Source: an optimization exercise on an open RTL-to-GDS flow (aim: small area). Production flows keep margins and buffers that such runs may drop. Only simulation tests tie the RTL to the original design; equivalence was not proved. The series may have gaps, and a smaller design here may also do less where the tests do not look. The flow treats the clock pin as an ideal source, which a real chip does not have. No activity file was given, so power comes from the tool's default toggle rates.

<file path="flow/config.mk">
export PLATFORM = sky130hd
export DESIGN_NAME = multiple
export DESIGN_NICKNAME = multiple
export VERILOG_FILES = /design/flow/design.v
export SDC_FILE = /design/flow/constraint.sdc
export NUM_CORES = 4
export LEC_CHECK = 0
export CAP_MARGIN = 20
export CORE_MARGIN = 2
export CORE_UTILIZATION = 40
export SLEW_MARGIN = 20
</file>
<file path="flow/constraint.sdc">
create_clock -name core_clock -period 10.0 [get_ports {CLOCK_50}]
set_input_delay 2.0000 -clock core_clock [delete_from_list [all_inputs] [get_ports {CLOCK_50}]]
set_output_delay 2.0000 -clock core_clock [all_outputs]
set_load 0.01 [all_outputs]
</file>
<file path="flow/design.v">
module uart_tx (
    input clk,
    input rst,
    input tx_start,
    input [7:0] tx_data,
    output reg tx_line,
    output reg tx_busy
);
    parameter CLOCK_RATE = 50_000_000;
    parameter BAUD_RATE = 9600;
    localparam CLOCK_DIVIDE = CLOCK_RATE / (BAUD_RATE * 16);
    reg [3:0] bit_count;
    reg [7:0] shift_reg;
    reg [9:0] baud_count;
    always @(posedge clk) begin
        if (rst) begin
            tx_busy <= 1'b0;
            tx_line <= 1'b1;
            shift_reg <= 8'd0;
            bit_count <= 4'd0;
            baud_count <= 10'd0;
        end else if (!tx_busy && tx_start) begin
            tx_busy <= 1'b1;
            shift_reg <= tx_data;
            bit_count <= 4'd0;
            tx_line <= 1'b0;   
            baud_count <= 10'd0;
        end else if (tx_busy) begin
            if (baud_count == CLOCK_DIVIDE) begin
                baud_count <= 10'd0;
                if (bit_count < 8) begin
                    tx_line <= shift_reg[0];
                    shift_reg <= {1'b0, shift_reg[7:1]};
                    bit_count <= bit_count + 1'b1;
                end else if (bit_count == 8) begin
                    tx_line <= 1'b1;
                    bit_count <= bit_count + 1'b1;
                end else begin
                    tx_busy <= 1'b0;
                end
            end else begin
                baud_count <= baud_count + 1'b1;
            end
        end
    end
endmodule
module uart_rx (
    input clk,
    input rst,
    input rx_line,
    output reg [7:0] rx_data,
    output reg rx_ready
);
    parameter CLOCK_RATE = 50_000_000;
    parameter BAUD_RATE = 9600;
    localparam CLOCK_DIVIDE = CLOCK_RATE / (BAUD_RATE * 16);
    reg [3:0] bit_count;
    reg [9:0] baud_count;
    reg [7:0] shift_reg;
    reg receiving;
    always @(posedge clk) begin
        if (rst) begin
            receiving <= 1'b0;
            bit_count <= 4'd0;
            baud_count <= 10'd0;
            shift_reg <= 8'd0;
            rx_data <= 8'd0;
            rx_ready <= 1'b0;
        end else begin
            if (!receiving && !rx_line) begin
                receiving <= 1'b1;
                bit_count <= 4'd0;
                baud_count <= {10{1'b1}} - (CLOCK_DIVIDE >> 1);
                rx_ready <= 1'b0;
            end
            if (receiving) begin
                if (baud_count == CLOCK_DIVIDE) begin
                    baud_count <= 10'd0;
                    if (bit_count < 8) begin
                        shift_reg <= {rx_line, shift_reg[7:1]};
                        bit_count <= bit_count + 1'b1;
                    end else if (bit_count == 8) begin
                        rx_data <= shift_reg;
                        rx_ready <= 1'b1;
                        receiving <= 1'b0;
                    end
                end else begin
                    baud_count <= baud_count + 1'b1;
                end
            end
        end
    end
endmodule
module lcd (
    input wire clk,         
    input wire rst,         
    input wire [7:0] input_data,  
    input wire data_valid,   
    output reg [7:0] data,  
    output reg rs,          
    output reg rw,          
    output reg en           
);
    localparam IDLE     = 3'b000,
               INIT     = 3'b001,
               WRITE    = 3'b010,
               FINISH   = 3'b011;
    localparam SLOW_DIV = 16'd9;
    reg [2:0] state;
    reg [19:0] delay_counter;   
    reg [3:0] char_index;
    reg [15:0] clk_divider;
    reg slow_clk;
    wire slow_tick = (clk_divider == SLOW_DIV) && !slow_clk;
    always @(posedge clk) begin
        if (rst) begin
            clk_divider <= 0;
            slow_clk <= 0;
        end else if (clk_divider == SLOW_DIV) begin
            clk_divider <= 0;
            slow_clk <= ~slow_clk;
        end else begin
            clk_divider <= clk_divider + 1;
        end
    end
    always @(posedge clk) begin
        if (rst) begin
            state <= IDLE;
            delay_counter <= 0;
            char_index <= 0;
            en <= 0;
            data <= 8'h00;
            rs <= 0;
            rw <= 0;
        end else if (slow_tick) begin
            case (state)
                IDLE: begin
                    delay_counter <= 20'd0;
                    en <= 0;
                    state <= INIT;
                end
                INIT: begin
                    if (delay_counter < 20'd1_000) begin  
                        delay_counter <= delay_counter + 1;
                    end else begin
                        delay_counter <= 0;
                        state <= WRITE;
                    end
                end
                WRITE: begin
                    if (data_valid) begin
                        data <= input_data;
                        rs <= 1;  
                        en <= 1;
                        if (delay_counter < 20'd20) begin
                            delay_counter <= delay_counter + 1;
                        end else begin
                            en <= 0;
                            delay_counter <= 0;
                            if (char_index < 15) begin
                                char_index <= char_index + 1;
                            end else begin
                                state <= FINISH;
                            end
                        end
                    end
                end
                FINISH: begin
                    en <= 0;
                end
            endcase
        end
    end
endmodule
module multiple (
    input CLOCK_50,        
    input rst,             
    input UART_RXD,       
    output UART_TXD,      
    input SWITCH_1,       
    output [7:0] lcd_data,   
    output lcd_rs,        
    output lcd_rw,        
    output lcd_en         
);
    wire rx_ready;
    wire tx_busy;
    wire [7:0] rx_data;
    reg [7:0] tx_data;
    reg tx_start;
    reg [1:0] state;  
    reg [7:0] lcd_message [0:15];   
    reg [3:0] lcd_index;   
    integer i;
    uart_tx transmitter (
        .clk(CLOCK_50),
        .rst(rst),
        .tx_start(tx_start),
        .tx_data(tx_data),
        .tx_line(UART_TXD),
        .tx_busy(tx_busy)
    );
    uart_rx receiver (
        .clk(CLOCK_50),
        .rst(rst),
        .rx_line(UART_RXD),
        .rx_data(rx_data),
        .rx_ready(rx_ready)
    );
    lcd lcd_display (
        .clk(CLOCK_50),
        .rst(rst),
        .input_data(lcd_message[lcd_index]),   
        .data_valid(rx_ready),   
        .data(lcd_data),
        .rs(lcd_rs),
        .rw(lcd_rw),
        .en(lcd_en)
    );
    always @(posedge CLOCK_50) begin
        if (rst) begin
            for (i = 0; i < 16; i = i + 1)
                lcd_message[i] <= 8'd0;
        end else if (rx_ready) begin
            lcd_message[lcd_index] <= rx_data;   
        end
    end
    always @(posedge CLOCK_50) begin
        if (rst) begin
            state <= 2'b00;
            tx_data <= 8'd0;
            tx_start <= 1'b0;
        end else if (SWITCH_1) begin  
            case (state)
                2'b00: begin
                    if (!tx_busy) begin
                        tx_data <= 8'd50;  
                        tx_start <= 1'b1;
                        state <= 2'b01;
                    end
                end
                2'b01: begin
                    if (tx_busy) begin
                        tx_start <= 1'b0;
                    end else if (!tx_busy) begin
                        state <= 2'b10;
                    end
                end
                2'b10: begin
                    if (!tx_busy) begin
                        tx_data <= 8'd52;  
                        tx_start <= 1'b1;
                        state <= 2'b11;
                    end
                end
                2'b11: begin
                    if (tx_busy) begin
                        tx_start <= 1'b0;
                    end else if (!tx_busy) begin
                        state <= 2'b00;  
                    end
                end
            endcase
        end else begin
            state <= 2'b00;
        end
    end
    always @(posedge CLOCK_50) begin
        if (rst) begin
            lcd_index <= 4'd0;
        end else if (rx_ready && lcd_index < 15) begin
            lcd_index <= lcd_index + 1;   
        end else if (lcd_index == 15) begin
            lcd_index <= 0;  
        end
    end
endmodule
</file>
<file path="flow/run.sh">
#!/bin/bash
# synth_recipe.tcl (not shown) runs the flow's synth.tcl, then flattens the netlist and writes it again
# the make line also repeats each setting of config.mk as NAME=value (left out here)
make -C /OpenROAD-flow-scripts/flow DESIGN_CONFIG=/design/flow/config.mk WORK_HOME=/design/flow/orfs CLKGATE_MAP_FILE= SYNTH_SCRIPT=/design/flow/synth_recipe.tcl finish
</file>
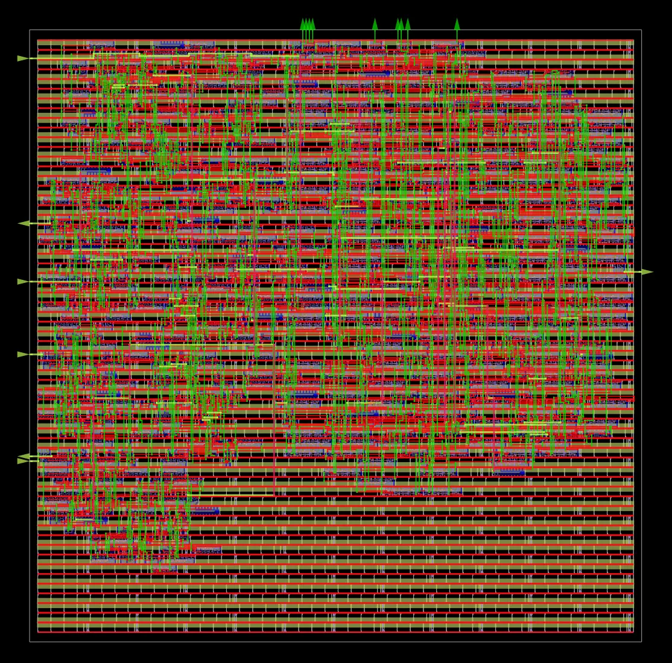
Figure 1: run 1, signal routing as the flow saved it.
routed vias: 7,130
combined global-route utilization of all metal layers: 16.1%
routed wire length: 23,000 µm
met2 layer wire length in the routed design: 10,400 µm
M1 wire length: 11,100 µm

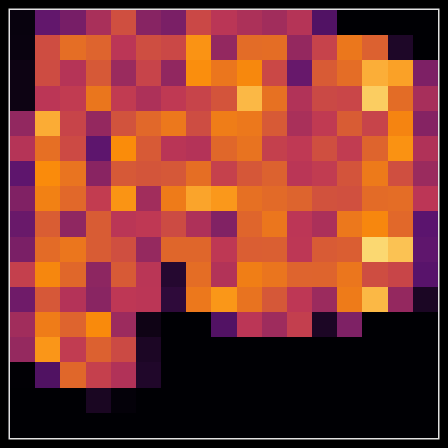
Figure 2: run 1, local utilization.
17 x 17 tiles, from black (low) to pale yellow (high), 0 to 100% covered.
mean over tiles: 41%
fullest tile: 92%
emptiest ninth of the die: south-east
nearly empty tiles: 23%
effective utilization at floorplan: 40.5%
utilization after layout: 45.1%
core box area: 27,700 µm²

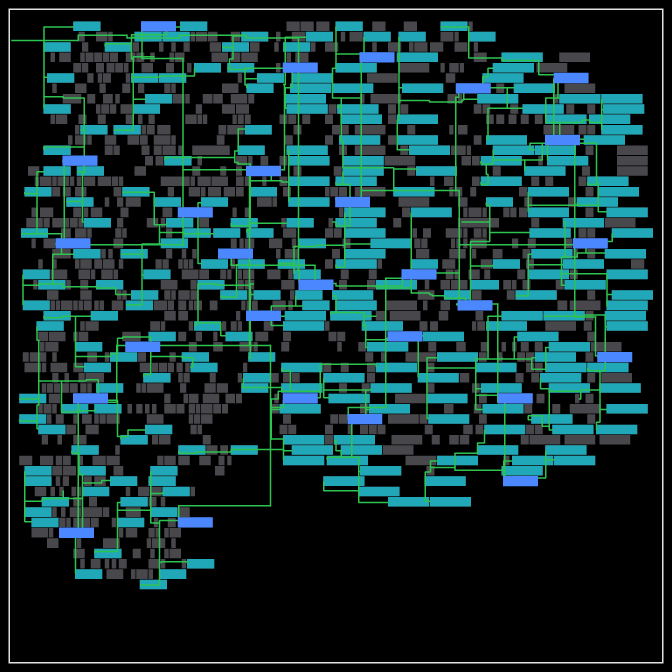
Figure 3: run 1, routed clock nets over the placement.
legend:
  cyan:
    item: flip-flops
    count: 245
  green:
    item: clock wires
    length: 3,200 µm
  blue:
    item: clock drivers
    count: 27
routed clock nets: 28

## run 1: tightest hold or removal path, cell delays in order, from the launching register on
cell     delay [ps]
dfxtp_1         320
a21oi_1          40
nor2_1           70
## run 1: final cells by class
type,instances,area (µm²),share of cell area [%]
well taps,378,473,3.78
repair buffers,20,180,1.44
flip-flops and latches,245,6190,49.5
multi-input cells,674,4760,38.1
clock buffers,45,783,6.27
inverters,18,67.6,0.540
clock inverters,4,46.3,0.370
## run 1: cells in the mapped netlist (19+ instances only)
cell / n
edfxtp_1: 128
a21oi_1: 37
mux2i_1: 27
clkbuf_1: 37
a22oi_1: 19
dfxtp_1: 117
mux4_2: 32
ha_1: 24
and2_1: 133
xnor2_1: 24
nor2_1: 116
nand2_1: 59
## run 1: placed cells by master, fill, tap and decap left out, types with 27 or more instances in the layout
cell / count
nor2_1: 116
dfxtp_1: 116
mux2i_1: 27
and2_1: 133
mux4_2: 32
clkbuf_16: 27
edfxtp_1: 128
nand2_1: 59
a21oi_1: 37
## run 1: routing by layer
layer	global-route usage (%)	vias up	share of wire (%)
li1	-	3520	-
met1	22.5	3456	48
met2	25.8	102	45
met3	2.25	52	3.0
met4	5.49	0	3.5
met5	0	-	0
## run 1: power by group
part           switching [µW]  internal, µW  leakage (µW)
Sequential               18.8          1080       0.00227
Combinational            41.8          27.8       0.00175
Clock                     390           554      0.000398
Total                     451          1660       0.00442
## run 1: kinds of logic after synthesis
group                    share of synthesized area, %
AO/OA/AOI/OAI                                    6.13
XOR/XNOR                                         3.12
adder cells (fa/ha/maj)                          2.67
buffers and inverters                            2.51
flip-flops                                       55.1
multiplexers                                     8.92
other                                          0.0334
AND/OR/NAND/NOR                                  21.5
## run 1: how the worst max path moves through the flow
stage	cells after the start	to	start	slack, ps
after floorplan	5	lcd_message[3][0]	rst	6570
after global placement	6	lcd_message[1][2]	rst	5890
after detailed placement	6	lcd_message[1][6]	rst	5860
after CTS	6	lcd_message[1][4]	rst	6420
after global routing	6	lcd_message[1][0]	rst	6120
final	6	lcd_message[3][6]	rst	6410
## run 1: per-stage QoR
stage | utilization, % | total power, µW
6_report | 45.1 | 2120
4_1_cts | 45.1 | 2130
3_5_place_dp | 42.1 | 1190
3_3_place_gp | 42.1 | 1190
5_1_grt | 45.1 | 2180
2_1_floorplan | - | 1170
==> flow_results.xml, run 1 <==
<?xml version="1.0" encoding="UTF-8"?>
<metrics>
  <group name="route">
    <metric name="route.detailed.wl_per_inst" unit="µm">16.6</metric>
    <metric name="route.detailed.vias_per_inst" unit="">5.15</metric>
    <metric name="route.antenna.remaining_nets" unit="">0</metric>
  </group>
  <group name="synth">
    <metric name="synth_top_cells_by_area" unit="">edfxtp_1, dfxtp_1, and2_1</metric>
    <metric name="synth-async-reset-ratio" unit="%">0</metric>
    <metric name="ys_ff_latch" unit="">245</metric>
    <metric name="average_cell_area_after_synthesis" unit="µm²">11.4</metric>
    <metric name="synth-edff-count" unit="">128</metric>
    <metric name="ys_dominant_reg_cell" unit="">edfxtp_1</metric>
    <metric name="synth.yosys.warnings" unit="">4</metric>
    <metric name="post_synthesis_cell_type_count" unit="">62</metric>
    <metric name="yosysTopAreaCellShare" unit="%">34.2</metric>
  </group>
  <group name="cells_and_area">
    <metric name="post-route-cell-area" unit="µm²">12500</metric>
    <metric name="num_antenna_cells" unit="">0</metric>
    <metric name="number_of_flip_flops_under_the_largest_register_name" unit="">128</metric>
    <metric name="drive_above_1_share" unit="%">10.6</metric>
  </group>
  <group name="clock_tree">
    <metric name="ctsRootBufferMaster" unit="">clkbuf_16</metric>
    <metric name="post-cts-setup-buffer-count" unit="">0</metric>
    <metric name="clock_sink_count" unit="">245</metric>
    <metric name="worst_setup_hold_path_clk_slew" unit="ps">60</metric>
    <metric name="clk-insertion-delay-late" unit="ps">530</metric>
    <metric name="cts.repair.resized" unit="">0</metric>
  </group>
  <group name="sta">
    <metric name="timing_worst_slew_pin_value" unit="ps">951</metric>
    <metric name="clock-skew-final" unit="ps">10.8</metric>
    <metric name="fmax" unit="GHz">0.278</metric>
    <metric name="setup_repair_after_global_routing_missed_its_margin" unit="">no</metric>
    <metric name="fin_hold_ws" unit="ps">462</metric>
  </group>
  <group name="die">
    <metric name="num_io_pins" unit="">16</metric>
    <metric name="standard_cell_rows" unit="">61</metric>
    <metric name="die_y" unit="µm">172</metric>
  </group>
  <group name="flow_run">
    <metric name="maxCapViolations" unit="">0</metric>
  </group>
  <group name="place">
    <metric name="gpl.final_weighted_congestion" unit="">0.781</metric>
    <metric name="place_inst" unit="">1335</metric>
    <metric name="post-dp-hpwl" unit="µm">15400</metric>
  </group>
  <group name="pwr">
    <metric name="irDropWorstVdd" unit="mV">0.121</metric>
    <metric name="powerDensity" unit="nW/µm²">169</metric>
  </group>
  <group name="critical_path">
    <metric name="worstReg2RegStart" unit="">lcd_index[0]</metric>
    <metric name="worst_r2r_path_depth" unit="">5</metric>
    <metric name="worstSetupEndpointType" unit="">flop</metric>
    <metric name="crit_chain" unit="">buf_2 -&gt; buf_4 -&gt; nor2b_1 -&gt; nand2_1 -&gt; nor3_1 -&gt; or2_2</metric>
    <metric name="path_max_fanout" unit="">40</metric>
    <metric name="worst_path_largest_cell_delay" unit="ps">590</metric>
  </group>
  <group name="global_route">
    <metric name="grt_start_max_net_pins" unit="">53</metric>
    <metric name="grt_antenna_before_repair" unit="">0</metric>
    <metric name="grt_overflow_total" unit="">0</metric>
  </group>
  <group name="worst_hold_path">
    <metric name="min_delay_worst_endpoint" unit="">lcd_display.delay_counter[19]</metric>
    <metric name="hold_path.startpoint" unit="">lcd_display.delay_counter[19]</metric>
    <metric name="whs_path_depth" unit="">2</metric>
    <metric name="min-delay-path-class" unit="">reg -&gt; reg</metric>
  </group>
  <group name="outcome">
    <metric name="status" unit="">timing/DRC/antenna clean</metric>
  </group>
</metrics>
--- run 2 (diff from run 1) ---
==> flow/design.v (replaced) <==
module multiple (
    input CLOCK_50,        
    input rst,             
    input UART_RXD,        
    output UART_TXD,       
    input SWITCH_1,        
    output [7:0] lcd_data, 
    output lcd_rs,         
    output lcd_rw,         
    output lcd_en          
);
    reg       rx_busy;
    reg [8:0] rx_sr;
    reg [8:0] rx_baud;
    wire rx_tick  = (rx_baud == 9'd325);
    wire rx_ready = !rx_busy & rx_sr[0];
    wire [7:0] rx_data = rx_sr[8:1];
    always @(posedge CLOCK_50) begin
        if (rst)
            rx_busy <= 1'b0;
        else if (!rx_busy)
            rx_busy <= !UART_RXD;
        else if (rx_tick && rx_sr[0])
            rx_busy <= 1'b0;
    end
    always @(posedge CLOCK_50) begin
        if (rst)
            rx_sr[0] <= 1'b0;
        else if (!rx_busy) begin
            if (!UART_RXD) rx_sr[0] <= 1'b0;
        end else if (rx_tick && !rx_sr[0])
            rx_sr[0] <= rx_sr[1];
    end
    always @(posedge CLOCK_50) begin
        if (!rx_busy) begin
            if (!UART_RXD) rx_sr[8:1] <= 8'h80;
            rx_baud <= 9'd349;    
        end else if (rx_tick) begin
            rx_baud <= 9'd0;
            if (!rx_sr[0]) rx_sr[8:1] <= {UART_RXD, rx_sr[8:2]};
        end else
            rx_baud <= rx_baud + 9'd1;
    end
    reg [127:0] mb;
    reg [3:0]   idx;
    reg         wrapped;
    reg         w15;
    wire at15 = &idx;
    wire rot  = rx_ready | at15;
    wire [7:0] rot_in = rx_ready ? rx_data : mb[7:0];
    wire entry_valid = wrapped & (!at15 | w15);
    always @(posedge CLOCK_50)
        if (rot) mb <= {rot_in, mb[127:8]};
    always @(posedge CLOCK_50) begin
        if (rst) begin
            idx <= 4'd0;
            wrapped <= 1'b0;
            w15 <= 1'b0;
        end else begin
            if (rot) idx <= idx + 4'd1;
            if (at15) wrapped <= 1'b1;
            if (at15 & rx_ready) w15 <= 1'b1;
        end
    end
    reg [4:0] div;
    reg [9:0] cnt;
    reg       lcd_w;
    reg [7:0] data_q;
    wire tick = div[4] & div[1] & div[0];
    wire done = lcd_w & cnt[9];
    wire wr_tick = tick & lcd_w & !cnt[9] & rx_ready;
    wire cnt_en = tick & (!lcd_w | (rx_ready & !cnt[9]));
    wire [10:0] cnt_inc = {1'b0, cnt} + 11'd1;
    wire low_wrap = (&cnt[4:0]) & (lcd_w | (&cnt[9:5]));
    always @(posedge CLOCK_50) begin
        if (rst)
            div <= 5'd10;
        else if (tick)
            div <= 5'd0;
        else
            div <= div + 5'd1;
    end
    always @(posedge CLOCK_50) begin
        if (rst) begin
            cnt <= 10'd22;
            lcd_w <= 1'b0;
        end else if (cnt_en) begin
            cnt <= {cnt_inc[9:5], low_wrap ? 5'd11 : cnt_inc[4:0]};
            if (cnt_inc[10]) lcd_w <= 1'b1;
        end
    end
    always @(posedge CLOCK_50) begin
        if (rst)
            data_q <= 8'h00;
        else if (wr_tick)
            data_q <= entry_valid ? mb[7:0] : 8'h00;
    end
    assign lcd_data = data_q;
    assign lcd_en = lcd_w & (cnt[4:0] != 5'd11);
    assign lcd_rs = lcd_w & ((cnt[4:0] != 5'd11) | (|cnt[9:5]));
    assign lcd_rw = 1'b0;
    reg [1:0] st;
    reg       sel;
    reg       tx_start;
    reg       tx_busy;
    always @(posedge CLOCK_50) begin
        if (rst) begin
            st <= 2'b00;
            tx_start <= 1'b0;
        end else if (SWITCH_1) begin
            if (!st[0]) begin
                if (!tx_busy) begin
                    tx_start <= 1'b1;
                    st[0] <= 1'b1;
                end
            end else if (tx_busy)
                tx_start <= 1'b0;
            else
                st <= {~st[1], 1'b0};
        end else
            st <= 2'b00;
    end
    always @(posedge CLOCK_50)
        if (SWITCH_1 && !st[0] && !tx_busy) sel <= st[1];
    reg       tx_sel;
    reg [3:0] tx_bc;
    reg [8:0] tx_baud;
    wire tx_tick = tx_baud[8] & tx_baud[6] & tx_baud[2] & tx_baud[0];  
    always @(posedge CLOCK_50) begin
        if (rst)
            tx_busy <= 1'b0;
        else if (!tx_busy)
            tx_busy <= tx_start;
        else if (tx_tick && tx_bc == 4'd9)
            tx_busy <= 1'b0;
    end
    always @(posedge CLOCK_50) begin
        if (!tx_busy) begin
            tx_sel <= sel;
            tx_bc <= 4'd0;
            tx_baud <= 9'd0;
        end else if (tx_tick) begin
            tx_baud <= 9'd0;
            tx_bc <= tx_bc + 4'd1;
        end else
            tx_baud <= tx_baud + 9'd1;
    end
    reg tx_bit;
    always @(*) begin
        case (tx_bc)
            4'd2: tx_bit = !tx_sel;
            4'd3: tx_bit = tx_sel;
            4'd5, 4'd6, 4'd9: tx_bit = 1'b1;
            default: tx_bit = 1'b0;
        endcase
    end
    assign UART_TXD = !tx_busy | tx_bit;
endmodule
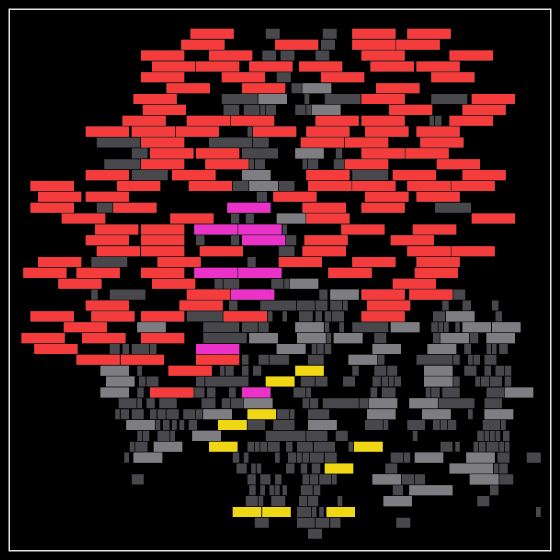
Figure 4: run 2, register map, names as in the netlist.
Other sequential cells in the stronger gray, the rest of the logic in the fainter gray.
legend:
  yellow:
    signal: `cnt`
    flops: 10
    where: south
  red:
    signal: `mb`
    flops: 128
  magenta:
    signal: `rx_sr`
    flops: 9
    where: center
utilization after layout: 47.3%
sequential cell area: 5310 µm²
sequential cell power: 878 µW
sequential cell area share: 67.1%

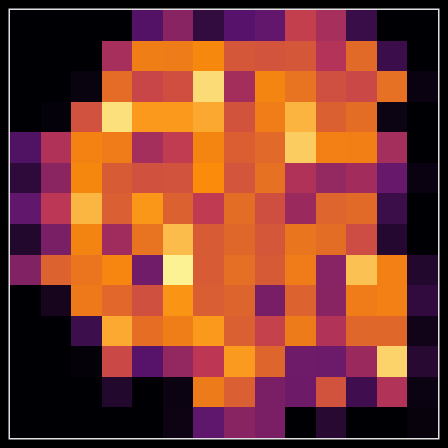
Figure 5: run 2, local utilization.
14 x 14 tiles, from black (low) to pale yellow (high), 0 to 100% covered.
nearly empty tiles: 18%
fullest tile: 97%
mean over tiles: 42%
tiles over 75% full: 8.7%

==> run 2 against run 1 <==
  * Critical endpoint is now UART_TXD
  * Design area shrank 37%
  * Hold slack lost 51 ps
  * Clock power shrank 25%
  * Critical path depth is the same
  * Global-route usage shrank 4.1 points
  * Count of clock-buffer cells in the layout shrank 27
==> flow_results.xml, run 2 <==
<?xml version="1.0" encoding="UTF-8"?>
<metrics>
  <group name="clock_tree">
    <metric name="clock_sink_count" unit="">196</metric>
  </group>
  <group name="route">
    <metric name="top_layer" unit="">met4</metric>
    <metric name="route.detailed.vias_per_inst" unit="">4.96</metric>
    <metric name="route.detailed.wl_per_inst" unit="µm">14.9</metric>
  </group>
  <group name="cells_and_area">
    <metric name="drive_above_1_share" unit="%">10.9</metric>
    <metric name="num_antenna_cells" unit="">0</metric>
    <metric name="number_of_flip_flops_under_the_largest_register_name" unit="">128</metric>
    <metric name="post-route-cell-area" unit="µm²">7900</metric>
    <metric name="multi_input_combinational_cell_area" unit="µm²">1510</metric>
    <metric name="final_cell_mix" unit="">edfxtp_1, dfxtp_1, nor2_1</metric>
  </group>
  <group name="synth">
    <metric name="average_cell_area_after_synthesis" unit="µm²">15.7</metric>
    <metric name="synth_most_common_cell" unit="">edfxtp_1</metric>
    <metric name="yosysTopAreaCellShare" unit="%">60.2</metric>
    <metric name="ys_dominant_reg_cell" unit="">edfxtp_1</metric>
    <metric name="post_synthesis_cell_type_count" unit="">54</metric>
    <metric name="synth.mux.area_fraction" unit="%">1.45</metric>
    <metric name="synthXorXnorAreaFrac" unit="%">2.67</metric>
    <metric name="synth.yosys.warnings" unit="">1</metric>
    <metric name="synth_compound_area_share" unit="%">6.53</metric>
    <metric name="synthTopCellsByCount" unit="">edfxtp_1, dfxtp_1, nor2_1</metric>
    <metric name="synth_top_cells_by_area" unit="">edfxtp_1, dfxtp_1, nor2_1</metric>
  </group>
  <group name="global_route">
    <metric name="combined_global_route_utilization_of_all_metal_layers" unit="%">12.0</metric>
  </group>
  <group name="sta">
    <metric name="timing_worst_slew_pin_value" unit="ps">806</metric>
    <metric name="setup_repair_after_global_routing_missed_its_margin" unit="">no</metric>
  </group>
  <group name="place">
    <metric name="post-dp-hpwl" unit="µm">6090</metric>
  </group>
  <group name="die">
    <metric name="standard_cell_rows" unit="">47</metric>
    <metric name="floorplan.core_area" unit="µm²">16700</metric>
  </group>
  <group name="critical_path">
    <metric name="critical_path_cell_count" unit="">6</metric>
    <metric name="worstSetupEndpoint" unit="">UART_TXD</metric>
    <metric name="worst_path_largest_cell_delay" unit="ps">490</metric>
  </group>
  <group name="worst_hold_path">
    <metric name="min-delay-path-class" unit="">reg -&gt; reg</metric>
  </group>
  <group name="pwr">
    <metric name="powerDensity" unit="nW/µm²">204</metric>
  </group>
  <group name="outcome">
    <metric name="status" unit="">timing/DRC/antenna clean</metric>
  </group>
</metrics>
-- run 2: stage by stage --
| step | instances | total power [µW] | utilization (%) | setup slack, ps | hold WS (ps) |
|---|---|---|---|---|---|
| 2_1_floorplan | 437 | 914 | - | 5630 | 400 |
| 3_3_place_gp | 664 | 922 | 43.6 | 6300 | 404 |
| 3_5_place_dp | 664 | 924 | 43.6 | 6200 | 405 |
| 4_1_cts | 696 | 1630 | 47.3 | 5730 | 414 |
| 5_1_grt | 696 | 1670 | 47.3 | 5580 | 427 |
| 6_report | 696 | 1610 | 47.3 | 5730 | 411 |
-- run 2: how the worst min path moves through the flow --
stage | to | startpoint | depth (start not counted) | slack, ps
6_report | mb[68] | mb[76] | 0 | 410
4_1_cts | mb[50] | mb[58] | 0 | 410
3_3_place_gp | mb[115] | mb[123] | 0 | 400
3_5_place_dp | mb[24] | mb[32] | 0 | 400
5_1_grt | mb[52] | mb[60] | 0 | 430
2_1_floorplan | mb[0] | mb[8] | 0 | 400
-- run 2: cells by family (layout without fill, tap and decap cells) --
family | count (synthesis) | in the layout
other cells | 1 | 1
fa+ha+maj | 11 | 11
mux | 9 | 9
xor+xnor | 21 | 21
compound gates | 58 | 58
flops | 196 | 196
buf+inv | 19 | 58
simple gates | 122 | 122
-- run 2: final cells by class --
cell class / instances / area share (%)
repair buffers: 17 / 2.11
clock inverters: 14 / 2.34
flip-flops and latches: 196 / 67.1
inverters: 9 / 0.428
well taps: 220 / 3.48
multi-input cells: 222 / 19.1
clock buffers: 18 / 5.43
-- run 2: power by group --
| part | internal (µW) | switching, µW |
|---|---|---|
| sequential | 868 | 10.2 |
| clock | 418 | 289 |
| combinational | 12.8 | 14.9 |
-- run 2: layer usage --
metal | vias to the layer above | track usage (%)
li1 | 1688 | -
met4 | 0 | 4.69
met2 | 40 | 19.1
met1 | 1715 | 15.4
met3 | 11 | 3.93
met5 | - | 0
--- run 3 (diff from run 2) ---
--- a/flow/design.v
+++ b/flow/design.v
@@ -12,7 +12,7 @@
     reg       rx_busy;
     reg [8:0] rx_sr;
     reg [8:0] rx_baud;
-    wire rx_tick  = (rx_baud == 9'd325);
+    wire rx_tick  = (rx_baud == 9'd28);    
     wire rx_ready = !rx_busy & rx_sr[0];
     wire [7:0] rx_data = rx_sr[8:1];
     always @(posedge CLOCK_50) begin
@@ -34,12 +34,12 @@
     always @(posedge CLOCK_50) begin
         if (!rx_busy) begin
             if (!UART_RXD) rx_sr[8:1] <= 8'h80;
-            rx_baud <= 9'd349;    
+            rx_baud <= 9'd82;     
         end else if (rx_tick) begin
             rx_baud <= 9'd0;
             if (!rx_sr[0]) rx_sr[8:1] <= {UART_RXD, rx_sr[8:2]};
         end else
-            rx_baud <= rx_baud + 9'd1;
+            rx_baud <= {rx_baud[7:0], ~(rx_baud[8] ^ rx_baud[4])};
     end
     reg [127:0] mb;
     reg [3:0]   idx;
@@ -66,28 +66,35 @@
     reg [9:0] cnt;
     reg       lcd_w;
     reg [7:0] data_q;
-    wire tick = div[4] & div[1] & div[0];
-    wire done = lcd_w & cnt[9];
-    wire wr_tick = tick & lcd_w & !cnt[9] & rx_ready;
-    wire cnt_en = tick & (!lcd_w | (rx_ready & !cnt[9]));
-    wire [10:0] cnt_inc = {1'b0, cnt} + 11'd1;
-    wire low_wrap = (&cnt[4:0]) & (lcd_w | (&cnt[9:5]));
+    wire tick = (div == 5'd29);                  
+    wire [4:0] lo = cnt[4:0];
+    wire [4:0] hi = cnt[9:5];
+    wire done = (hi == 5'd23);                   
+    wire lo_wrap = (lo == 5'd27);                
+    wire init_end = (cnt == 10'd712);            
+    wire wr_tick = tick & lcd_w & !done & rx_ready;
+    wire [4:0] lo_next = lo_wrap ? 5'd0 : {lo[3:0], ~(lo[4] ^ lo[2])};
+    wire [4:0] hi_next = lo_wrap ? {hi[3:0], ~(hi[4] ^ hi[2])} : hi;
     always @(posedge CLOCK_50) begin
         if (rst)
-            div <= 5'd10;
+            div <= 5'd17;                        
         else if (tick)
             div <= 5'd0;
         else
-            div <= div + 5'd1;
+            div <= {div[3:0], ~(div[4] ^ div[2])};
     end
     always @(posedge CLOCK_50) begin
         if (rst) begin
-            cnt <= 10'd22;
+            cnt <= 10'd0;
             lcd_w <= 1'b0;
-        end else if (cnt_en) begin
-            cnt <= {cnt_inc[9:5], low_wrap ? 5'd11 : cnt_inc[4:0]};
-            if (cnt_inc[10]) lcd_w <= 1'b1;
-        end
+        end else if (tick && !lcd_w) begin
+            if (init_end) begin
+                lcd_w <= 1'b1;
+                cnt <= 10'd0;
+            end else
+                cnt <= {cnt[8:0], ~(cnt[9] ^ cnt[6])};
+        end else if (wr_tick)
+            cnt <= {hi_next, lo_next};
     end
     always @(posedge CLOCK_50) begin
         if (rst)
@@ -96,8 +103,8 @@
             data_q <= entry_valid ? mb[7:0] : 8'h00;
     end
     assign lcd_data = data_q;
-    assign lcd_en = lcd_w & (cnt[4:0] != 5'd11);
-    assign lcd_rs = lcd_w & ((cnt[4:0] != 5'd11) | (|cnt[9:5]));
+    assign lcd_en = lcd_w & (|lo);
+    assign lcd_rs = lcd_w & (|cnt);
     assign lcd_rw = 1'b0;
     reg [1:0] st;
     reg       sel;
@@ -125,7 +132,7 @@
     reg       tx_sel;
     reg [3:0] tx_bc;
     reg [8:0] tx_baud;
-    wire tx_tick = tx_baud[8] & tx_baud[6] & tx_baud[2] & tx_baud[0];  
+    wire tx_tick = (tx_baud == 9'd28);           
     always @(posedge CLOCK_50) begin
         if (rst)
             tx_busy <= 1'b0;
@@ -141,16 +148,16 @@
             tx_baud <= 9'd0;
         end else if (tx_tick) begin
             tx_baud <= 9'd0;
-            tx_bc <= tx_bc + 4'd1;
+            tx_bc <= {tx_bc[2:0], ~(tx_bc[3] ^ tx_bc[2])};
         end else
-            tx_baud <= tx_baud + 9'd1;
+            tx_baud <= {tx_baud[7:0], ~(tx_baud[8] ^ tx_baud[4])};
     end
     reg tx_bit;
     always @(*) begin
         case (tx_bc)
-            4'd2: tx_bit = !tx_sel;
-            4'd3: tx_bit = tx_sel;
-            4'd5, 4'd6, 4'd9: tx_bit = 1'b1;
+            4'd3: tx_bit = !tx_sel;              
+            4'd7: tx_bit = tx_sel;               
+            4'd13, 4'd11, 4'd9: tx_bit = 1'b1;   
             default: tx_bit = 1'b0;
         endcase
     end
--- a/flow/config.mk
+++ b/flow/config.mk
@@ -8,4 +8,5 @@
 export CAP_MARGIN = 20
 export CORE_MARGIN = 2
 export CORE_UTILIZATION = 40
+export CTS_BUF_LIST = sky130_fd_sc_hd__clkbuf_8
 export SLEW_MARGIN = 20
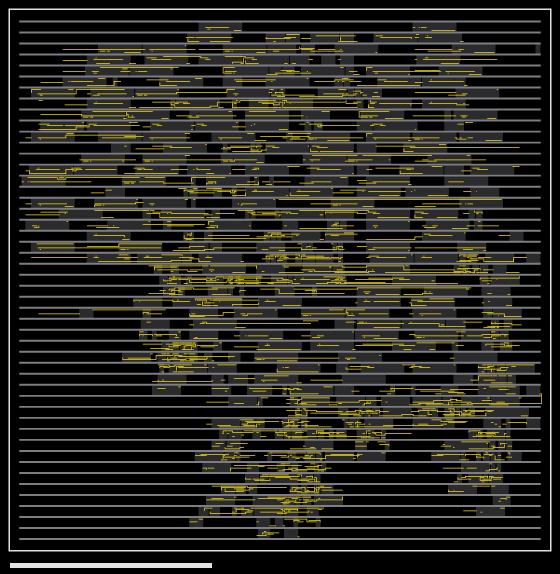
Figure 6: run 3, the metal 1 layer.
Scale bar: 50 µm. Supply wires on this layer in gray.
nets with wire on the layer: 442
longest straight run: 55.0 µm
wire length on this layer: 4,800 µm

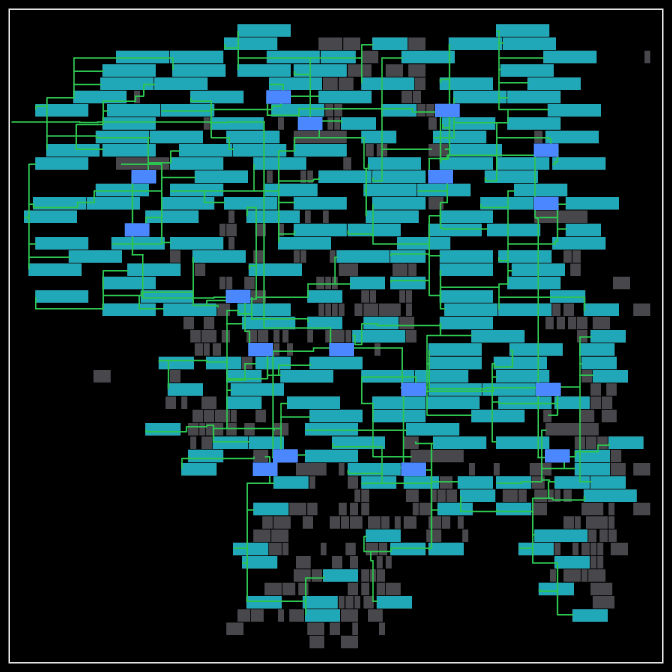
Figure 7: run 3, routed clock nets over the placement.
legend:
  green:
    item: clock wires
    length: 2,140 µm
  cyan:
    item: flip-flops
    count: 196
  blue:
    item: clock drivers
    count: 17
flops lie: widely spread
insertion delay of the later-clocked pin in the worst-skew pair: 450 ps
final setup skew: 11.3 ps
Clock power frac: 39.1%

==> run 3 against run 2 <==
  * Still clean
  * Die area fell by 2.6%
  * Wire length fell by 6.7%
  * Flip-flop and latch count did not move
  * Global-route usage fell by 0.47 points
  * Clock power fell by 19%
  * Largest cell class unchanged
  * Highest routed layer unchanged
==> flow_results.xml, run 3 <==
<?xml version="1.0" encoding="UTF-8"?>
<metrics>
  <group name="synth">
    <metric name="synth_top_family_by_area" unit="">simple AND/OR/NAND/NOR gates</metric>
    <metric name="synth-edff-count" unit="">138</metric>
    <metric name="synthXorXnorAreaFrac" unit="%">1.18</metric>
    <metric name="synth-simple-area-share" unit="%">12.1</metric>
    <metric name="average_cell_area_after_synthesis" unit="µm²">15.6</metric>
    <metric name="synth.yosys.warnings" unit="">1</metric>
    <metric name="ys_dominant_reg_cell" unit="">edfxtp_1</metric>
    <metric name="ys_ff_latch" unit="">196</metric>
    <metric name="post_synthesis_cell_type_count" unit="">46</metric>
    <metric name="synth_most_common_cell" unit="">edfxtp_1</metric>
    <metric name="synth_top_cells_by_area" unit="">edfxtp_1, dfxtp_1, nand2_1</metric>
  </group>
  <group name="cells_and_area">
    <metric name="num_antenna_cells" unit="">0</metric>
    <metric name="number_of_flip_flops_under_the_largest_register_name" unit="">128</metric>
    <metric name="final_cell_mix" unit="">edfxtp_1, dfxtp_1, nand2_1</metric>
    <metric name="final_cell_count_no_fill" unit="">685</metric>
  </group>
  <group name="critical_path">
    <metric name="setup.worst_path.start" unit="">cnt[4]</metric>
    <metric name="worst_r2r_path_depth" unit="">3</metric>
    <metric name="worstSetupEndpointType" unit="">primary output</metric>
    <metric name="path_max_fanout" unit="">5</metric>
  </group>
  <group name="outcome">
    <metric name="status" unit="">timing/DRC/antenna clean</metric>
  </group>
  <group name="die">
    <metric name="die_y" unit="µm">133</metric>
  </group>
  <group name="route">
    <metric name="finalWirelength" unit="µm">9660</metric>
    <metric name="route.antenna.remaining_nets" unit="">0</metric>
    <metric name="dr_total_vias" unit="">3260</metric>
    <metric name="route.detailed.wl_per_inst" unit="µm">14.1</metric>
  </group>
  <group name="flow_run">
    <metric name="maxCapViolations" unit="">0</metric>
  </group>
  <group name="clock_tree">
    <metric name="worst_setup_hold_path_clk_slew" unit="ps">90</metric>
    <metric name="ctsRootBufferMaster" unit="">clkbuf_8</metric>
    <metric name="clock_sink_count" unit="">196</metric>
  </group>
  <group name="worst_hold_path">
    <metric name="min-delay-path-class" unit="">reg -&gt; reg</metric>
  </group>
  <group name="sta">
    <metric name="timing_worst_slew_pin_value" unit="ps">826</metric>
    <metric name="fmax" unit="GHz">0.231</metric>
  </group>
  <group name="place">
    <metric name="place_inst" unit="">653</metric>
    <metric name="post-dp-hpwl" unit="µm">5730</metric>
    <metric name="gpl.final_weighted_congestion" unit="">0.734</metric>
  </group>
  <group name="global_route">
    <metric name="grt_start_max_net_pins" unit="">97</metric>
  </group>
</metrics>
run 3: per-layer routing:
layer | part of all wire [%] | track usage [%] | vias to the layer above
li1 | - | - | 1588
met3 | 2.9 | 3.39 | 14
met1 | 50 | 15.9 | 1614
met4 | 1.7 | 5.97 | 0
met5 | 0 | 0 | -
met2 | 46 | 16.7 | 44
run 3: how the worst min path moves through the flow:
stage	startpoint	end	slack [ps]
finish	mb[88]	mb[80]	420
global placement	mb[15]	mb[7]	400
floorplan	mb[8]	mb[0]	400
detailed placement	mb[118]	mb[110]	400
CTS	mb[88]	mb[80]	420
global route	mb[79]	mb[71]	430
run 3: metrics by stage:
stage	utilization [%]	setup WS, ps	area (µm²)	power, µW
floorplan	-	5840	6700	906
global placement	42.8	6180	7050	911
detailed placement	42.8	6150	7050	913
CTS	45.6	5620	7510	1490
global route	45.7	5580	7520	1520
finish	45.7	5670	7520	1470
run 3: final cells by class:
cell class	instances	area (µm²)
multi-input cells	215	1300
well taps	220	275
clock buffers	17	234
flip-flops and latches	196	5310
fillers	1446	8950
inverters	6	22.5
repair buffers	16	159
clock inverters	15	226
run 3: cells by family (layout without fill, tap and decap cells):
group / after synthesis / count (layout)
DFF: 196 / 196
and+or+nand+nor: 153 / 153
AOI/OAI and AO/OA: 37 / 37
buffers and inverters: 19 / 54
xor gates and xnor gates: 9 / 9
muxes: 9 / 9
adders and majority gates: 6 / 6
other: 1 / 1
run 3: power by group:
| part | switching [µW] | total, µW | internal [µW] | leakage [µW] |
|---|---|---|---|---|
| Combinational | 10.3 | 19.9 | 9.58 | 0.000580 |
| Clock | 274 | 574 | 301 | 0.000234 |
| Sequential | 7.42 | 874 | 867 | 0.00172 |
| Total | 291 | 1470 | 1180 | 0.00253 |
run 3: critical path: stages (launching register included):
cell and delay, ps:
dfxtp_1 360, or3_1 410, or3_1 350, o31a_1 300, clkdlybuf4s50_1 470
--- run 4 (diff from run 3) ---
--- a/flow/config.mk
+++ b/flow/config.mk
@@ -7,6 +7,6 @@
 export LEC_CHECK = 0
 export CAP_MARGIN = 20
 export CORE_MARGIN = 2
-export CORE_UTILIZATION = 40
+export CORE_UTILIZATION = 65
 export CTS_BUF_LIST = sky130_fd_sc_hd__clkbuf_8
 export SLEW_MARGIN = 20
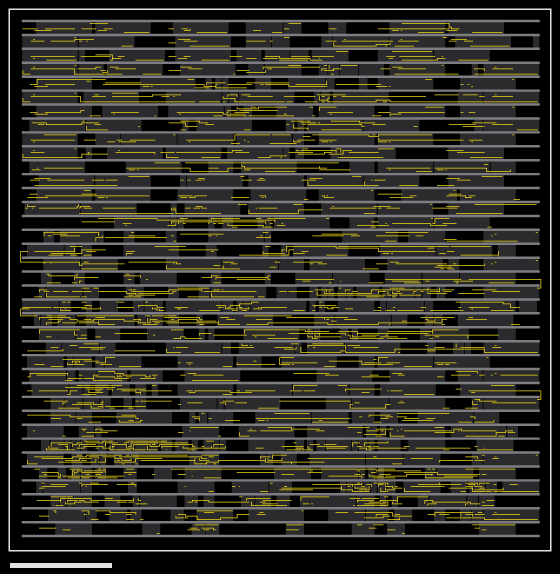
Figure 8: run 4, the metal 1 layer.
Scale bar: 20 µm. Supply wires on this layer in gray.
wire length on this layer: 4,520 µm
share of all routed wire: 49%
nets with wire on the layer: 442
main direction: horizontal
longest straight run: 40.0 µm
routed wire length: 9320 µm
routed vias: 3,224
met1 Use GR: 25.8%

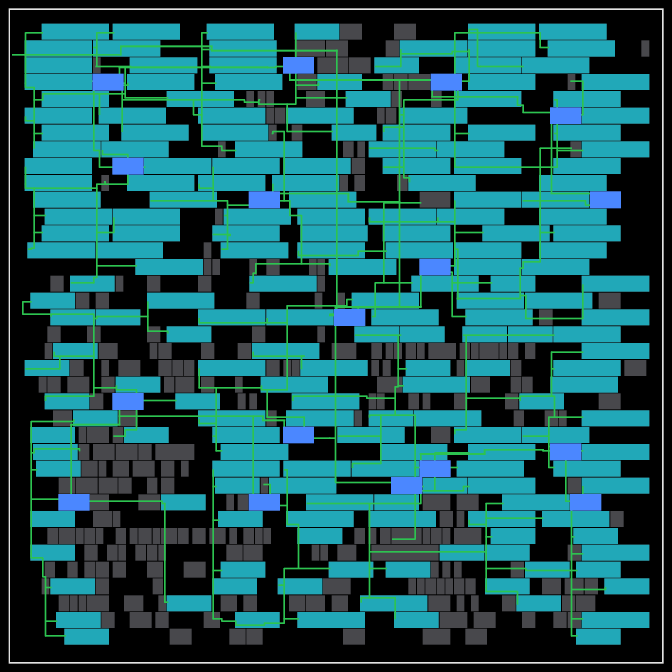
Figure 9: run 4, routed clock nets over the placement.
legend:
  cyan:
    item: flip-flops
    count: 196
  blue:
    item: clock drivers
    count: 17
  green:
    item: clock wires
    length: 1,920 µm
flops lie: widely spread
power drawn by the clock network: 444 µW
final setup skew: 9.54 ps

==> run 4 against run 3 <==
  * Count of clock-buffer cells in the layout is 2 higher
  * Die area down 37%
  * Synthesized cell count unchanged
  * Hold slack got worse by 5.3 ps
  * Still clean on timing, DRC and antenna
  * First-iteration DRC count decreased by 39%
  * Largest cell class unchanged
  * Global-route usage up 6.7 points
  * Clock skew down 1.7 ps
  * Final cell count fell by 12%
  * Critical path depth unchanged
  * Wire length down 3.5%
  * Largest power group unchanged
  * Critical path type unchanged
==> flow_results.xml, run 4 <==
<?xml version="1.0" encoding="UTF-8"?>
<metrics>
  <group name="outcome">
    <metric name="status" unit="">timing/DRC/antenna clean</metric>
  </group>
  <group name="cells_and_area">
    <metric name="num-fill-cells" unit="">670</metric>
    <metric name="most_frequent_standard_cell_in_the_layout_excluding_fill_and_tap_cells" unit="">edfxtp_1</metric>
    <metric name="number_of_flip_flops_under_the_largest_register_name" unit="">128</metric>
    <metric name="final_cell_count_no_fill" unit="">601</metric>
    <metric name="drive_above_1_share" unit="%">7.96</metric>
  </group>
  <group name="pwr">
    <metric name="clock_power_share" unit="%">33.2</metric>
    <metric name="irDropWorstVdd" unit="mV">0.128</metric>
    <metric name="seq_power_share" unit="%">65.4</metric>
    <metric name="combPwrFrac" unit="%">1.5</metric>
    <metric name="netSwitchingPower" unit="µW">260</metric>
  </group>
  <group name="sta">
    <metric name="timing_worst_slew_pin_value" unit="ps">803</metric>
    <metric name="fmax" unit="GHz">0.232</metric>
  </group>
  <group name="critical_path">
    <metric name="worstReg2RegStart" unit="">rx_busy</metric>
    <metric name="crit_chain" unit="">or3_1 -&gt; or3_1 -&gt; o31a_1 -&gt; clkdlybuf4s50_1</metric>
    <metric name="worst_path_largest_cell_delay" unit="ps">470</metric>
  </group>
  <group name="synth">
    <metric name="synthTopCellsByCount" unit="">edfxtp_1, dfxtp_1, nand2_1</metric>
    <metric name="synth-edff-count" unit="">138</metric>
    <metric name="post_synthesis_cell_type_count" unit="">46</metric>
    <metric name="average_cell_area_after_synthesis" unit="µm²">15.6</metric>
    <metric name="ys_ff_latch" unit="">196</metric>
    <metric name="synth.yosys.warnings" unit="">1</metric>
    <metric name="ys_dominant_reg_cell" unit="">edfxtp_1</metric>
    <metric name="yosysTopAreaCellShare" unit="%">61.9</metric>
  </group>
  <group name="global_route">
    <metric name="grt_start_max_net_pins" unit="">97</metric>
    <metric name="combined_global_route_utilization_of_all_metal_layers" unit="%">18.2</metric>
    <metric name="grt_antenna_before_repair" unit="">0</metric>
  </group>
  <group name="die">
    <metric name="standard_cell_rows" unit="">37</metric>
  </group>
  <group name="clock_tree">
    <metric name="worst_setup_hold_path_clk_slew" unit="ps">90</metric>
    <metric name="clk-insertion-delay-late" unit="ps">450</metric>
    <metric name="clock_sink_count" unit="">196</metric>
  </group>
</metrics>
## run 4: cell counts after synthesis
Identical to the previous run, type by type.
## run 4: how the worst min path moves through the flow
stage          startpoint  endpoint  slack, ps  cells after the start
6_report           mb[64]    mb[56]        410                      0
5_1_grt            mb[52]    mb[44]        430                      0
4_1_cts           mb[100]    mb[92]        420                      0
3_5_place_dp       mb[64]    mb[56]        400                      0
3_3_place_gp      mb[127]   mb[119]        400                      0
2_1_floorplan       mb[8]     mb[0]        400                      0
## run 4: cell type report
class | instances | area (µm²) | share of cell area [%]
sequential | 196 | 5310 | 72.7
multi-input combinational | 215 | 1300 | 17.8
clock buffer | 19 | 262 | 3.58
tap | 136 | 170 | 2.33
timing repair buffer | 16 | 159 | 2.18
clock inverter | 13 | 81.3 | 1.11
inverter | 6 | 22.5 | 0.309
## run 4: metal layers
| metal | part of all wire [%] | wire (µm) | GRT usage (%) | vias up |
|---|---|---|---|---|
| met5 | 0 | 0 | 0 | - |
| met4 | 0.85 | 79 | 7.61 | 0 |
| met3 | 4.2 | 393 | 6.68 | 5 |
| met2 | 46 | 4320 | 25.9 | 53 |
| met1 | 49 | 4520 | 25.8 | 1580 |
| li1 | - | - | - | 1586 |
## run 4: power groups by stage
stage                     clock [µW]  combinational [µW]  sequential [µW]
after floorplan                    0                17.0              889
after global placement             0                19.0              893
after detailed placement           0                19.6              893
after CTS                        458                19.8              874
after global routing             487                21.9              876
final                            444                19.5              874
## run 4: kinds of logic (layout without fill, tap and decap cells)
family,Yosys count,after routing,share of synthesized area (%)
flops,196,196,79.2
xor+xnor,9,9,1.18
other cells,1,1,0.0560
fa+ha+maj,6,6,1.12
compound gates,37,37,3.40
mux,9,9,1.35
simple gates,153,153,12.1
buf+inv,19,54,1.55
## run 4: through the flow
step | setup WS (ps) | area, µm² | power, µW | hold slack, ps | util (%)
floorplan | 5840 | 6700 | 906 | 400 | -
CTS | 5660 | 7290 | 1350 | 418 | 71.6
global placement | 6200 | 6950 | 912 | 402 | 68.2
detailed placement | 6180 | 6950 | 913 | 405 | 68.2
global route | 5580 | 7300 | 1390 | 428 | 71.6
finish | 5690 | 7300 | 1340 | 413 | 71.6
## run 4: critical path, delay by kind of cell (launching register included)
kind            cells  cell delay, ps
compound gates      1             300
flops               1             360
simple gates        2             730
buf+inv             1             470
--- run 5 (diff from run 4) ---
--- a/flow/config.mk
+++ b/flow/config.mk
@@ -5,8 +5,8 @@
 export SDC_FILE = /design/flow/constraint.sdc
 export NUM_CORES = 4
 export LEC_CHECK = 0
-export CAP_MARGIN = 20
+export CAP_MARGIN = 0
 export CORE_MARGIN = 2
 export CORE_UTILIZATION = 65
 export CTS_BUF_LIST = sky130_fd_sc_hd__clkbuf_8
-export SLEW_MARGIN = 20
+export SLEW_MARGIN = 0
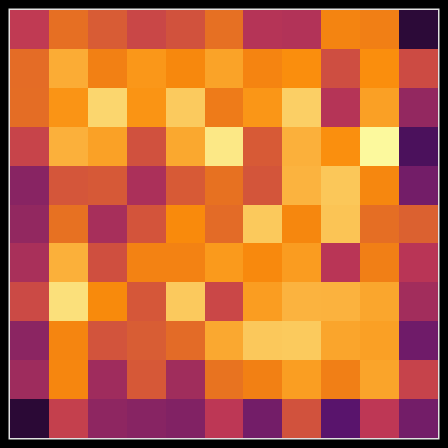
Figure 10: run 5, local utilization.
11 x 11 tiles, from black (low) to pale yellow (high), 0 to 100% covered.
tiles over 75% full: 32%
fullest tile: 99%
mean over tiles: 64%
effective utilization at floorplan: 65.8%
utilization after layout: 71.6%
core box area: 10,200 µm²

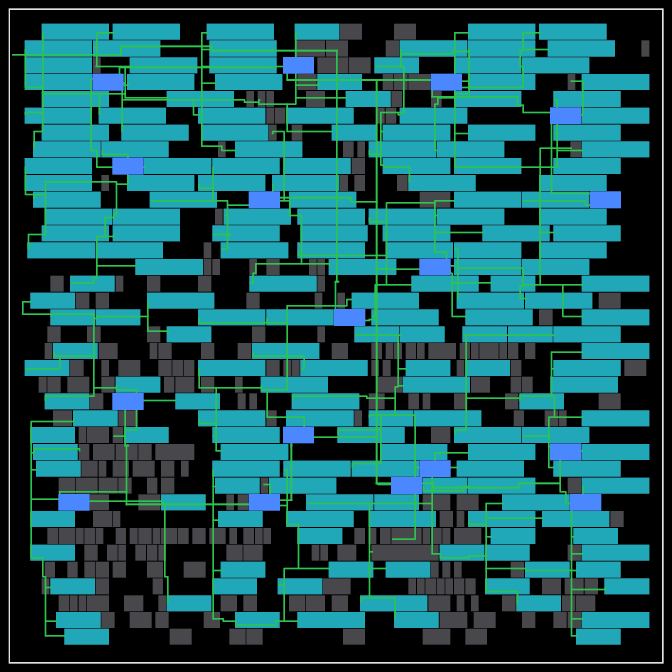
Figure 11: run 5, routed clock nets over the placement.
legend:
  blue:
    item: clock drivers
    count: 17
  green:
    item: clock wires
    length: 1,910 µm
  cyan:
    item: flip-flops
    count: 196
routed clock nets: 18
flops lie: widely spread

==> run 5 against run 4 <==
  * Flip-flop and latch count unchanged
  * Total power about the same
  * Sequential share of layout area about the same
  * Sequential power about the same
  * Via count up 0.40%
  * Clock power about the same
  * Fmax about the same
  * Global-route usage unchanged
  * Critical path type unchanged
  * Highest routed layer unchanged
==> flow_results.xml, run 5 <==
<?xml version="1.0" encoding="UTF-8"?>
<metrics>
  <group name="place">
    <metric name="post-dp-hpwl" unit="µm">5520</metric>
    <metric name="gpl.final_weighted_congestion" unit="">0.828</metric>
    <metric name="placement.setup.worst_slack" unit="ps">6180</metric>
    <metric name="post_place_cell_area" unit="µm²">6950</metric>
  </group>
  <group name="synth">
    <metric name="average_cell_area_after_synthesis" unit="µm²">15.6</metric>
    <metric name="synth-async-reset-ratio" unit="%">0</metric>
    <metric name="ys_ff_latch" unit="">196</metric>
    <metric name="synthTopCellsByCount" unit="">edfxtp_1, dfxtp_1, nand2_1</metric>
    <metric name="synth.yosys.warnings" unit="">1</metric>
    <metric name="post_synthesis_cell_type_count" unit="">46</metric>
  </group>
  <group name="route">
    <metric name="dr_total_vias" unit="">3237</metric>
    <metric name="route.detailed.vias_per_inst" unit="">5.39</metric>
    <metric name="route.detailed.wl_per_inst" unit="µm">15.5</metric>
    <metric name="route.antenna.remaining_nets" unit="">0</metric>
    <metric name="finalWirelength" unit="µm">9320</metric>
  </group>
  <group name="sta">
    <metric name="clock-skew-final" unit="ps">8.63</metric>
    <metric name="fin_hold_ws" unit="ps">412</metric>
    <metric name="setup_repair_after_global_routing_missed_its_margin" unit="">no</metric>
    <metric name="fmax" unit="GHz">0.232</metric>
    <metric name="timing_worst_slew_pin_value" unit="ps">1110</metric>
  </group>
  <group name="clock_tree">
    <metric name="clk-insertion-delay-late" unit="ps">450</metric>
    <metric name="clock_sink_count" unit="">196</metric>
    <metric name="post-cts-setup-buffer-count" unit="">0</metric>
    <metric name="worst_setup_hold_path_clk_slew" unit="ps">90</metric>
  </group>
  <group name="pwr">
    <metric name="intPower" unit="µW">1080</metric>
    <metric name="irDropWorstVdd" unit="mV">0.128</metric>
    <metric name="powerDensity" unit="nW/µm²">183</metric>
    <metric name="power.switching_fraction" unit="%">19.4</metric>
    <metric name="power" unit="µW">1340</metric>
    <metric name="combPwrFrac" unit="%">1.5</metric>
    <metric name="netSwitchingPower" unit="µW">260</metric>
    <metric name="clock_power_share" unit="%">33.2</metric>
  </group>
  <group name="worst_hold_path">
    <metric name="min-delay-path-class" unit="">reg -&gt; reg</metric>
    <metric name="hold_path.startpoint" unit="">mb[64]</metric>
  </group>
  <group name="die">
    <metric name="num_io_pins" unit="">16</metric>
    <metric name="standard_cell_rows" unit="">37</metric>
    <metric name="die_y" unit="µm">106</metric>
  </group>
  <group name="cells_and_area">
    <metric name="num_antenna_cells" unit="">0</metric>
    <metric name="drive_above_1_share" unit="%">7.96</metric>
    <metric name="post-route-cell-area" unit="µm²">7290</metric>
    <metric name="number_of_flip_flops_under_the_largest_register_name" unit="">128</metric>
    <metric name="most_frequent_standard_cell_in_the_layout_excluding_fill_and_tap_cells" unit="">edfxtp_1</metric>
  </group>
  <group name="critical_path">
    <metric name="cp.buffers_inverters" unit="">1</metric>
    <metric name="cpLargestDelayFamily" unit="">simple AND/OR/NAND/NOR gates</metric>
    <metric name="path_max_fanout" unit="">5</metric>
    <metric name="path_common_cell" unit="">or3_1</metric>
    <metric name="worstReg2RegStart" unit="">rx_busy</metric>
    <metric name="cp_slowest_cell" unit="">clkdlybuf4s50_1</metric>
  </group>
  <group name="outcome">
    <metric name="status" unit="">timing/DRC/antenna clean</metric>
  </group>
  <group name="global_route">
    <metric name="grt_antenna_before_repair" unit="">0</metric>
  </group>
</metrics>
run 5: changes by cell type in the layout (fill, tap and decap cells not counted):
cell / delta
buf_4: +1
buf_6: -1
run 5: metrics by stage:
step | cells | utilization [%]
after global placement | 569 | 68.2
after global routing | 601 | 71.6
after floorplan | 430 | -
after CTS | 601 | 71.6
final | 601 | 71.6
after detailed placement | 569 | 68.2
run 5: cell type report:
cell class	count	area (µm²)
clock buffer	19	262
inverter	6	22.5
clock inverter	13	81.3
timing repair buffer	16	155
tap	136	170
fill	670	2890
sequential	196	5310
multi-input combinational	215	1300
run 5: per-layer routing:
| layer | up-vias | GRT usage, % | part of all wire [%] |
|---|---|---|---|
| met1 | 1582 | 25.8 | 48 |
| met5 | - | 0 | 0 |
| li1 | 1585 | - | - |
| met2 | 57 | 25.9 | 46 |
| met3 | 13 | 6.68 | 4.3 |
| met4 | 0 | 7.61 | 1.3 |
run 5: final timing paths:
path,endpoint,cells past startpoint
setup / recovery,lcd_rs,4
hold / removal,mb[56],0
setup reg to reg,mb[109],3
hold reg to reg,mb[56],0
run 5: logic make-up (layout without fill, tap and decap cells):
family | Yosys count | after routing | synth area share, %
XOR/XNOR | 9 | 9 | 1.18
flip-flops | 196 | 196 | 79.2
AO/OA/AOI/OAI | 37 | 37 | 3.40
AND/OR/NAND/NOR | 153 | 153 | 12.1
buffers and inverters | 19 | 54 | 1.55
other | 1 | 1 | 0.0560
multiplexers | 9 | 9 | 1.35
adder cells (fa/ha/maj) | 6 | 6 | 1.12
run 5: power groups by stage:
stage / clock network [µW] / registers [µW] / logic (µW)
floorplan: 0 / 889 / 17.0
global placement: 0 / 893 / 19.0
detailed placement: 0 / 893 / 19.6
CTS: 458 / 874 / 19.8
global route: 487 / 876 / 21.9
finish: 444 / 874 / 19.5
--- run 6 (diff from run 5) ---
==> flow/config.mk (replaced) <==
export PLATFORM = sky130hd
export DESIGN_NAME = multiple
export DESIGN_NICKNAME = multiple
export VERILOG_FILES = /design/flow/design.v
export SDC_FILE = /design/flow/constraint.sdc
export NUM_CORES = 4
export LEC_CHECK = 0
export CAP_MARGIN = 20
export CORE_MARGIN = 2
export CORE_UTILIZATION = 80
export CTS_BUF_LIST = sky130_fd_sc_hd__clkbuf_4
export SLEW_MARGIN = 20
==> run 6 against run 5 <==
  * The flow now stops in detailed placement (3_5_place_dp)
  * Synthesized cell count is the same
  * Area after synthesis did not move
==> flow_results.xml, run 6 <==
<?xml version="1.0" encoding="UTF-8"?>
<metrics>
  <group name="synth">
    <metric name="synth-edff-count" unit="">138</metric>
    <metric name="synth_area_leader_cell" unit="">edfxtp_1</metric>
    <metric name="synth_most_common_cell" unit="">edfxtp_1</metric>
    <metric name="ys_ff_latch" unit="">196</metric>
    <metric name="synth-adder-area-share" unit="%">1.12</metric>
    <metric name="synthXorXnorAreaFrac" unit="%">1.18</metric>
    <metric name="yosysTopAreaCellShare" unit="%">61.9</metric>
    <metric name="post_synthesis_cell_type_count" unit="">46</metric>
    <metric name="post_synth_instance_area" unit="µm²">6700</metric>
    <metric name="synth.yosys.warnings" unit="">1</metric>
    <metric name="synth.mux.area_fraction" unit="%">1.35</metric>
    <metric name="mappedNetlistNets" unit="">440</metric>
    <metric name="synthTopCellsByCount" unit="">edfxtp_1, dfxtp_1, nand2_1</metric>
    <metric name="synth_top_family_by_area" unit="">simple AND/OR/NAND/NOR gates</metric>
    <metric name="ys_dominant_reg_cell" unit="">edfxtp_1</metric>
    <metric name="average_cell_area_after_synthesis" unit="µm²">15.6</metric>
    <metric name="synthesis.instances" unit="">430</metric>
    <metric name="synth-async-reset-ratio" unit="%">0</metric>
    <metric name="synth-simple-area-share" unit="%">12.1</metric>
    <metric name="synth_top_cells_by_area" unit="">edfxtp_1, dfxtp_1, nand2_1</metric>
    <metric name="synth-seq-area-share" unit="%">79.2</metric>
    <metric name="synth_compound_area_share" unit="%">3.40</metric>
  </group>
  <group name="place">
    <metric name="post-dp-hpwl" unit="µm">7100</metric>
    <metric name="portBuffers" unit="">14</metric>
    <metric name="gpl.final_weighted_congestion" unit="">0.858</metric>
  </group>
  <group name="outcome">
    <metric name="stop_stage" unit="">detailed placement (3_5_place_dp)</metric>
    <metric name="first-error" unit="">[ERROR DPL-0033] detailed placement checks failed during check placement.</metric>
    <metric name="status" unit="">did not finish</metric>
  </group>
  <group name="die">
    <metric name="num_io_pins" unit="">16</metric>
    <metric name="die_y" unit="µm">95.5</metric>
    <metric name="standard_cell_rows" unit="">33</metric>
    <metric name="initial_core_util" unit="%">81.9</metric>
    <metric name="fp.dieW" unit="µm">95.5</metric>
  </group>
</metrics>
-- run 6: worst max-delay path by stage --
| stage | to | cells after the start | startpoint | slack, ps |
|---|---|---|---|---|
| 2_1_floorplan | idx[3] | 6 | idx[0] | 5840 |
| 3_3_place_gp | lcd_rs | 4 | cnt[4] | 6190 |
-- run 6: metrics by stage --
step	cells	hold slack, ps	instance area (µm²)	worst slack, ps	total power, µW
2_1_floorplan	430	400	6700	5840	906
3_3_place_gp	538	401	6910	6190	911
-- run 6: logic make-up after synthesis --
kind of cell               count (synthesis)
xor gates and xnor gates                   9
buffers and inverters                     19
muxes                                      9
other                                      1
and+or+nand+nor                          153
DFF                                      196
AOI/OAI and AO/OA                         37
adders and majority gates                  6
-- run 6: power by group through the flow --
stage                   Clock, µW  Sequential, µW  Combinational, µW
after global placement          0             892               18.8
after floorplan                 0             889               17.0
--- run 7 (diff from run 6) ---
==> flow/flow/run.sh (new file) <==
#!/bin/bash
# Standard ORFS flow with two layout options changed: plain buf_1 cells for
# the port buffers, and no dummy loads in the clock tree.
bash standard.sh \
  "BUFFER_PORTS_ARGS=-buffer_cell sky130_fd_sc_hd__buf_1" \
  "CTS_ARGS=-sink_clustering_enable -repair_clock_nets -dont_use_dummy_load -buf_list sky130_fd_sc_hd__clkbuf_8" \
  finish > flow.log 2>&1
==> flow/standard.sh (new file) <==
#!/bin/bash
# synth_recipe.tcl (not shown) runs the flow's synth.tcl, then flattens the netlist and writes it again
# the make line also repeats each setting of config.mk as NAME=value (left out here)
make -C /OpenROAD-flow-scripts/flow DESIGN_CONFIG=/design/flow/config.mk WORK_HOME=/design/flow/orfs CLKGATE_MAP_FILE= SYNTH_SCRIPT=/design/flow/synth_recipe.tcl "${@:-finish}"
--- a/flow/config.mk
+++ b/flow/config.mk
@@ -7,6 +7,6 @@
 export LEC_CHECK = 0
 export CAP_MARGIN = 20
 export CORE_MARGIN = 2
-export CORE_UTILIZATION = 80
-export CTS_BUF_LIST = sky130_fd_sc_hd__clkbuf_4
+export CORE_UTILIZATION = 65
+export CTS_BUF_LIST = sky130_fd_sc_hd__clkbuf_8
 export SLEW_MARGIN = 20
removed: flow/run.sh
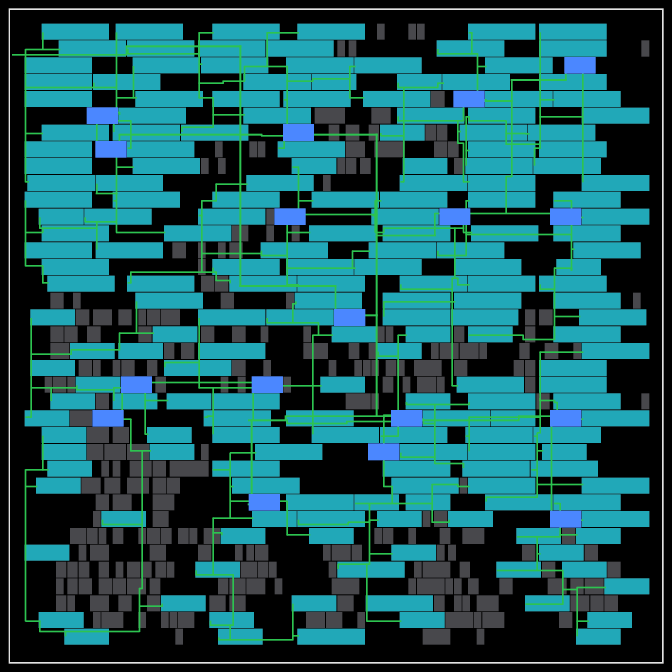
Figure 12: run 7, routed clock nets over the placement.
legend:
  green:
    item: clock wires
    length: 1,770 µm
  cyan:
    item: flip-flops
    count: 196
  blue:
    item: clock drivers
    count: 17
flops lie: widely spread
routed clock nets: 18

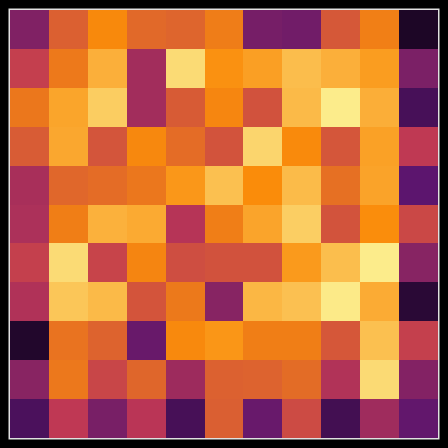
Figure 13: run 7, local utilization.
11 x 11 tiles, from black (low) to pale yellow (high), 0 to 100% covered.
mean over tiles: 62%
fullest tile: 96%
tiles over 75% full: 31%
emptiest ninth of the die: south-west
utilization after layout: 69.7%

==> run 7 against run 6 <==
  * The run now finishes clean
  * Synthesized cell count unchanged
  * Area after synthesis unchanged
==> flow_results.xml, run 7 <==
<?xml version="1.0" encoding="UTF-8"?>
<metrics>
  <group name="die">
    <metric name="initial_core_util" unit="%">65.8</metric>
    <metric name="fp.dieW" unit="µm">106</metric>
  </group>
  <group name="sta">
    <metric name="setup_repair_after_global_routing_missed_its_margin" unit="">no</metric>
    <metric name="timing_worst_slew_pin_value" unit="ps">811</metric>
  </group>
  <group name="global_route">
    <metric name="grt_overflow_total" unit="">0</metric>
  </group>
  <group name="synth">
    <metric name="post_synth_instance_area" unit="µm²">6700</metric>
    <metric name="synth_top_cells_by_area" unit="">edfxtp_1, dfxtp_1, nand2_1</metric>
    <metric name="post_synthesis_cell_type_count" unit="">46</metric>
    <metric name="synthTopCellsByCount" unit="">edfxtp_1, dfxtp_1, nand2_1</metric>
    <metric name="synth_area_leader_cell" unit="">edfxtp_1</metric>
    <metric name="ys_dominant_reg_cell" unit="">edfxtp_1</metric>
    <metric name="average_cell_area_after_synthesis" unit="µm²">15.6</metric>
  </group>
  <group name="pwr">
    <metric name="power.switching_fraction" unit="%">18.5</metric>
    <metric name="seq_power_share" unit="%">69.5</metric>
  </group>
  <group name="route">
    <metric name="finalWirelength" unit="µm">8810</metric>
    <metric name="met2_layer_wire_length_in_the_routed_design" unit="µm">3850</metric>
    <metric name="route.detailed.vias_per_inst" unit="">5.47</metric>
    <metric name="top_layer" unit="">met4</metric>
    <metric name="drt-met1-wl" unit="µm">4410</metric>
    <metric name="wl_met3" unit="µm">452</metric>
  </group>
  <group name="critical_path">
    <metric name="worst_r2r_endpoint" unit="">mb[81]</metric>
    <metric name="worstReg2RegStart" unit="">rx_busy</metric>
  </group>
  <group name="worst_hold_path">
    <metric name="min_delay_worst_endpoint" unit="">mb[41]</metric>
    <metric name="min-delay-path-class" unit="">reg -&gt; reg</metric>
  </group>
  <group name="cells_and_area">
    <metric name="number_of_flip_flops_under_the_largest_register_name" unit="">128</metric>
    <metric name="drive_above_1_share" unit="%">6.44</metric>
    <metric name="final_cell_mix" unit="">edfxtp_1, dfxtp_1, nand2_1</metric>
  </group>
  <group name="clock_tree">
    <metric name="clock_sink_count" unit="">196</metric>
    <metric name="clk-insertion-delay-late" unit="ps">440</metric>
  </group>
  <group name="place">
    <metric name="post-dp-hpwl" unit="µm">5260</metric>
  </group>
  <group name="outcome">
    <metric name="status" unit="">timing/DRC/antenna clean</metric>
  </group>
  <group name="flow_run">
    <metric name="maxCapViolations" unit="">0</metric>
  </group>
</metrics>
-- run 7: metal layers --
layer | up-vias | track usage [%]
li1 | 1568 | -
met1 | 1567 | 26.5
met2 | 61 | 24.1
met3 | 9 | 5.94
met4 | 0 | 6.48
met5 | - | 0
-- run 7: logic make-up (layout without fill, tap and decap cells) --
family,Yosys count,in the layout,share of synthesized area (%)
and+or+nand+nor,153,153,12.1
muxes,9,9,1.35
adders and majority gates,6,6,1.12
AOI/OAI and AO/OA,37,37,3.40
xor gates and xnor gates,9,9,1.18
buffers and inverters,19,39,1.55
DFF,196,196,79.2
other,1,1,0.0560
-- run 7: power by group through the flow --
stage | clock (µW) | combinational, µW | sequential [µW]
after CTS | 381 | 18.4 | 875
final | 366 | 18.2 | 875
after detailed placement | 0 | 18.3 | 893
after global placement | 0 | 17.7 | 893
after global routing | 408 | 21.0 | 876
after floorplan | 0 | 17.0 | 889
-- run 7: critical path, stage by stage, from the launching register on --
cell	delay (ps)
dfxtp_1	350
or3_1	400
or3_1	330
o31a_1	300
buf_1	130
-- run 7: worst max-delay path by stage --
stage          depth (start not counted)   start     end  slack, ps
6_report                               4  cnt[4]  lcd_rs       6070
5_1_grt                                4  cnt[4]  lcd_rs       5930
4_1_cts                                4  cnt[4]  lcd_rs       6030
3_5_place_dp                           4  cnt[4]  lcd_rs       6520
3_3_place_gp                           4  cnt[4]  lcd_rs       6550
2_1_floorplan                          6  idx[0]  idx[3]       5840
-- run 7: final cells by class --
type / count / area [µm²] / area share [%]
Multi-Input combinational cell: 215 / 1300 / 18.3
Sequential cell: 196 / 5310 / 74.7
Inverter: 6 / 22.5 / 0.317
Timing Repair Buffer: 16 / 71.3 / 1.00
Clock buffer: 17 / 234 / 3.30
Tap cell: 136 / 170 / 2.40
-- run 7: metrics by stage --
stage	utilization, %	total power, µW	setup WS, ps	hold WS (ps)	cells
final	69.7	1260	6070	414	586
after global routing	69.7	1310	5930	414	586
after CTS	69.7	1270	6030	412	586
after detailed placement	67.4	911	6520	405	569
after global placement	67.4	910	6550	402	569
after floorplan	-	906	5840	400	430
--- run 8 (diff from run 7) ---
==> flow/flow/run.sh (replaced) <==
#!/bin/bash
# Standard ORFS flow (standard.sh) with these layout options changed:
#  - port buffers use sky130_fd_sc_hd__buf_1;
#  - the clock tree uses clkbuf_4 and no dummy loads; after CTS, leaf
#    buffers whose sinks would see too slow a clock edge become clkbuf_8
#    (flow/resize_clk.tcl, run as ORFS's POST_CTS_TCL hook).
# Each tool's output goes to ORFS's own logs; make's output to flow.log.
HERE=$(pwd)
bash standard.sh \
  "BUFFER_PORTS_ARGS=-buffer_cell sky130_fd_sc_hd__buf_1" \
  "CTS_ARGS=-sink_clustering_enable -repair_clock_nets -dont_use_dummy_load -buf_list sky130_fd_sc_hd__clkbuf_4" \
  "POST_CTS_TCL=$HERE/flow/resize_clk.tcl" \
  finish > flow.log 2>&1
==> flow/flow/resize_clk.tcl (new file) <==
# Upsize clock-tree buffers whose flip-flop sinks see a slew above the threshold.
set_propagated_clock [all_clocks]
estimate_parasitics -placement
set changed 0
foreach inst [get_cells *] {
  set m [get_property $inst ref_name]
  if {$m == "sky130_fd_sc_hd__clkbuf_4"} {
    set out [get_pins -of_objects $inst -filter "direction==output"]
    set net [get_nets -of_objects $out]
    set w 0
    foreach p [get_pins -of_objects $net -filter "direction==input"] {
      set s [get_property $p slew_max]
      if {$s > $w} { set w $s }
    }
    if {$w > 0.112} {
      replace_cell $inst sky130_fd_sc_hd__clkbuf_8
      incr changed
      puts "resize_clk: [get_property $inst name] worst sink slew $w -> clkbuf_8"
    }
  }
}
puts "resize_clk: upsized $changed clock buffers"
if {$changed > 0} {
  detailed_placement
  check_placement -verbose
  estimate_parasitics -placement
}
--- a/flow/config.mk
+++ b/flow/config.mk
@@ -8,5 +8,5 @@
 export CAP_MARGIN = 20
 export CORE_MARGIN = 2
 export CORE_UTILIZATION = 65
-export CTS_BUF_LIST = sky130_fd_sc_hd__clkbuf_8
+export CTS_BUF_LIST = sky130_fd_sc_hd__clkbuf_4
 export SLEW_MARGIN = 20
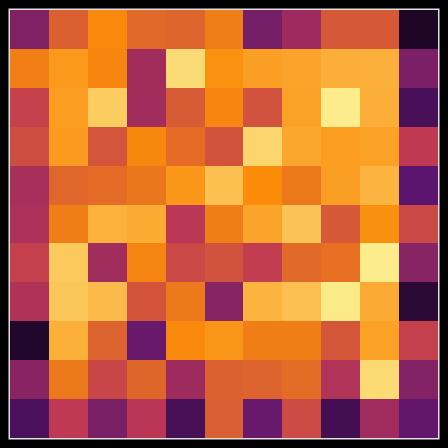
Figure 14: run 8, local utilization.
11 x 11 tiles, from black (low) to pale yellow (high), 0 to 100% covered.
fullest tile: 96%
tiles over 75% full: 31%
mean over tiles: 62%

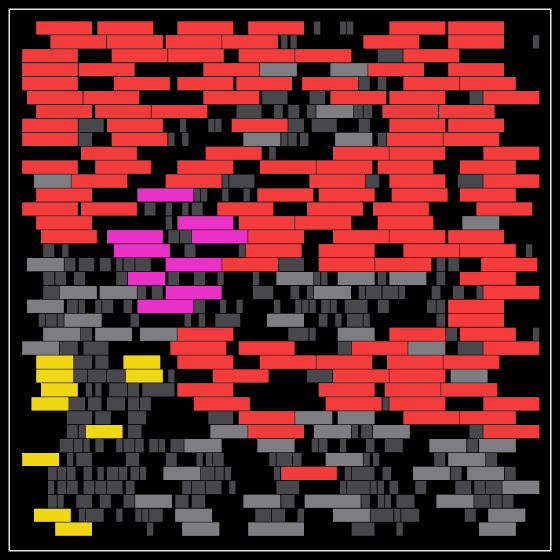
Figure 15: run 8, register map, names as in the netlist.
Other sequential cells in the stronger gray, the rest of the logic in the fainter gray.
legend:
  red:
    signal: `mb`
    flops: 128
    where: widely spread
  magenta:
    signal: `rx_sr`
    flops: 9
  yellow:
    signal: `cnt`
    flops: 10
sequential cell area share: 75.1%
utilization after layout: 69.4%
sequential cell power: 874 µW

==> run 8 against run 7 <==
  * Still clean on timing, DRC and antenna
  * Clock skew up 13 ps
  * Final cell count did not move
  * Design area down 0.44%
  * Count of clock-buffer cells in the layout stayed put
  * Total power shrank 1.8%
  * Fmax is 0.20% higher
  * Flip-flop and latch count stayed put
  * Critical endpoint unchanged
==> flow_results.xml, run 8 <==
<?xml version="1.0" encoding="UTF-8"?>
<metrics>
  <group name="sta">
    <metric name="fmax" unit="GHz">0.255</metric>
    <metric name="timing_worst_slew_pin_value" unit="ps">824</metric>
    <metric name="setup_repair_after_global_routing_missed_its_margin" unit="">no</metric>
    <metric name="postLayoutSetupSlackWorst" unit="ps">6070</metric>
  </group>
  <group name="critical_path">
    <metric name="path_max_fanout" unit="">5</metric>
    <metric name="worst_path_largest_cell_delay" unit="ps">400</metric>
  </group>
  <group name="cells_and_area">
    <metric name="drive_above_1_share" unit="%">6.44</metric>
    <metric name="final_cell_mix" unit="">edfxtp_1, dfxtp_1, nand2_1</metric>
  </group>
  <group name="global_route">
    <metric name="grt_antenna_before_repair" unit="">0</metric>
    <metric name="grt_overflow_total" unit="">0</metric>
  </group>
  <group name="synth">
    <metric name="synth-seq-area-share" unit="%">79.2</metric>
    <metric name="synth_area_leader_cell" unit="">edfxtp_1</metric>
    <metric name="synth_top_cells_by_area" unit="">edfxtp_1, dfxtp_1, nand2_1</metric>
    <metric name="synth-adder-area-share" unit="%">1.12</metric>
    <metric name="ys_ff_latch" unit="">196</metric>
    <metric name="yosysTopAreaCellShare" unit="%">61.9</metric>
    <metric name="average_cell_area_after_synthesis" unit="µm²">15.6</metric>
    <metric name="synth-simple-area-share" unit="%">12.1</metric>
  </group>
  <group name="route">
    <metric name="route.detailed.wl_per_inst" unit="µm">15.1</metric>
  </group>
  <group name="die">
    <metric name="num_io_pins" unit="">16</metric>
    <metric name="standard_cell_rows" unit="">37</metric>
  </group>
  <group name="pwr">
    <metric name="intPower" unit="µW">1010</metric>
    <metric name="irDropWorstVdd" unit="mV">0.164</metric>
    <metric name="combPwrFrac" unit="%">1.5</metric>
    <metric name="powerDensity" unit="nW/µm²">175</metric>
    <metric name="clock_power_share" unit="%">27.8</metric>
    <metric name="power.switching_fraction" unit="%">18.7</metric>
  </group>
  <group name="place">
    <metric name="portBuffers" unit="">14</metric>
    <metric name="post-dp-hpwl" unit="µm">5260</metric>
  </group>
  <group name="worst_hold_path">
    <metric name="min-delay-path-class" unit="">reg -&gt; reg</metric>
  </group>
  <group name="outcome">
    <metric name="status" unit="">timing/DRC/antenna clean</metric>
  </group>
</metrics>
==> run 8: cell counts after synthesis <==
Identical to the previous run, type by type.
==> run 8: path summary, 6_finish.rpt <==
kind	cells past startpoint	start	endpoint	slack (ps)
worst max-delay path	4	cnt[4]	lcd_rs	6070
worst min register to register	0	mb[63]	mb[55]	390
worst max register to register	3	rx_busy	mb[101]	7410
worst min-delay path	0	mb[63]	mb[55]	390
==> run 8: cell families after synthesis <==
logic type,after synthesis
AO/OA/AOI/OAI,37
XOR/XNOR,9
adder cells (fa/ha/maj),6
buffers and inverters,19
flip-flops,196
multiplexers,9
other,1
AND/OR/NAND/NOR,153
==> run 8: power groups by stage <==
stage	logic (µW)	clock network [µW]	registers [µW]
after floorplan	17.0	0	889
after global placement	17.7	0	893
after detailed placement	18.3	0	893
after global routing	21.0	385	876
final	18.2	344	874
==> run 8: layout make-up <==
class | count | area (µm²)
sequential | 196 | 5310
tap | 136 | 170
clock buffer | 17 | 203
multi-input combinational | 215 | 1300
timing repair buffer | 16 | 71.3
inverter | 6 | 22.5
fill | 696 | 3120
==> run 8: per-stage QoR <==
step           util (%)  area (µm²)  hold slack [ps]  instances  power (µW)
2_1_floorplan         -        6700              400        430         906
3_3_place_gp       67.4        6860              402        569         910
3_5_place_dp       67.4        6860              405        569         911
5_1_grt            69.4        7070              387        586        1280
6_report           69.4        7070              386        586        1240
==> run 8: routing by layer <==
layer  track usage [%]  up-vias  routed length, µm
met1              26.6     1573               4580
li1                  -     1574                  -
met5                 0        -                  0
met3              5.75       14                313
met4              8.18        0                144
met2              23.8       38               3830
--- run 9 (diff from run 8) ---
--- a/flow/design.v
+++ b/flow/design.v
@@ -96,13 +96,10 @@
         end else if (wr_tick)
             cnt <= {hi_next, lo_next};
     end
-    always @(posedge CLOCK_50) begin
-        if (rst)
-            data_q <= 8'h00;
-        else if (wr_tick)
+    always @(posedge CLOCK_50)
+        if (wr_tick)
             data_q <= entry_valid ? mb[7:0] : 8'h00;
-    end
-    assign lcd_data = data_q;
+    assign lcd_data = data_q & {8{lcd_rs}};
     assign lcd_en = lcd_w & (|lo);
     assign lcd_rs = lcd_w & (|cnt);
     assign lcd_rw = 1'b0;
--- a/flow/flow/resize_clk.tcl
+++ b/flow/flow/resize_clk.tcl
@@ -12,7 +12,7 @@
       set s [get_property $p slew_max]
       if {$s > $w} { set w $s }
     }
-    if {$w > 0.112} {
+    if {$w > 0.126} {
       replace_cell $inst sky130_fd_sc_hd__clkbuf_8
       incr changed
       puts "resize_clk: [get_property $inst name] worst sink slew $w -> clkbuf_8"
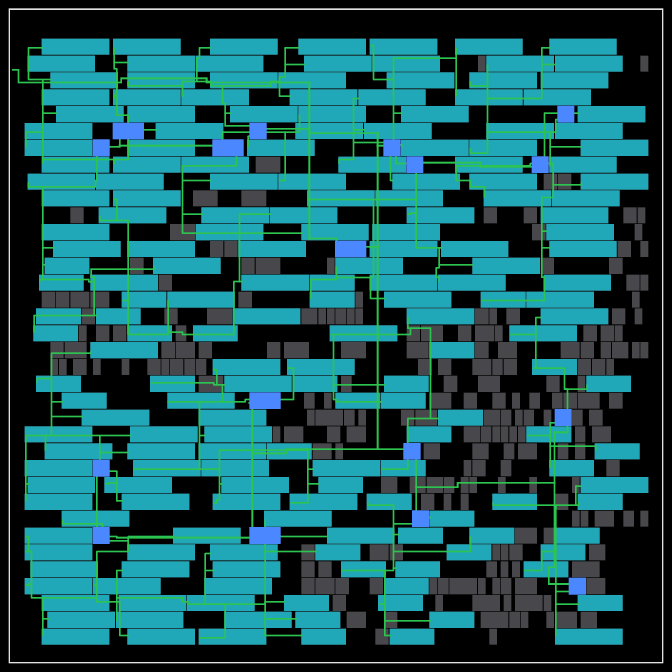
Figure 16: run 9, routed clock nets over the placement.
legend:
  green:
    item: clock wires
    length: 1,660 µm
  cyan:
    item: flip-flops
    count: 196
  blue:
    item: clock drivers
    count: 17
flops lie: widely spread
routed clock nets: 18
final setup skew: 40.2 ps
power drawn by the clock network: 303 µW
insertion delay of the later-clocked pin in the worst-skew pair: 430 ps
Clock power frac: 25.3%

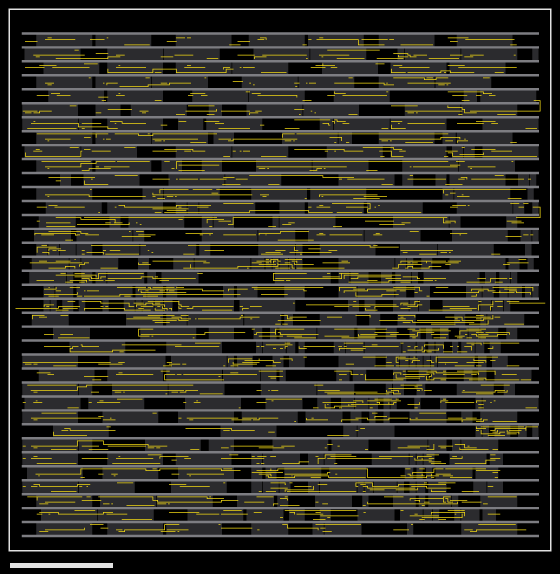
Figure 17: run 9, the metal 1 layer.
Scale bar: 20 µm. Supply wires on this layer in gray.
nets with wire on the layer: 411
main direction: horizontal
wire length on this layer: 4,340 µm
met1 Use GR: 24.9%
routed vias: 3,067

==> run 9 against run 8 <==
  * Still clean
  * Utilization rose by 1.7 points
  * Critical path depth rose by 1
  * Design area shrank 0.74%
  * Count of clock-buffer cells in the layout is the same
  * Combinational power is essentially flat
  * Worst setup slack worse by 300 ps
  * Sequential power grew 0.6%
  * First-iteration DRC count is 7.0% higher
  * Sequential share of layout area up 1.7 points
  * Largest power group unchanged
  * Highest routed layer unchanged
==> flow_results.xml, run 9 <==
<?xml version="1.0" encoding="UTF-8"?>
<metrics>
  <group name="clock_tree">
    <metric name="worst_setup_hold_path_clk_slew" unit="ps">120</metric>
  </group>
  <group name="critical_path">
    <metric name="worst_path_largest_cell_delay" unit="ps">400</metric>
    <metric name="path_common_cell" unit="">or3_1</metric>
    <metric name="cp.buffers_inverters" unit="">1</metric>
    <metric name="crit_chain" unit="">or3_1 -&gt; or3_1 -&gt; o31a_1 -&gt; and2_1 -&gt; buf_1</metric>
    <metric name="path_max_fanout" unit="">9</metric>
    <metric name="cp_slowest_cell" unit="">or3_1</metric>
  </group>
  <group name="sta">
    <metric name="fin_hold_ws" unit="ps">376</metric>
    <metric name="postLayoutSetupSlackWorst" unit="ps">5780</metric>
    <metric name="timing_worst_slew_pin_value" unit="ps">948</metric>
    <metric name="setup_repair_after_global_routing_missed_its_margin" unit="">no</metric>
  </group>
  <group name="place">
    <metric name="gpl.final_weighted_congestion" unit="">0.703</metric>
    <metric name="portBuffers" unit="">14</metric>
    <metric name="place_inst" unit="">540</metric>
  </group>
  <group name="synth">
    <metric name="average_cell_area_after_synthesis" unit="µm²">16.6</metric>
    <metric name="mappedNetlistNets" unit="">411</metric>
    <metric name="synthesis.instances" unit="">401</metric>
    <metric name="post_synthesis_cell_type_count" unit="">38</metric>
    <metric name="synthTopCellsByCount" unit="">edfxtp_1, dfxtp_1, and2_1</metric>
    <metric name="synth_top_cells_by_area" unit="">edfxtp_1, dfxtp_1, and2_1</metric>
    <metric name="synth-seq-area-share" unit="%">80.9</metric>
    <metric name="ys_ff_latch" unit="">196</metric>
    <metric name="synth_most_common_cell" unit="">edfxtp_1</metric>
    <metric name="post_synth_instance_area" unit="µm²">6660</metric>
    <metric name="synth-edff-count" unit="">146</metric>
    <metric name="yosysTopAreaCellShare" unit="%">65.9</metric>
  </group>
  <group name="cells_and_area">
    <metric name="num-fill-cells" unit="">669</metric>
    <metric name="final_cell_mix" unit="">edfxtp_1, dfxtp_1, and2_1</metric>
    <metric name="number_of_flip_flops_under_the_largest_register_name" unit="">128</metric>
    <metric name="drive_above_1_share" unit="%">7.08</metric>
    <metric name="utilization" unit="%">71.1</metric>
    <metric name="most_frequent_standard_cell_in_the_layout_excluding_fill_and_tap_cells" unit="">edfxtp_1</metric>
    <metric name="final_cell_count_no_fill" unit="">557</metric>
  </group>
  <group name="route">
    <metric name="route.detailed.wl_per_inst" unit="µm">15.0</metric>
    <metric name="route.detailed.vias_per_inst" unit="">5.51</metric>
    <metric name="finalWirelength" unit="µm">8360</metric>
    <metric name="route.antenna.remaining_nets" unit="">0</metric>
  </group>
  <group name="outcome">
    <metric name="status" unit="">timing/DRC/antenna clean</metric>
  </group>
  <group name="die">
    <metric name="num_io_pins" unit="">16</metric>
    <metric name="die_y" unit="µm">105</metric>
    <metric name="floorplan.core_area" unit="µm²">9860</metric>
    <metric name="initial_core_util" unit="%">67.5</metric>
    <metric name="standard_cell_rows" unit="">36</metric>
  </group>
  <group name="worst_hold_path">
    <metric name="min-delay-path-class" unit="">reg -&gt; reg</metric>
  </group>
  <group name="pwr">
    <metric name="powerDensity" unit="nW/µm²">171</metric>
    <metric name="seq_power_share" unit="%">73.2</metric>
    <metric name="irDropWorstVdd" unit="mV">0.124</metric>
    <metric name="netSwitchingPower" unit="µW">220</metric>
    <metric name="intPower" unit="µW">980</metric>
  </group>
  <group name="global_route">
    <metric name="grt_antenna_before_repair" unit="">0</metric>
    <metric name="combined_global_route_utilization_of_all_metal_layers" unit="%">16.8</metric>
    <metric name="grt_start_max_net_pins" unit="">82</metric>
  </group>
  <group name="flow_run">
    <metric name="maxCapViolations" unit="">0</metric>
  </group>
</metrics>
-- run 9: cell count changes after synthesis, moves of 2 or more --
cell	previous run	this run
and2_1	14	30
dfxtp_1	58	50
edfxtp_1	138	146
or2b_1	3	0
a21oi_1	19	12
nand2b_4	2	0
buf_6	2	0
nand2_1	39	15
a21oi_2	2	0
nand3_1	15	8
mux2_2	0	8
-- run 9: cell type report --
cell class	instances	area, µm²	share of cell area [%]
timing repair buffer	16	67.6	0.963
clock buffer	17	159	2.27
inverter	5	18.8	0.268
tap	133	166	2.37
sequential	196	5390	76.8
multi-input combinational	190	1220	17.4
-- run 9: metrics by stage --
| stage | power [µW] | cell area (µm²) |
|---|---|---|
| 6_report | 1200 | 7020 |
| 5_1_grt | 1250 | 7020 |
| 2_1_floorplan | 910 | 6660 |
| 3_5_place_dp | 916 | 6860 |
| 3_3_place_gp | 914 | 6860 |
-- run 9: metal layers --
layer,up-vias,track usage [%],wire length [µm]
met5,-,0,0
met4,0,6.86,123
met3,12,5.43,352
met2,49,23.3,3550
met1,1503,24.9,4340
li1,1503,-,-
-- run 9: kinds of logic (layout without fill, tap and decap cells) --
logic type      count (synthesis)  in the layout  share of synthesized area (%)
simple gates                  130            130                           10.7
compound gates                 27             27                           2.44
buf+inv                        15             38                          0.921
mux                            17             17                           2.71
xor+xnor                        9              9                           1.18
fa+ha+maj                       6              6                           1.13
other cells                     1              1                         0.0563
flops                         196            196                           80.9
-- run 9: final timing paths --
kind,cells after the start,from,slack (ps),to
worst max register to register,3,rx_busy,7030,mb[94]
worst max-delay path,5,cnt[4],5780,lcd_data[6]
worst min register to register,0,mb[69],380,mb[61]
worst min-delay path,0,mb[69],380,mb[61]
-- run 9: power groups by stage --
| stage | combinational [µW] | sequential (µW) | clock (µW) |
|---|---|---|---|
| 2_1_floorplan | 16.3 | 893 | 0 |
| 3_3_place_gp | 17.6 | 897 | 0 |
| 6_report | 18.3 | 879 | 303 |
| 3_5_place_dp | 18.3 | 897 | 0 |
| 5_1_grt | 20.8 | 880 | 348 |
--- run 10 (diff from run 9) ---
--- a/flow/flow/resize_clk.tcl
+++ b/flow/flow/resize_clk.tcl
@@ -12,7 +12,7 @@
       set s [get_property $p slew_max]
       if {$s > $w} { set w $s }
     }
-    if {$w > 0.126} {
+    if {$w > 0.120} {
       replace_cell $inst sky130_fd_sc_hd__clkbuf_8
       incr changed
       puts "resize_clk: [get_property $inst name] worst sink slew $w -> clkbuf_8"
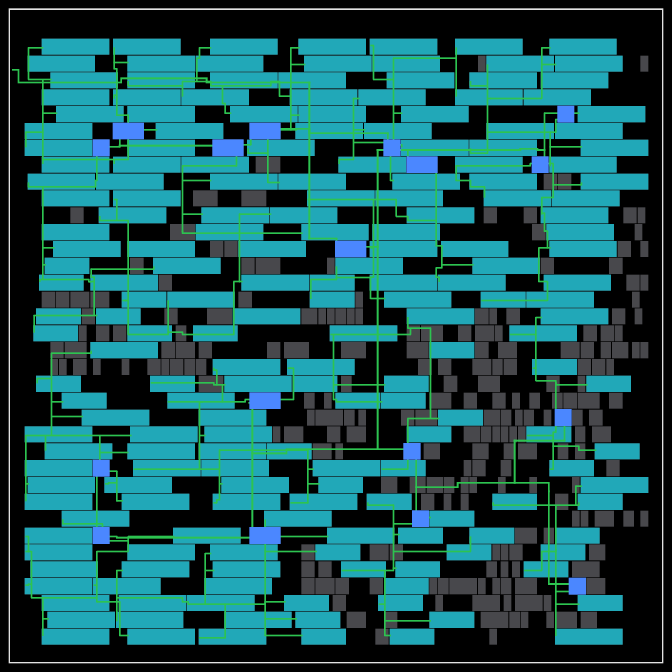
Figure 18: run 10, routed clock nets over the placement.
legend:
  green:
    item: clock wires
    length: 1,660 µm
  blue:
    item: clock drivers
    count: 17
  cyan:
    item: flip-flops
    count: 196
routed clock nets: 18

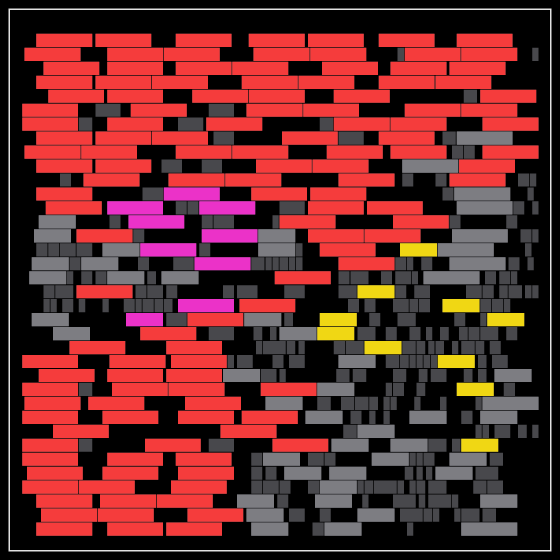
Figure 19: run 10, register map, names as in the netlist.
Other sequential cells in the stronger gray, the rest of the logic in the fainter gray.
legend:
  yellow:
    signal: `cnt`
    flops: 10
    where: east
  red:
    signal: `mb`
    flops: 128
    where: widely spread
  magenta:
    signal: `rx_sr`
    flops: 9
not colored: 49

==> run 10 against run 9 <==
  * Fmax shrank 0.14%
  * Final cell count stayed put
  * Sequential power hardly changed
  * Largest cell class unchanged
  * Largest power group unchanged
==> flow_results.xml, run 10 <==
<?xml version="1.0" encoding="UTF-8"?>
<metrics>
  <group name="outcome">
    <metric name="status" unit="">timing/DRC/antenna clean</metric>
  </group>
  <group name="route">
    <metric name="dr_total_vias" unit="">3063</metric>
    <metric name="route.antenna.remaining_nets" unit="">0</metric>
    <metric name="route.detailed.wl_per_inst" unit="µm">15.0</metric>
  </group>
  <group name="critical_path">
    <metric name="worstSetupEndpointType" unit="">primary output</metric>
    <metric name="worstReg2RegStart" unit="">rx_busy</metric>
    <metric name="cp_slowest_cell" unit="">or3_1</metric>
    <metric name="setup.worst_path.start" unit="">cnt[4]</metric>
  </group>
  <group name="global_route">
    <metric name="grt_overflow_total" unit="">0</metric>
    <metric name="combined_global_route_utilization_of_all_metal_layers" unit="%">16.8</metric>
  </group>
  <group name="synth">
    <metric name="average_cell_area_after_synthesis" unit="µm²">16.6</metric>
    <metric name="ys_dominant_reg_cell" unit="">edfxtp_1</metric>
    <metric name="post_synthesis_cell_type_count" unit="">38</metric>
    <metric name="synth_most_common_cell" unit="">edfxtp_1</metric>
    <metric name="yosysTopAreaCellShare" unit="%">65.9</metric>
    <metric name="synthTopCellsByCount" unit="">edfxtp_1, dfxtp_1, and2_1</metric>
  </group>
  <group name="place">
    <metric name="post-dp-hpwl" unit="µm">5150</metric>
    <metric name="post_place_cell_area" unit="µm²">6860</metric>
    <metric name="portBuffers" unit="">14</metric>
  </group>
  <group name="pwr">
    <metric name="intPower" unit="µW">989</metric>
    <metric name="seq_power_share" unit="%">72.6</metric>
  </group>
  <group name="cells_and_area">
    <metric name="most_frequent_standard_cell_in_the_layout_excluding_fill_and_tap_cells" unit="">edfxtp_1</metric>
  </group>
  <group name="sta">
    <metric name="fmax" unit="GHz">0.237</metric>
    <metric name="clock-skew-final" unit="ps">34.4</metric>
  </group>
  <group name="die">
    <metric name="standard_cell_rows" unit="">36</metric>
  </group>
  <group name="flow_run">
    <metric name="maxCapViolations" unit="">0</metric>
  </group>
  <group name="worst_hold_path">
    <metric name="hold_path.startpoint" unit="">mb[94]</metric>
  </group>
</metrics>
==> run 10: cell counts after synthesis <==
Identical to the previous run, type by type.
==> run 10: cell families after synthesis <==
kind of cell / Yosys count / synth area share (%)
AOI/OAI and AO/OA: 27 / 2.44
xor gates and xnor gates: 9 / 1.18
adders and majority gates: 6 / 1.13
buffers and inverters: 15 / 0.921
DFF: 196 / 80.9
muxes: 17 / 2.71
other: 1 / 0.0563
and+or+nand+nor: 130 / 10.7
==> run 10: area by class of cell <==
type	count	area (µm²)
clock buffer	17	171
fill	667	2840
inverter	5	18.8
multi-input combinational	190	1220
sequential	196	5390
tap	133	166
timing repair buffer	16	67.6
==> run 10: path summary, 6_finish.rpt <==
path,end,cells past startpoint
hold / removal,mb[86],0
hold reg to reg,mb[86],0
setup reg to reg,mb[98],3
setup / recovery,lcd_data[6],5
==> run 10: power groups by stage <==
stage | Clock (µW) | Combinational [µW] | Sequential, µW
2_1_floorplan | 0 | 16.3 | 893
3_5_place_dp | 0 | 18.3 | 897
6_report | 313 | 18.3 | 879
5_1_grt | 358 | 20.8 | 880
3_3_place_gp | 0 | 17.6 | 897
==> run 10: per-layer routing <==
| metal | vias to the layer above | GRT usage [%] | wire [µm] |
|---|---|---|---|
| li1 | 1499 | - | - |
| met3 | 12 | 5.43 | 364 |
| met2 | 47 | 23.3 | 3570 |
| met1 | 1505 | 24.9 | 4310 |
| met5 | - | 0 | 0 |
| met4 | 0 | 6.86 | 116 |
==> run 10: metrics by stage <==
stage / hold WS [ps] / std cells
finish: 393 / 557
global route: 386 / 557
detailed placement: 405 / 540
global placement: 401 / 540
floorplan: 400 / 401

==> screenshots <==
Signal routing as the flow saved it.
shot_01.png
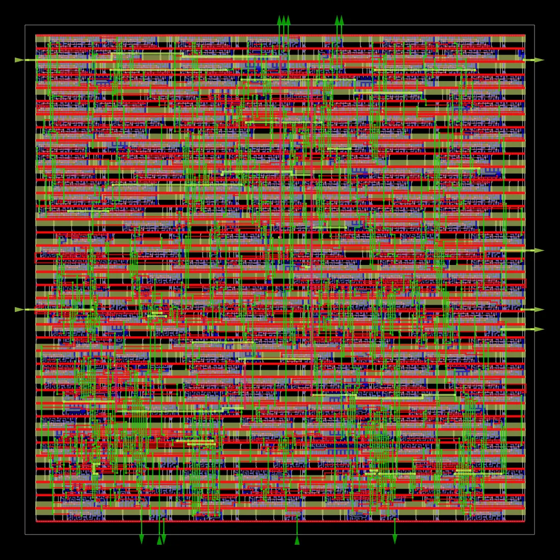
shot_02.png
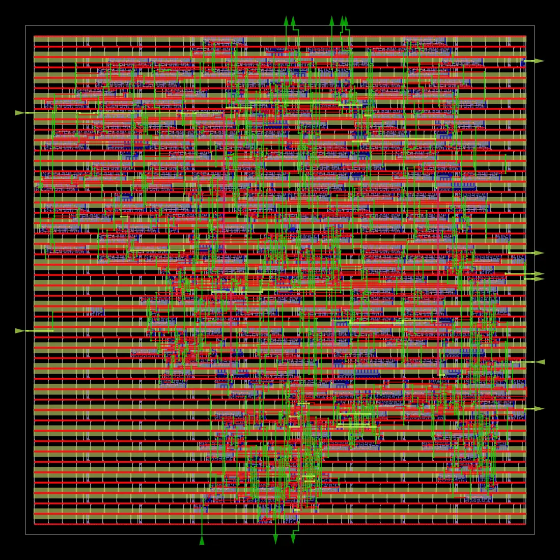
shot_03.png
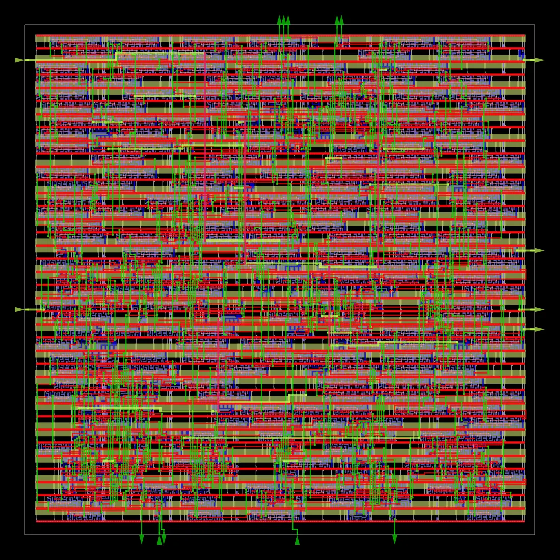
shot_04.png
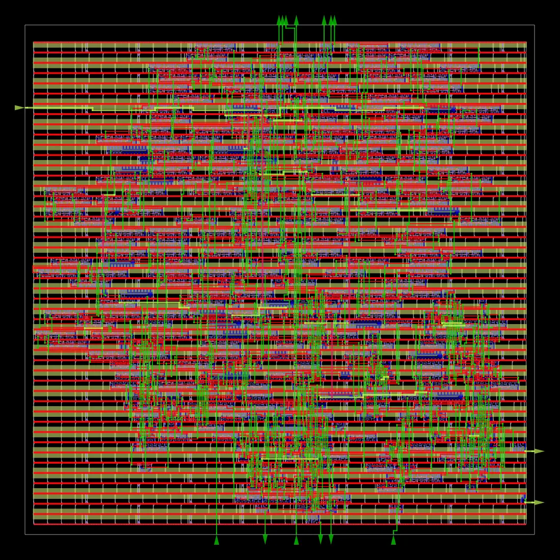
shot_05.png
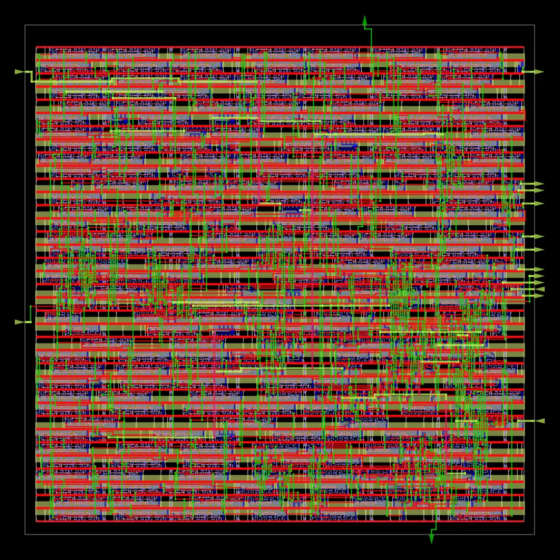
shot_01.png -> run 5
shot_02.png -> run 3
shot_05.png -> run 10
shot_03.png -> run 8
shot_04.png -> run 2


==> layout pictures side by side <==
Local utilization.
(a)
11 x 11 tiles, from black (low) to pale yellow (high), 0 to 100% covered.
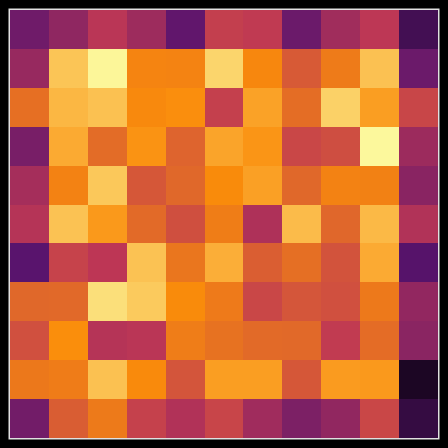
(b)
13 x 13 tiles, from black (low) to pale yellow (high), 0 to 100% covered.
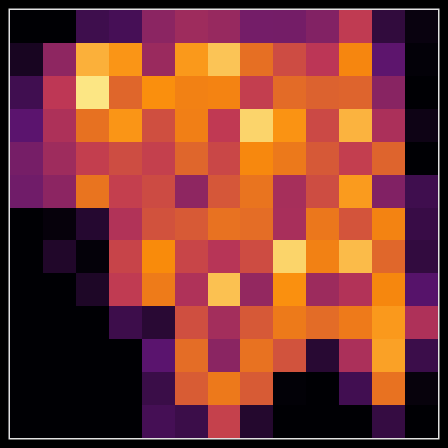
(c)
11 x 11 tiles, from black (low) to pale yellow (high), 0 to 100% covered.
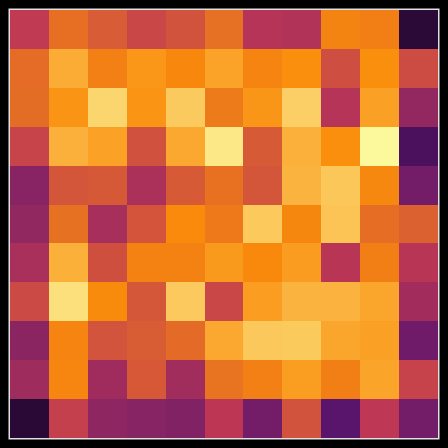
For run 3, see (b).
For run 9, see (a).
For run 4, see (c).
The one with the lowest utilization is (b).

Key to (c):
fullest tile: 99%
tiles over 75% full: 32%
mean over tiles: 64%

[static timing again, ports no longer ideal]
No port has a modelled driver above. Below, the same layouts with a new extraction and two added sets of constraints. Step 1 assumes that a clkbuf_16 drives the clock port and a buf_2 every other input. Step 2 adds t to the input delays and takes it off the output delays; t is the mean of the earliest and latest rising clock arrival at the registers after step 1. Input paths then give back, and output paths get back, about the clock's delay inside the block. Three values: no drivers, after step 1, after step 2; two values: the first two.
| run | t (ns) | setup slack, ns | slew at the worst register clock pin (ns) |
|---|---|---|---|
| run 1 | 0.573 | 6.406 / 6.434 / 5.861 | 0.06 / 0.06 |
| run 2 | 0.459 | 5.734 / 5.694 / 6.152 | 0.07 / 0.07 |
| run 3 | 0.477 | 5.667 / 5.631 / 6.109 | 0.10 / 0.10 |
| run 4 | 0.479 | 5.693 / 5.659 / 6.138 | 0.09 / 0.09 |
| run 5 | 0.480 | 5.694 / 5.661 / 6.141 | 0.09 / 0.09 |
| run 7 | 0.467 | 6.066 / 6.033 / 6.500 | 0.09 / 0.09 |
| run 8 | 0.470 | 6.074 / 6.041 / 6.510 | 0.11 / 0.11 |
| run 9 | 0.443 | 5.778 / 5.747 / 6.190 | 0.12 / 0.12 |
| run 10 | 0.446 | 5.772 / 5.742 / 6.187 | 0.12 / 0.12 |
After both steps setup and hold are still met in every run listed. For run 1, which loses most, drivers alone change the setup slack by +0.028 ns; drivers and shift together by -0.545 ns.
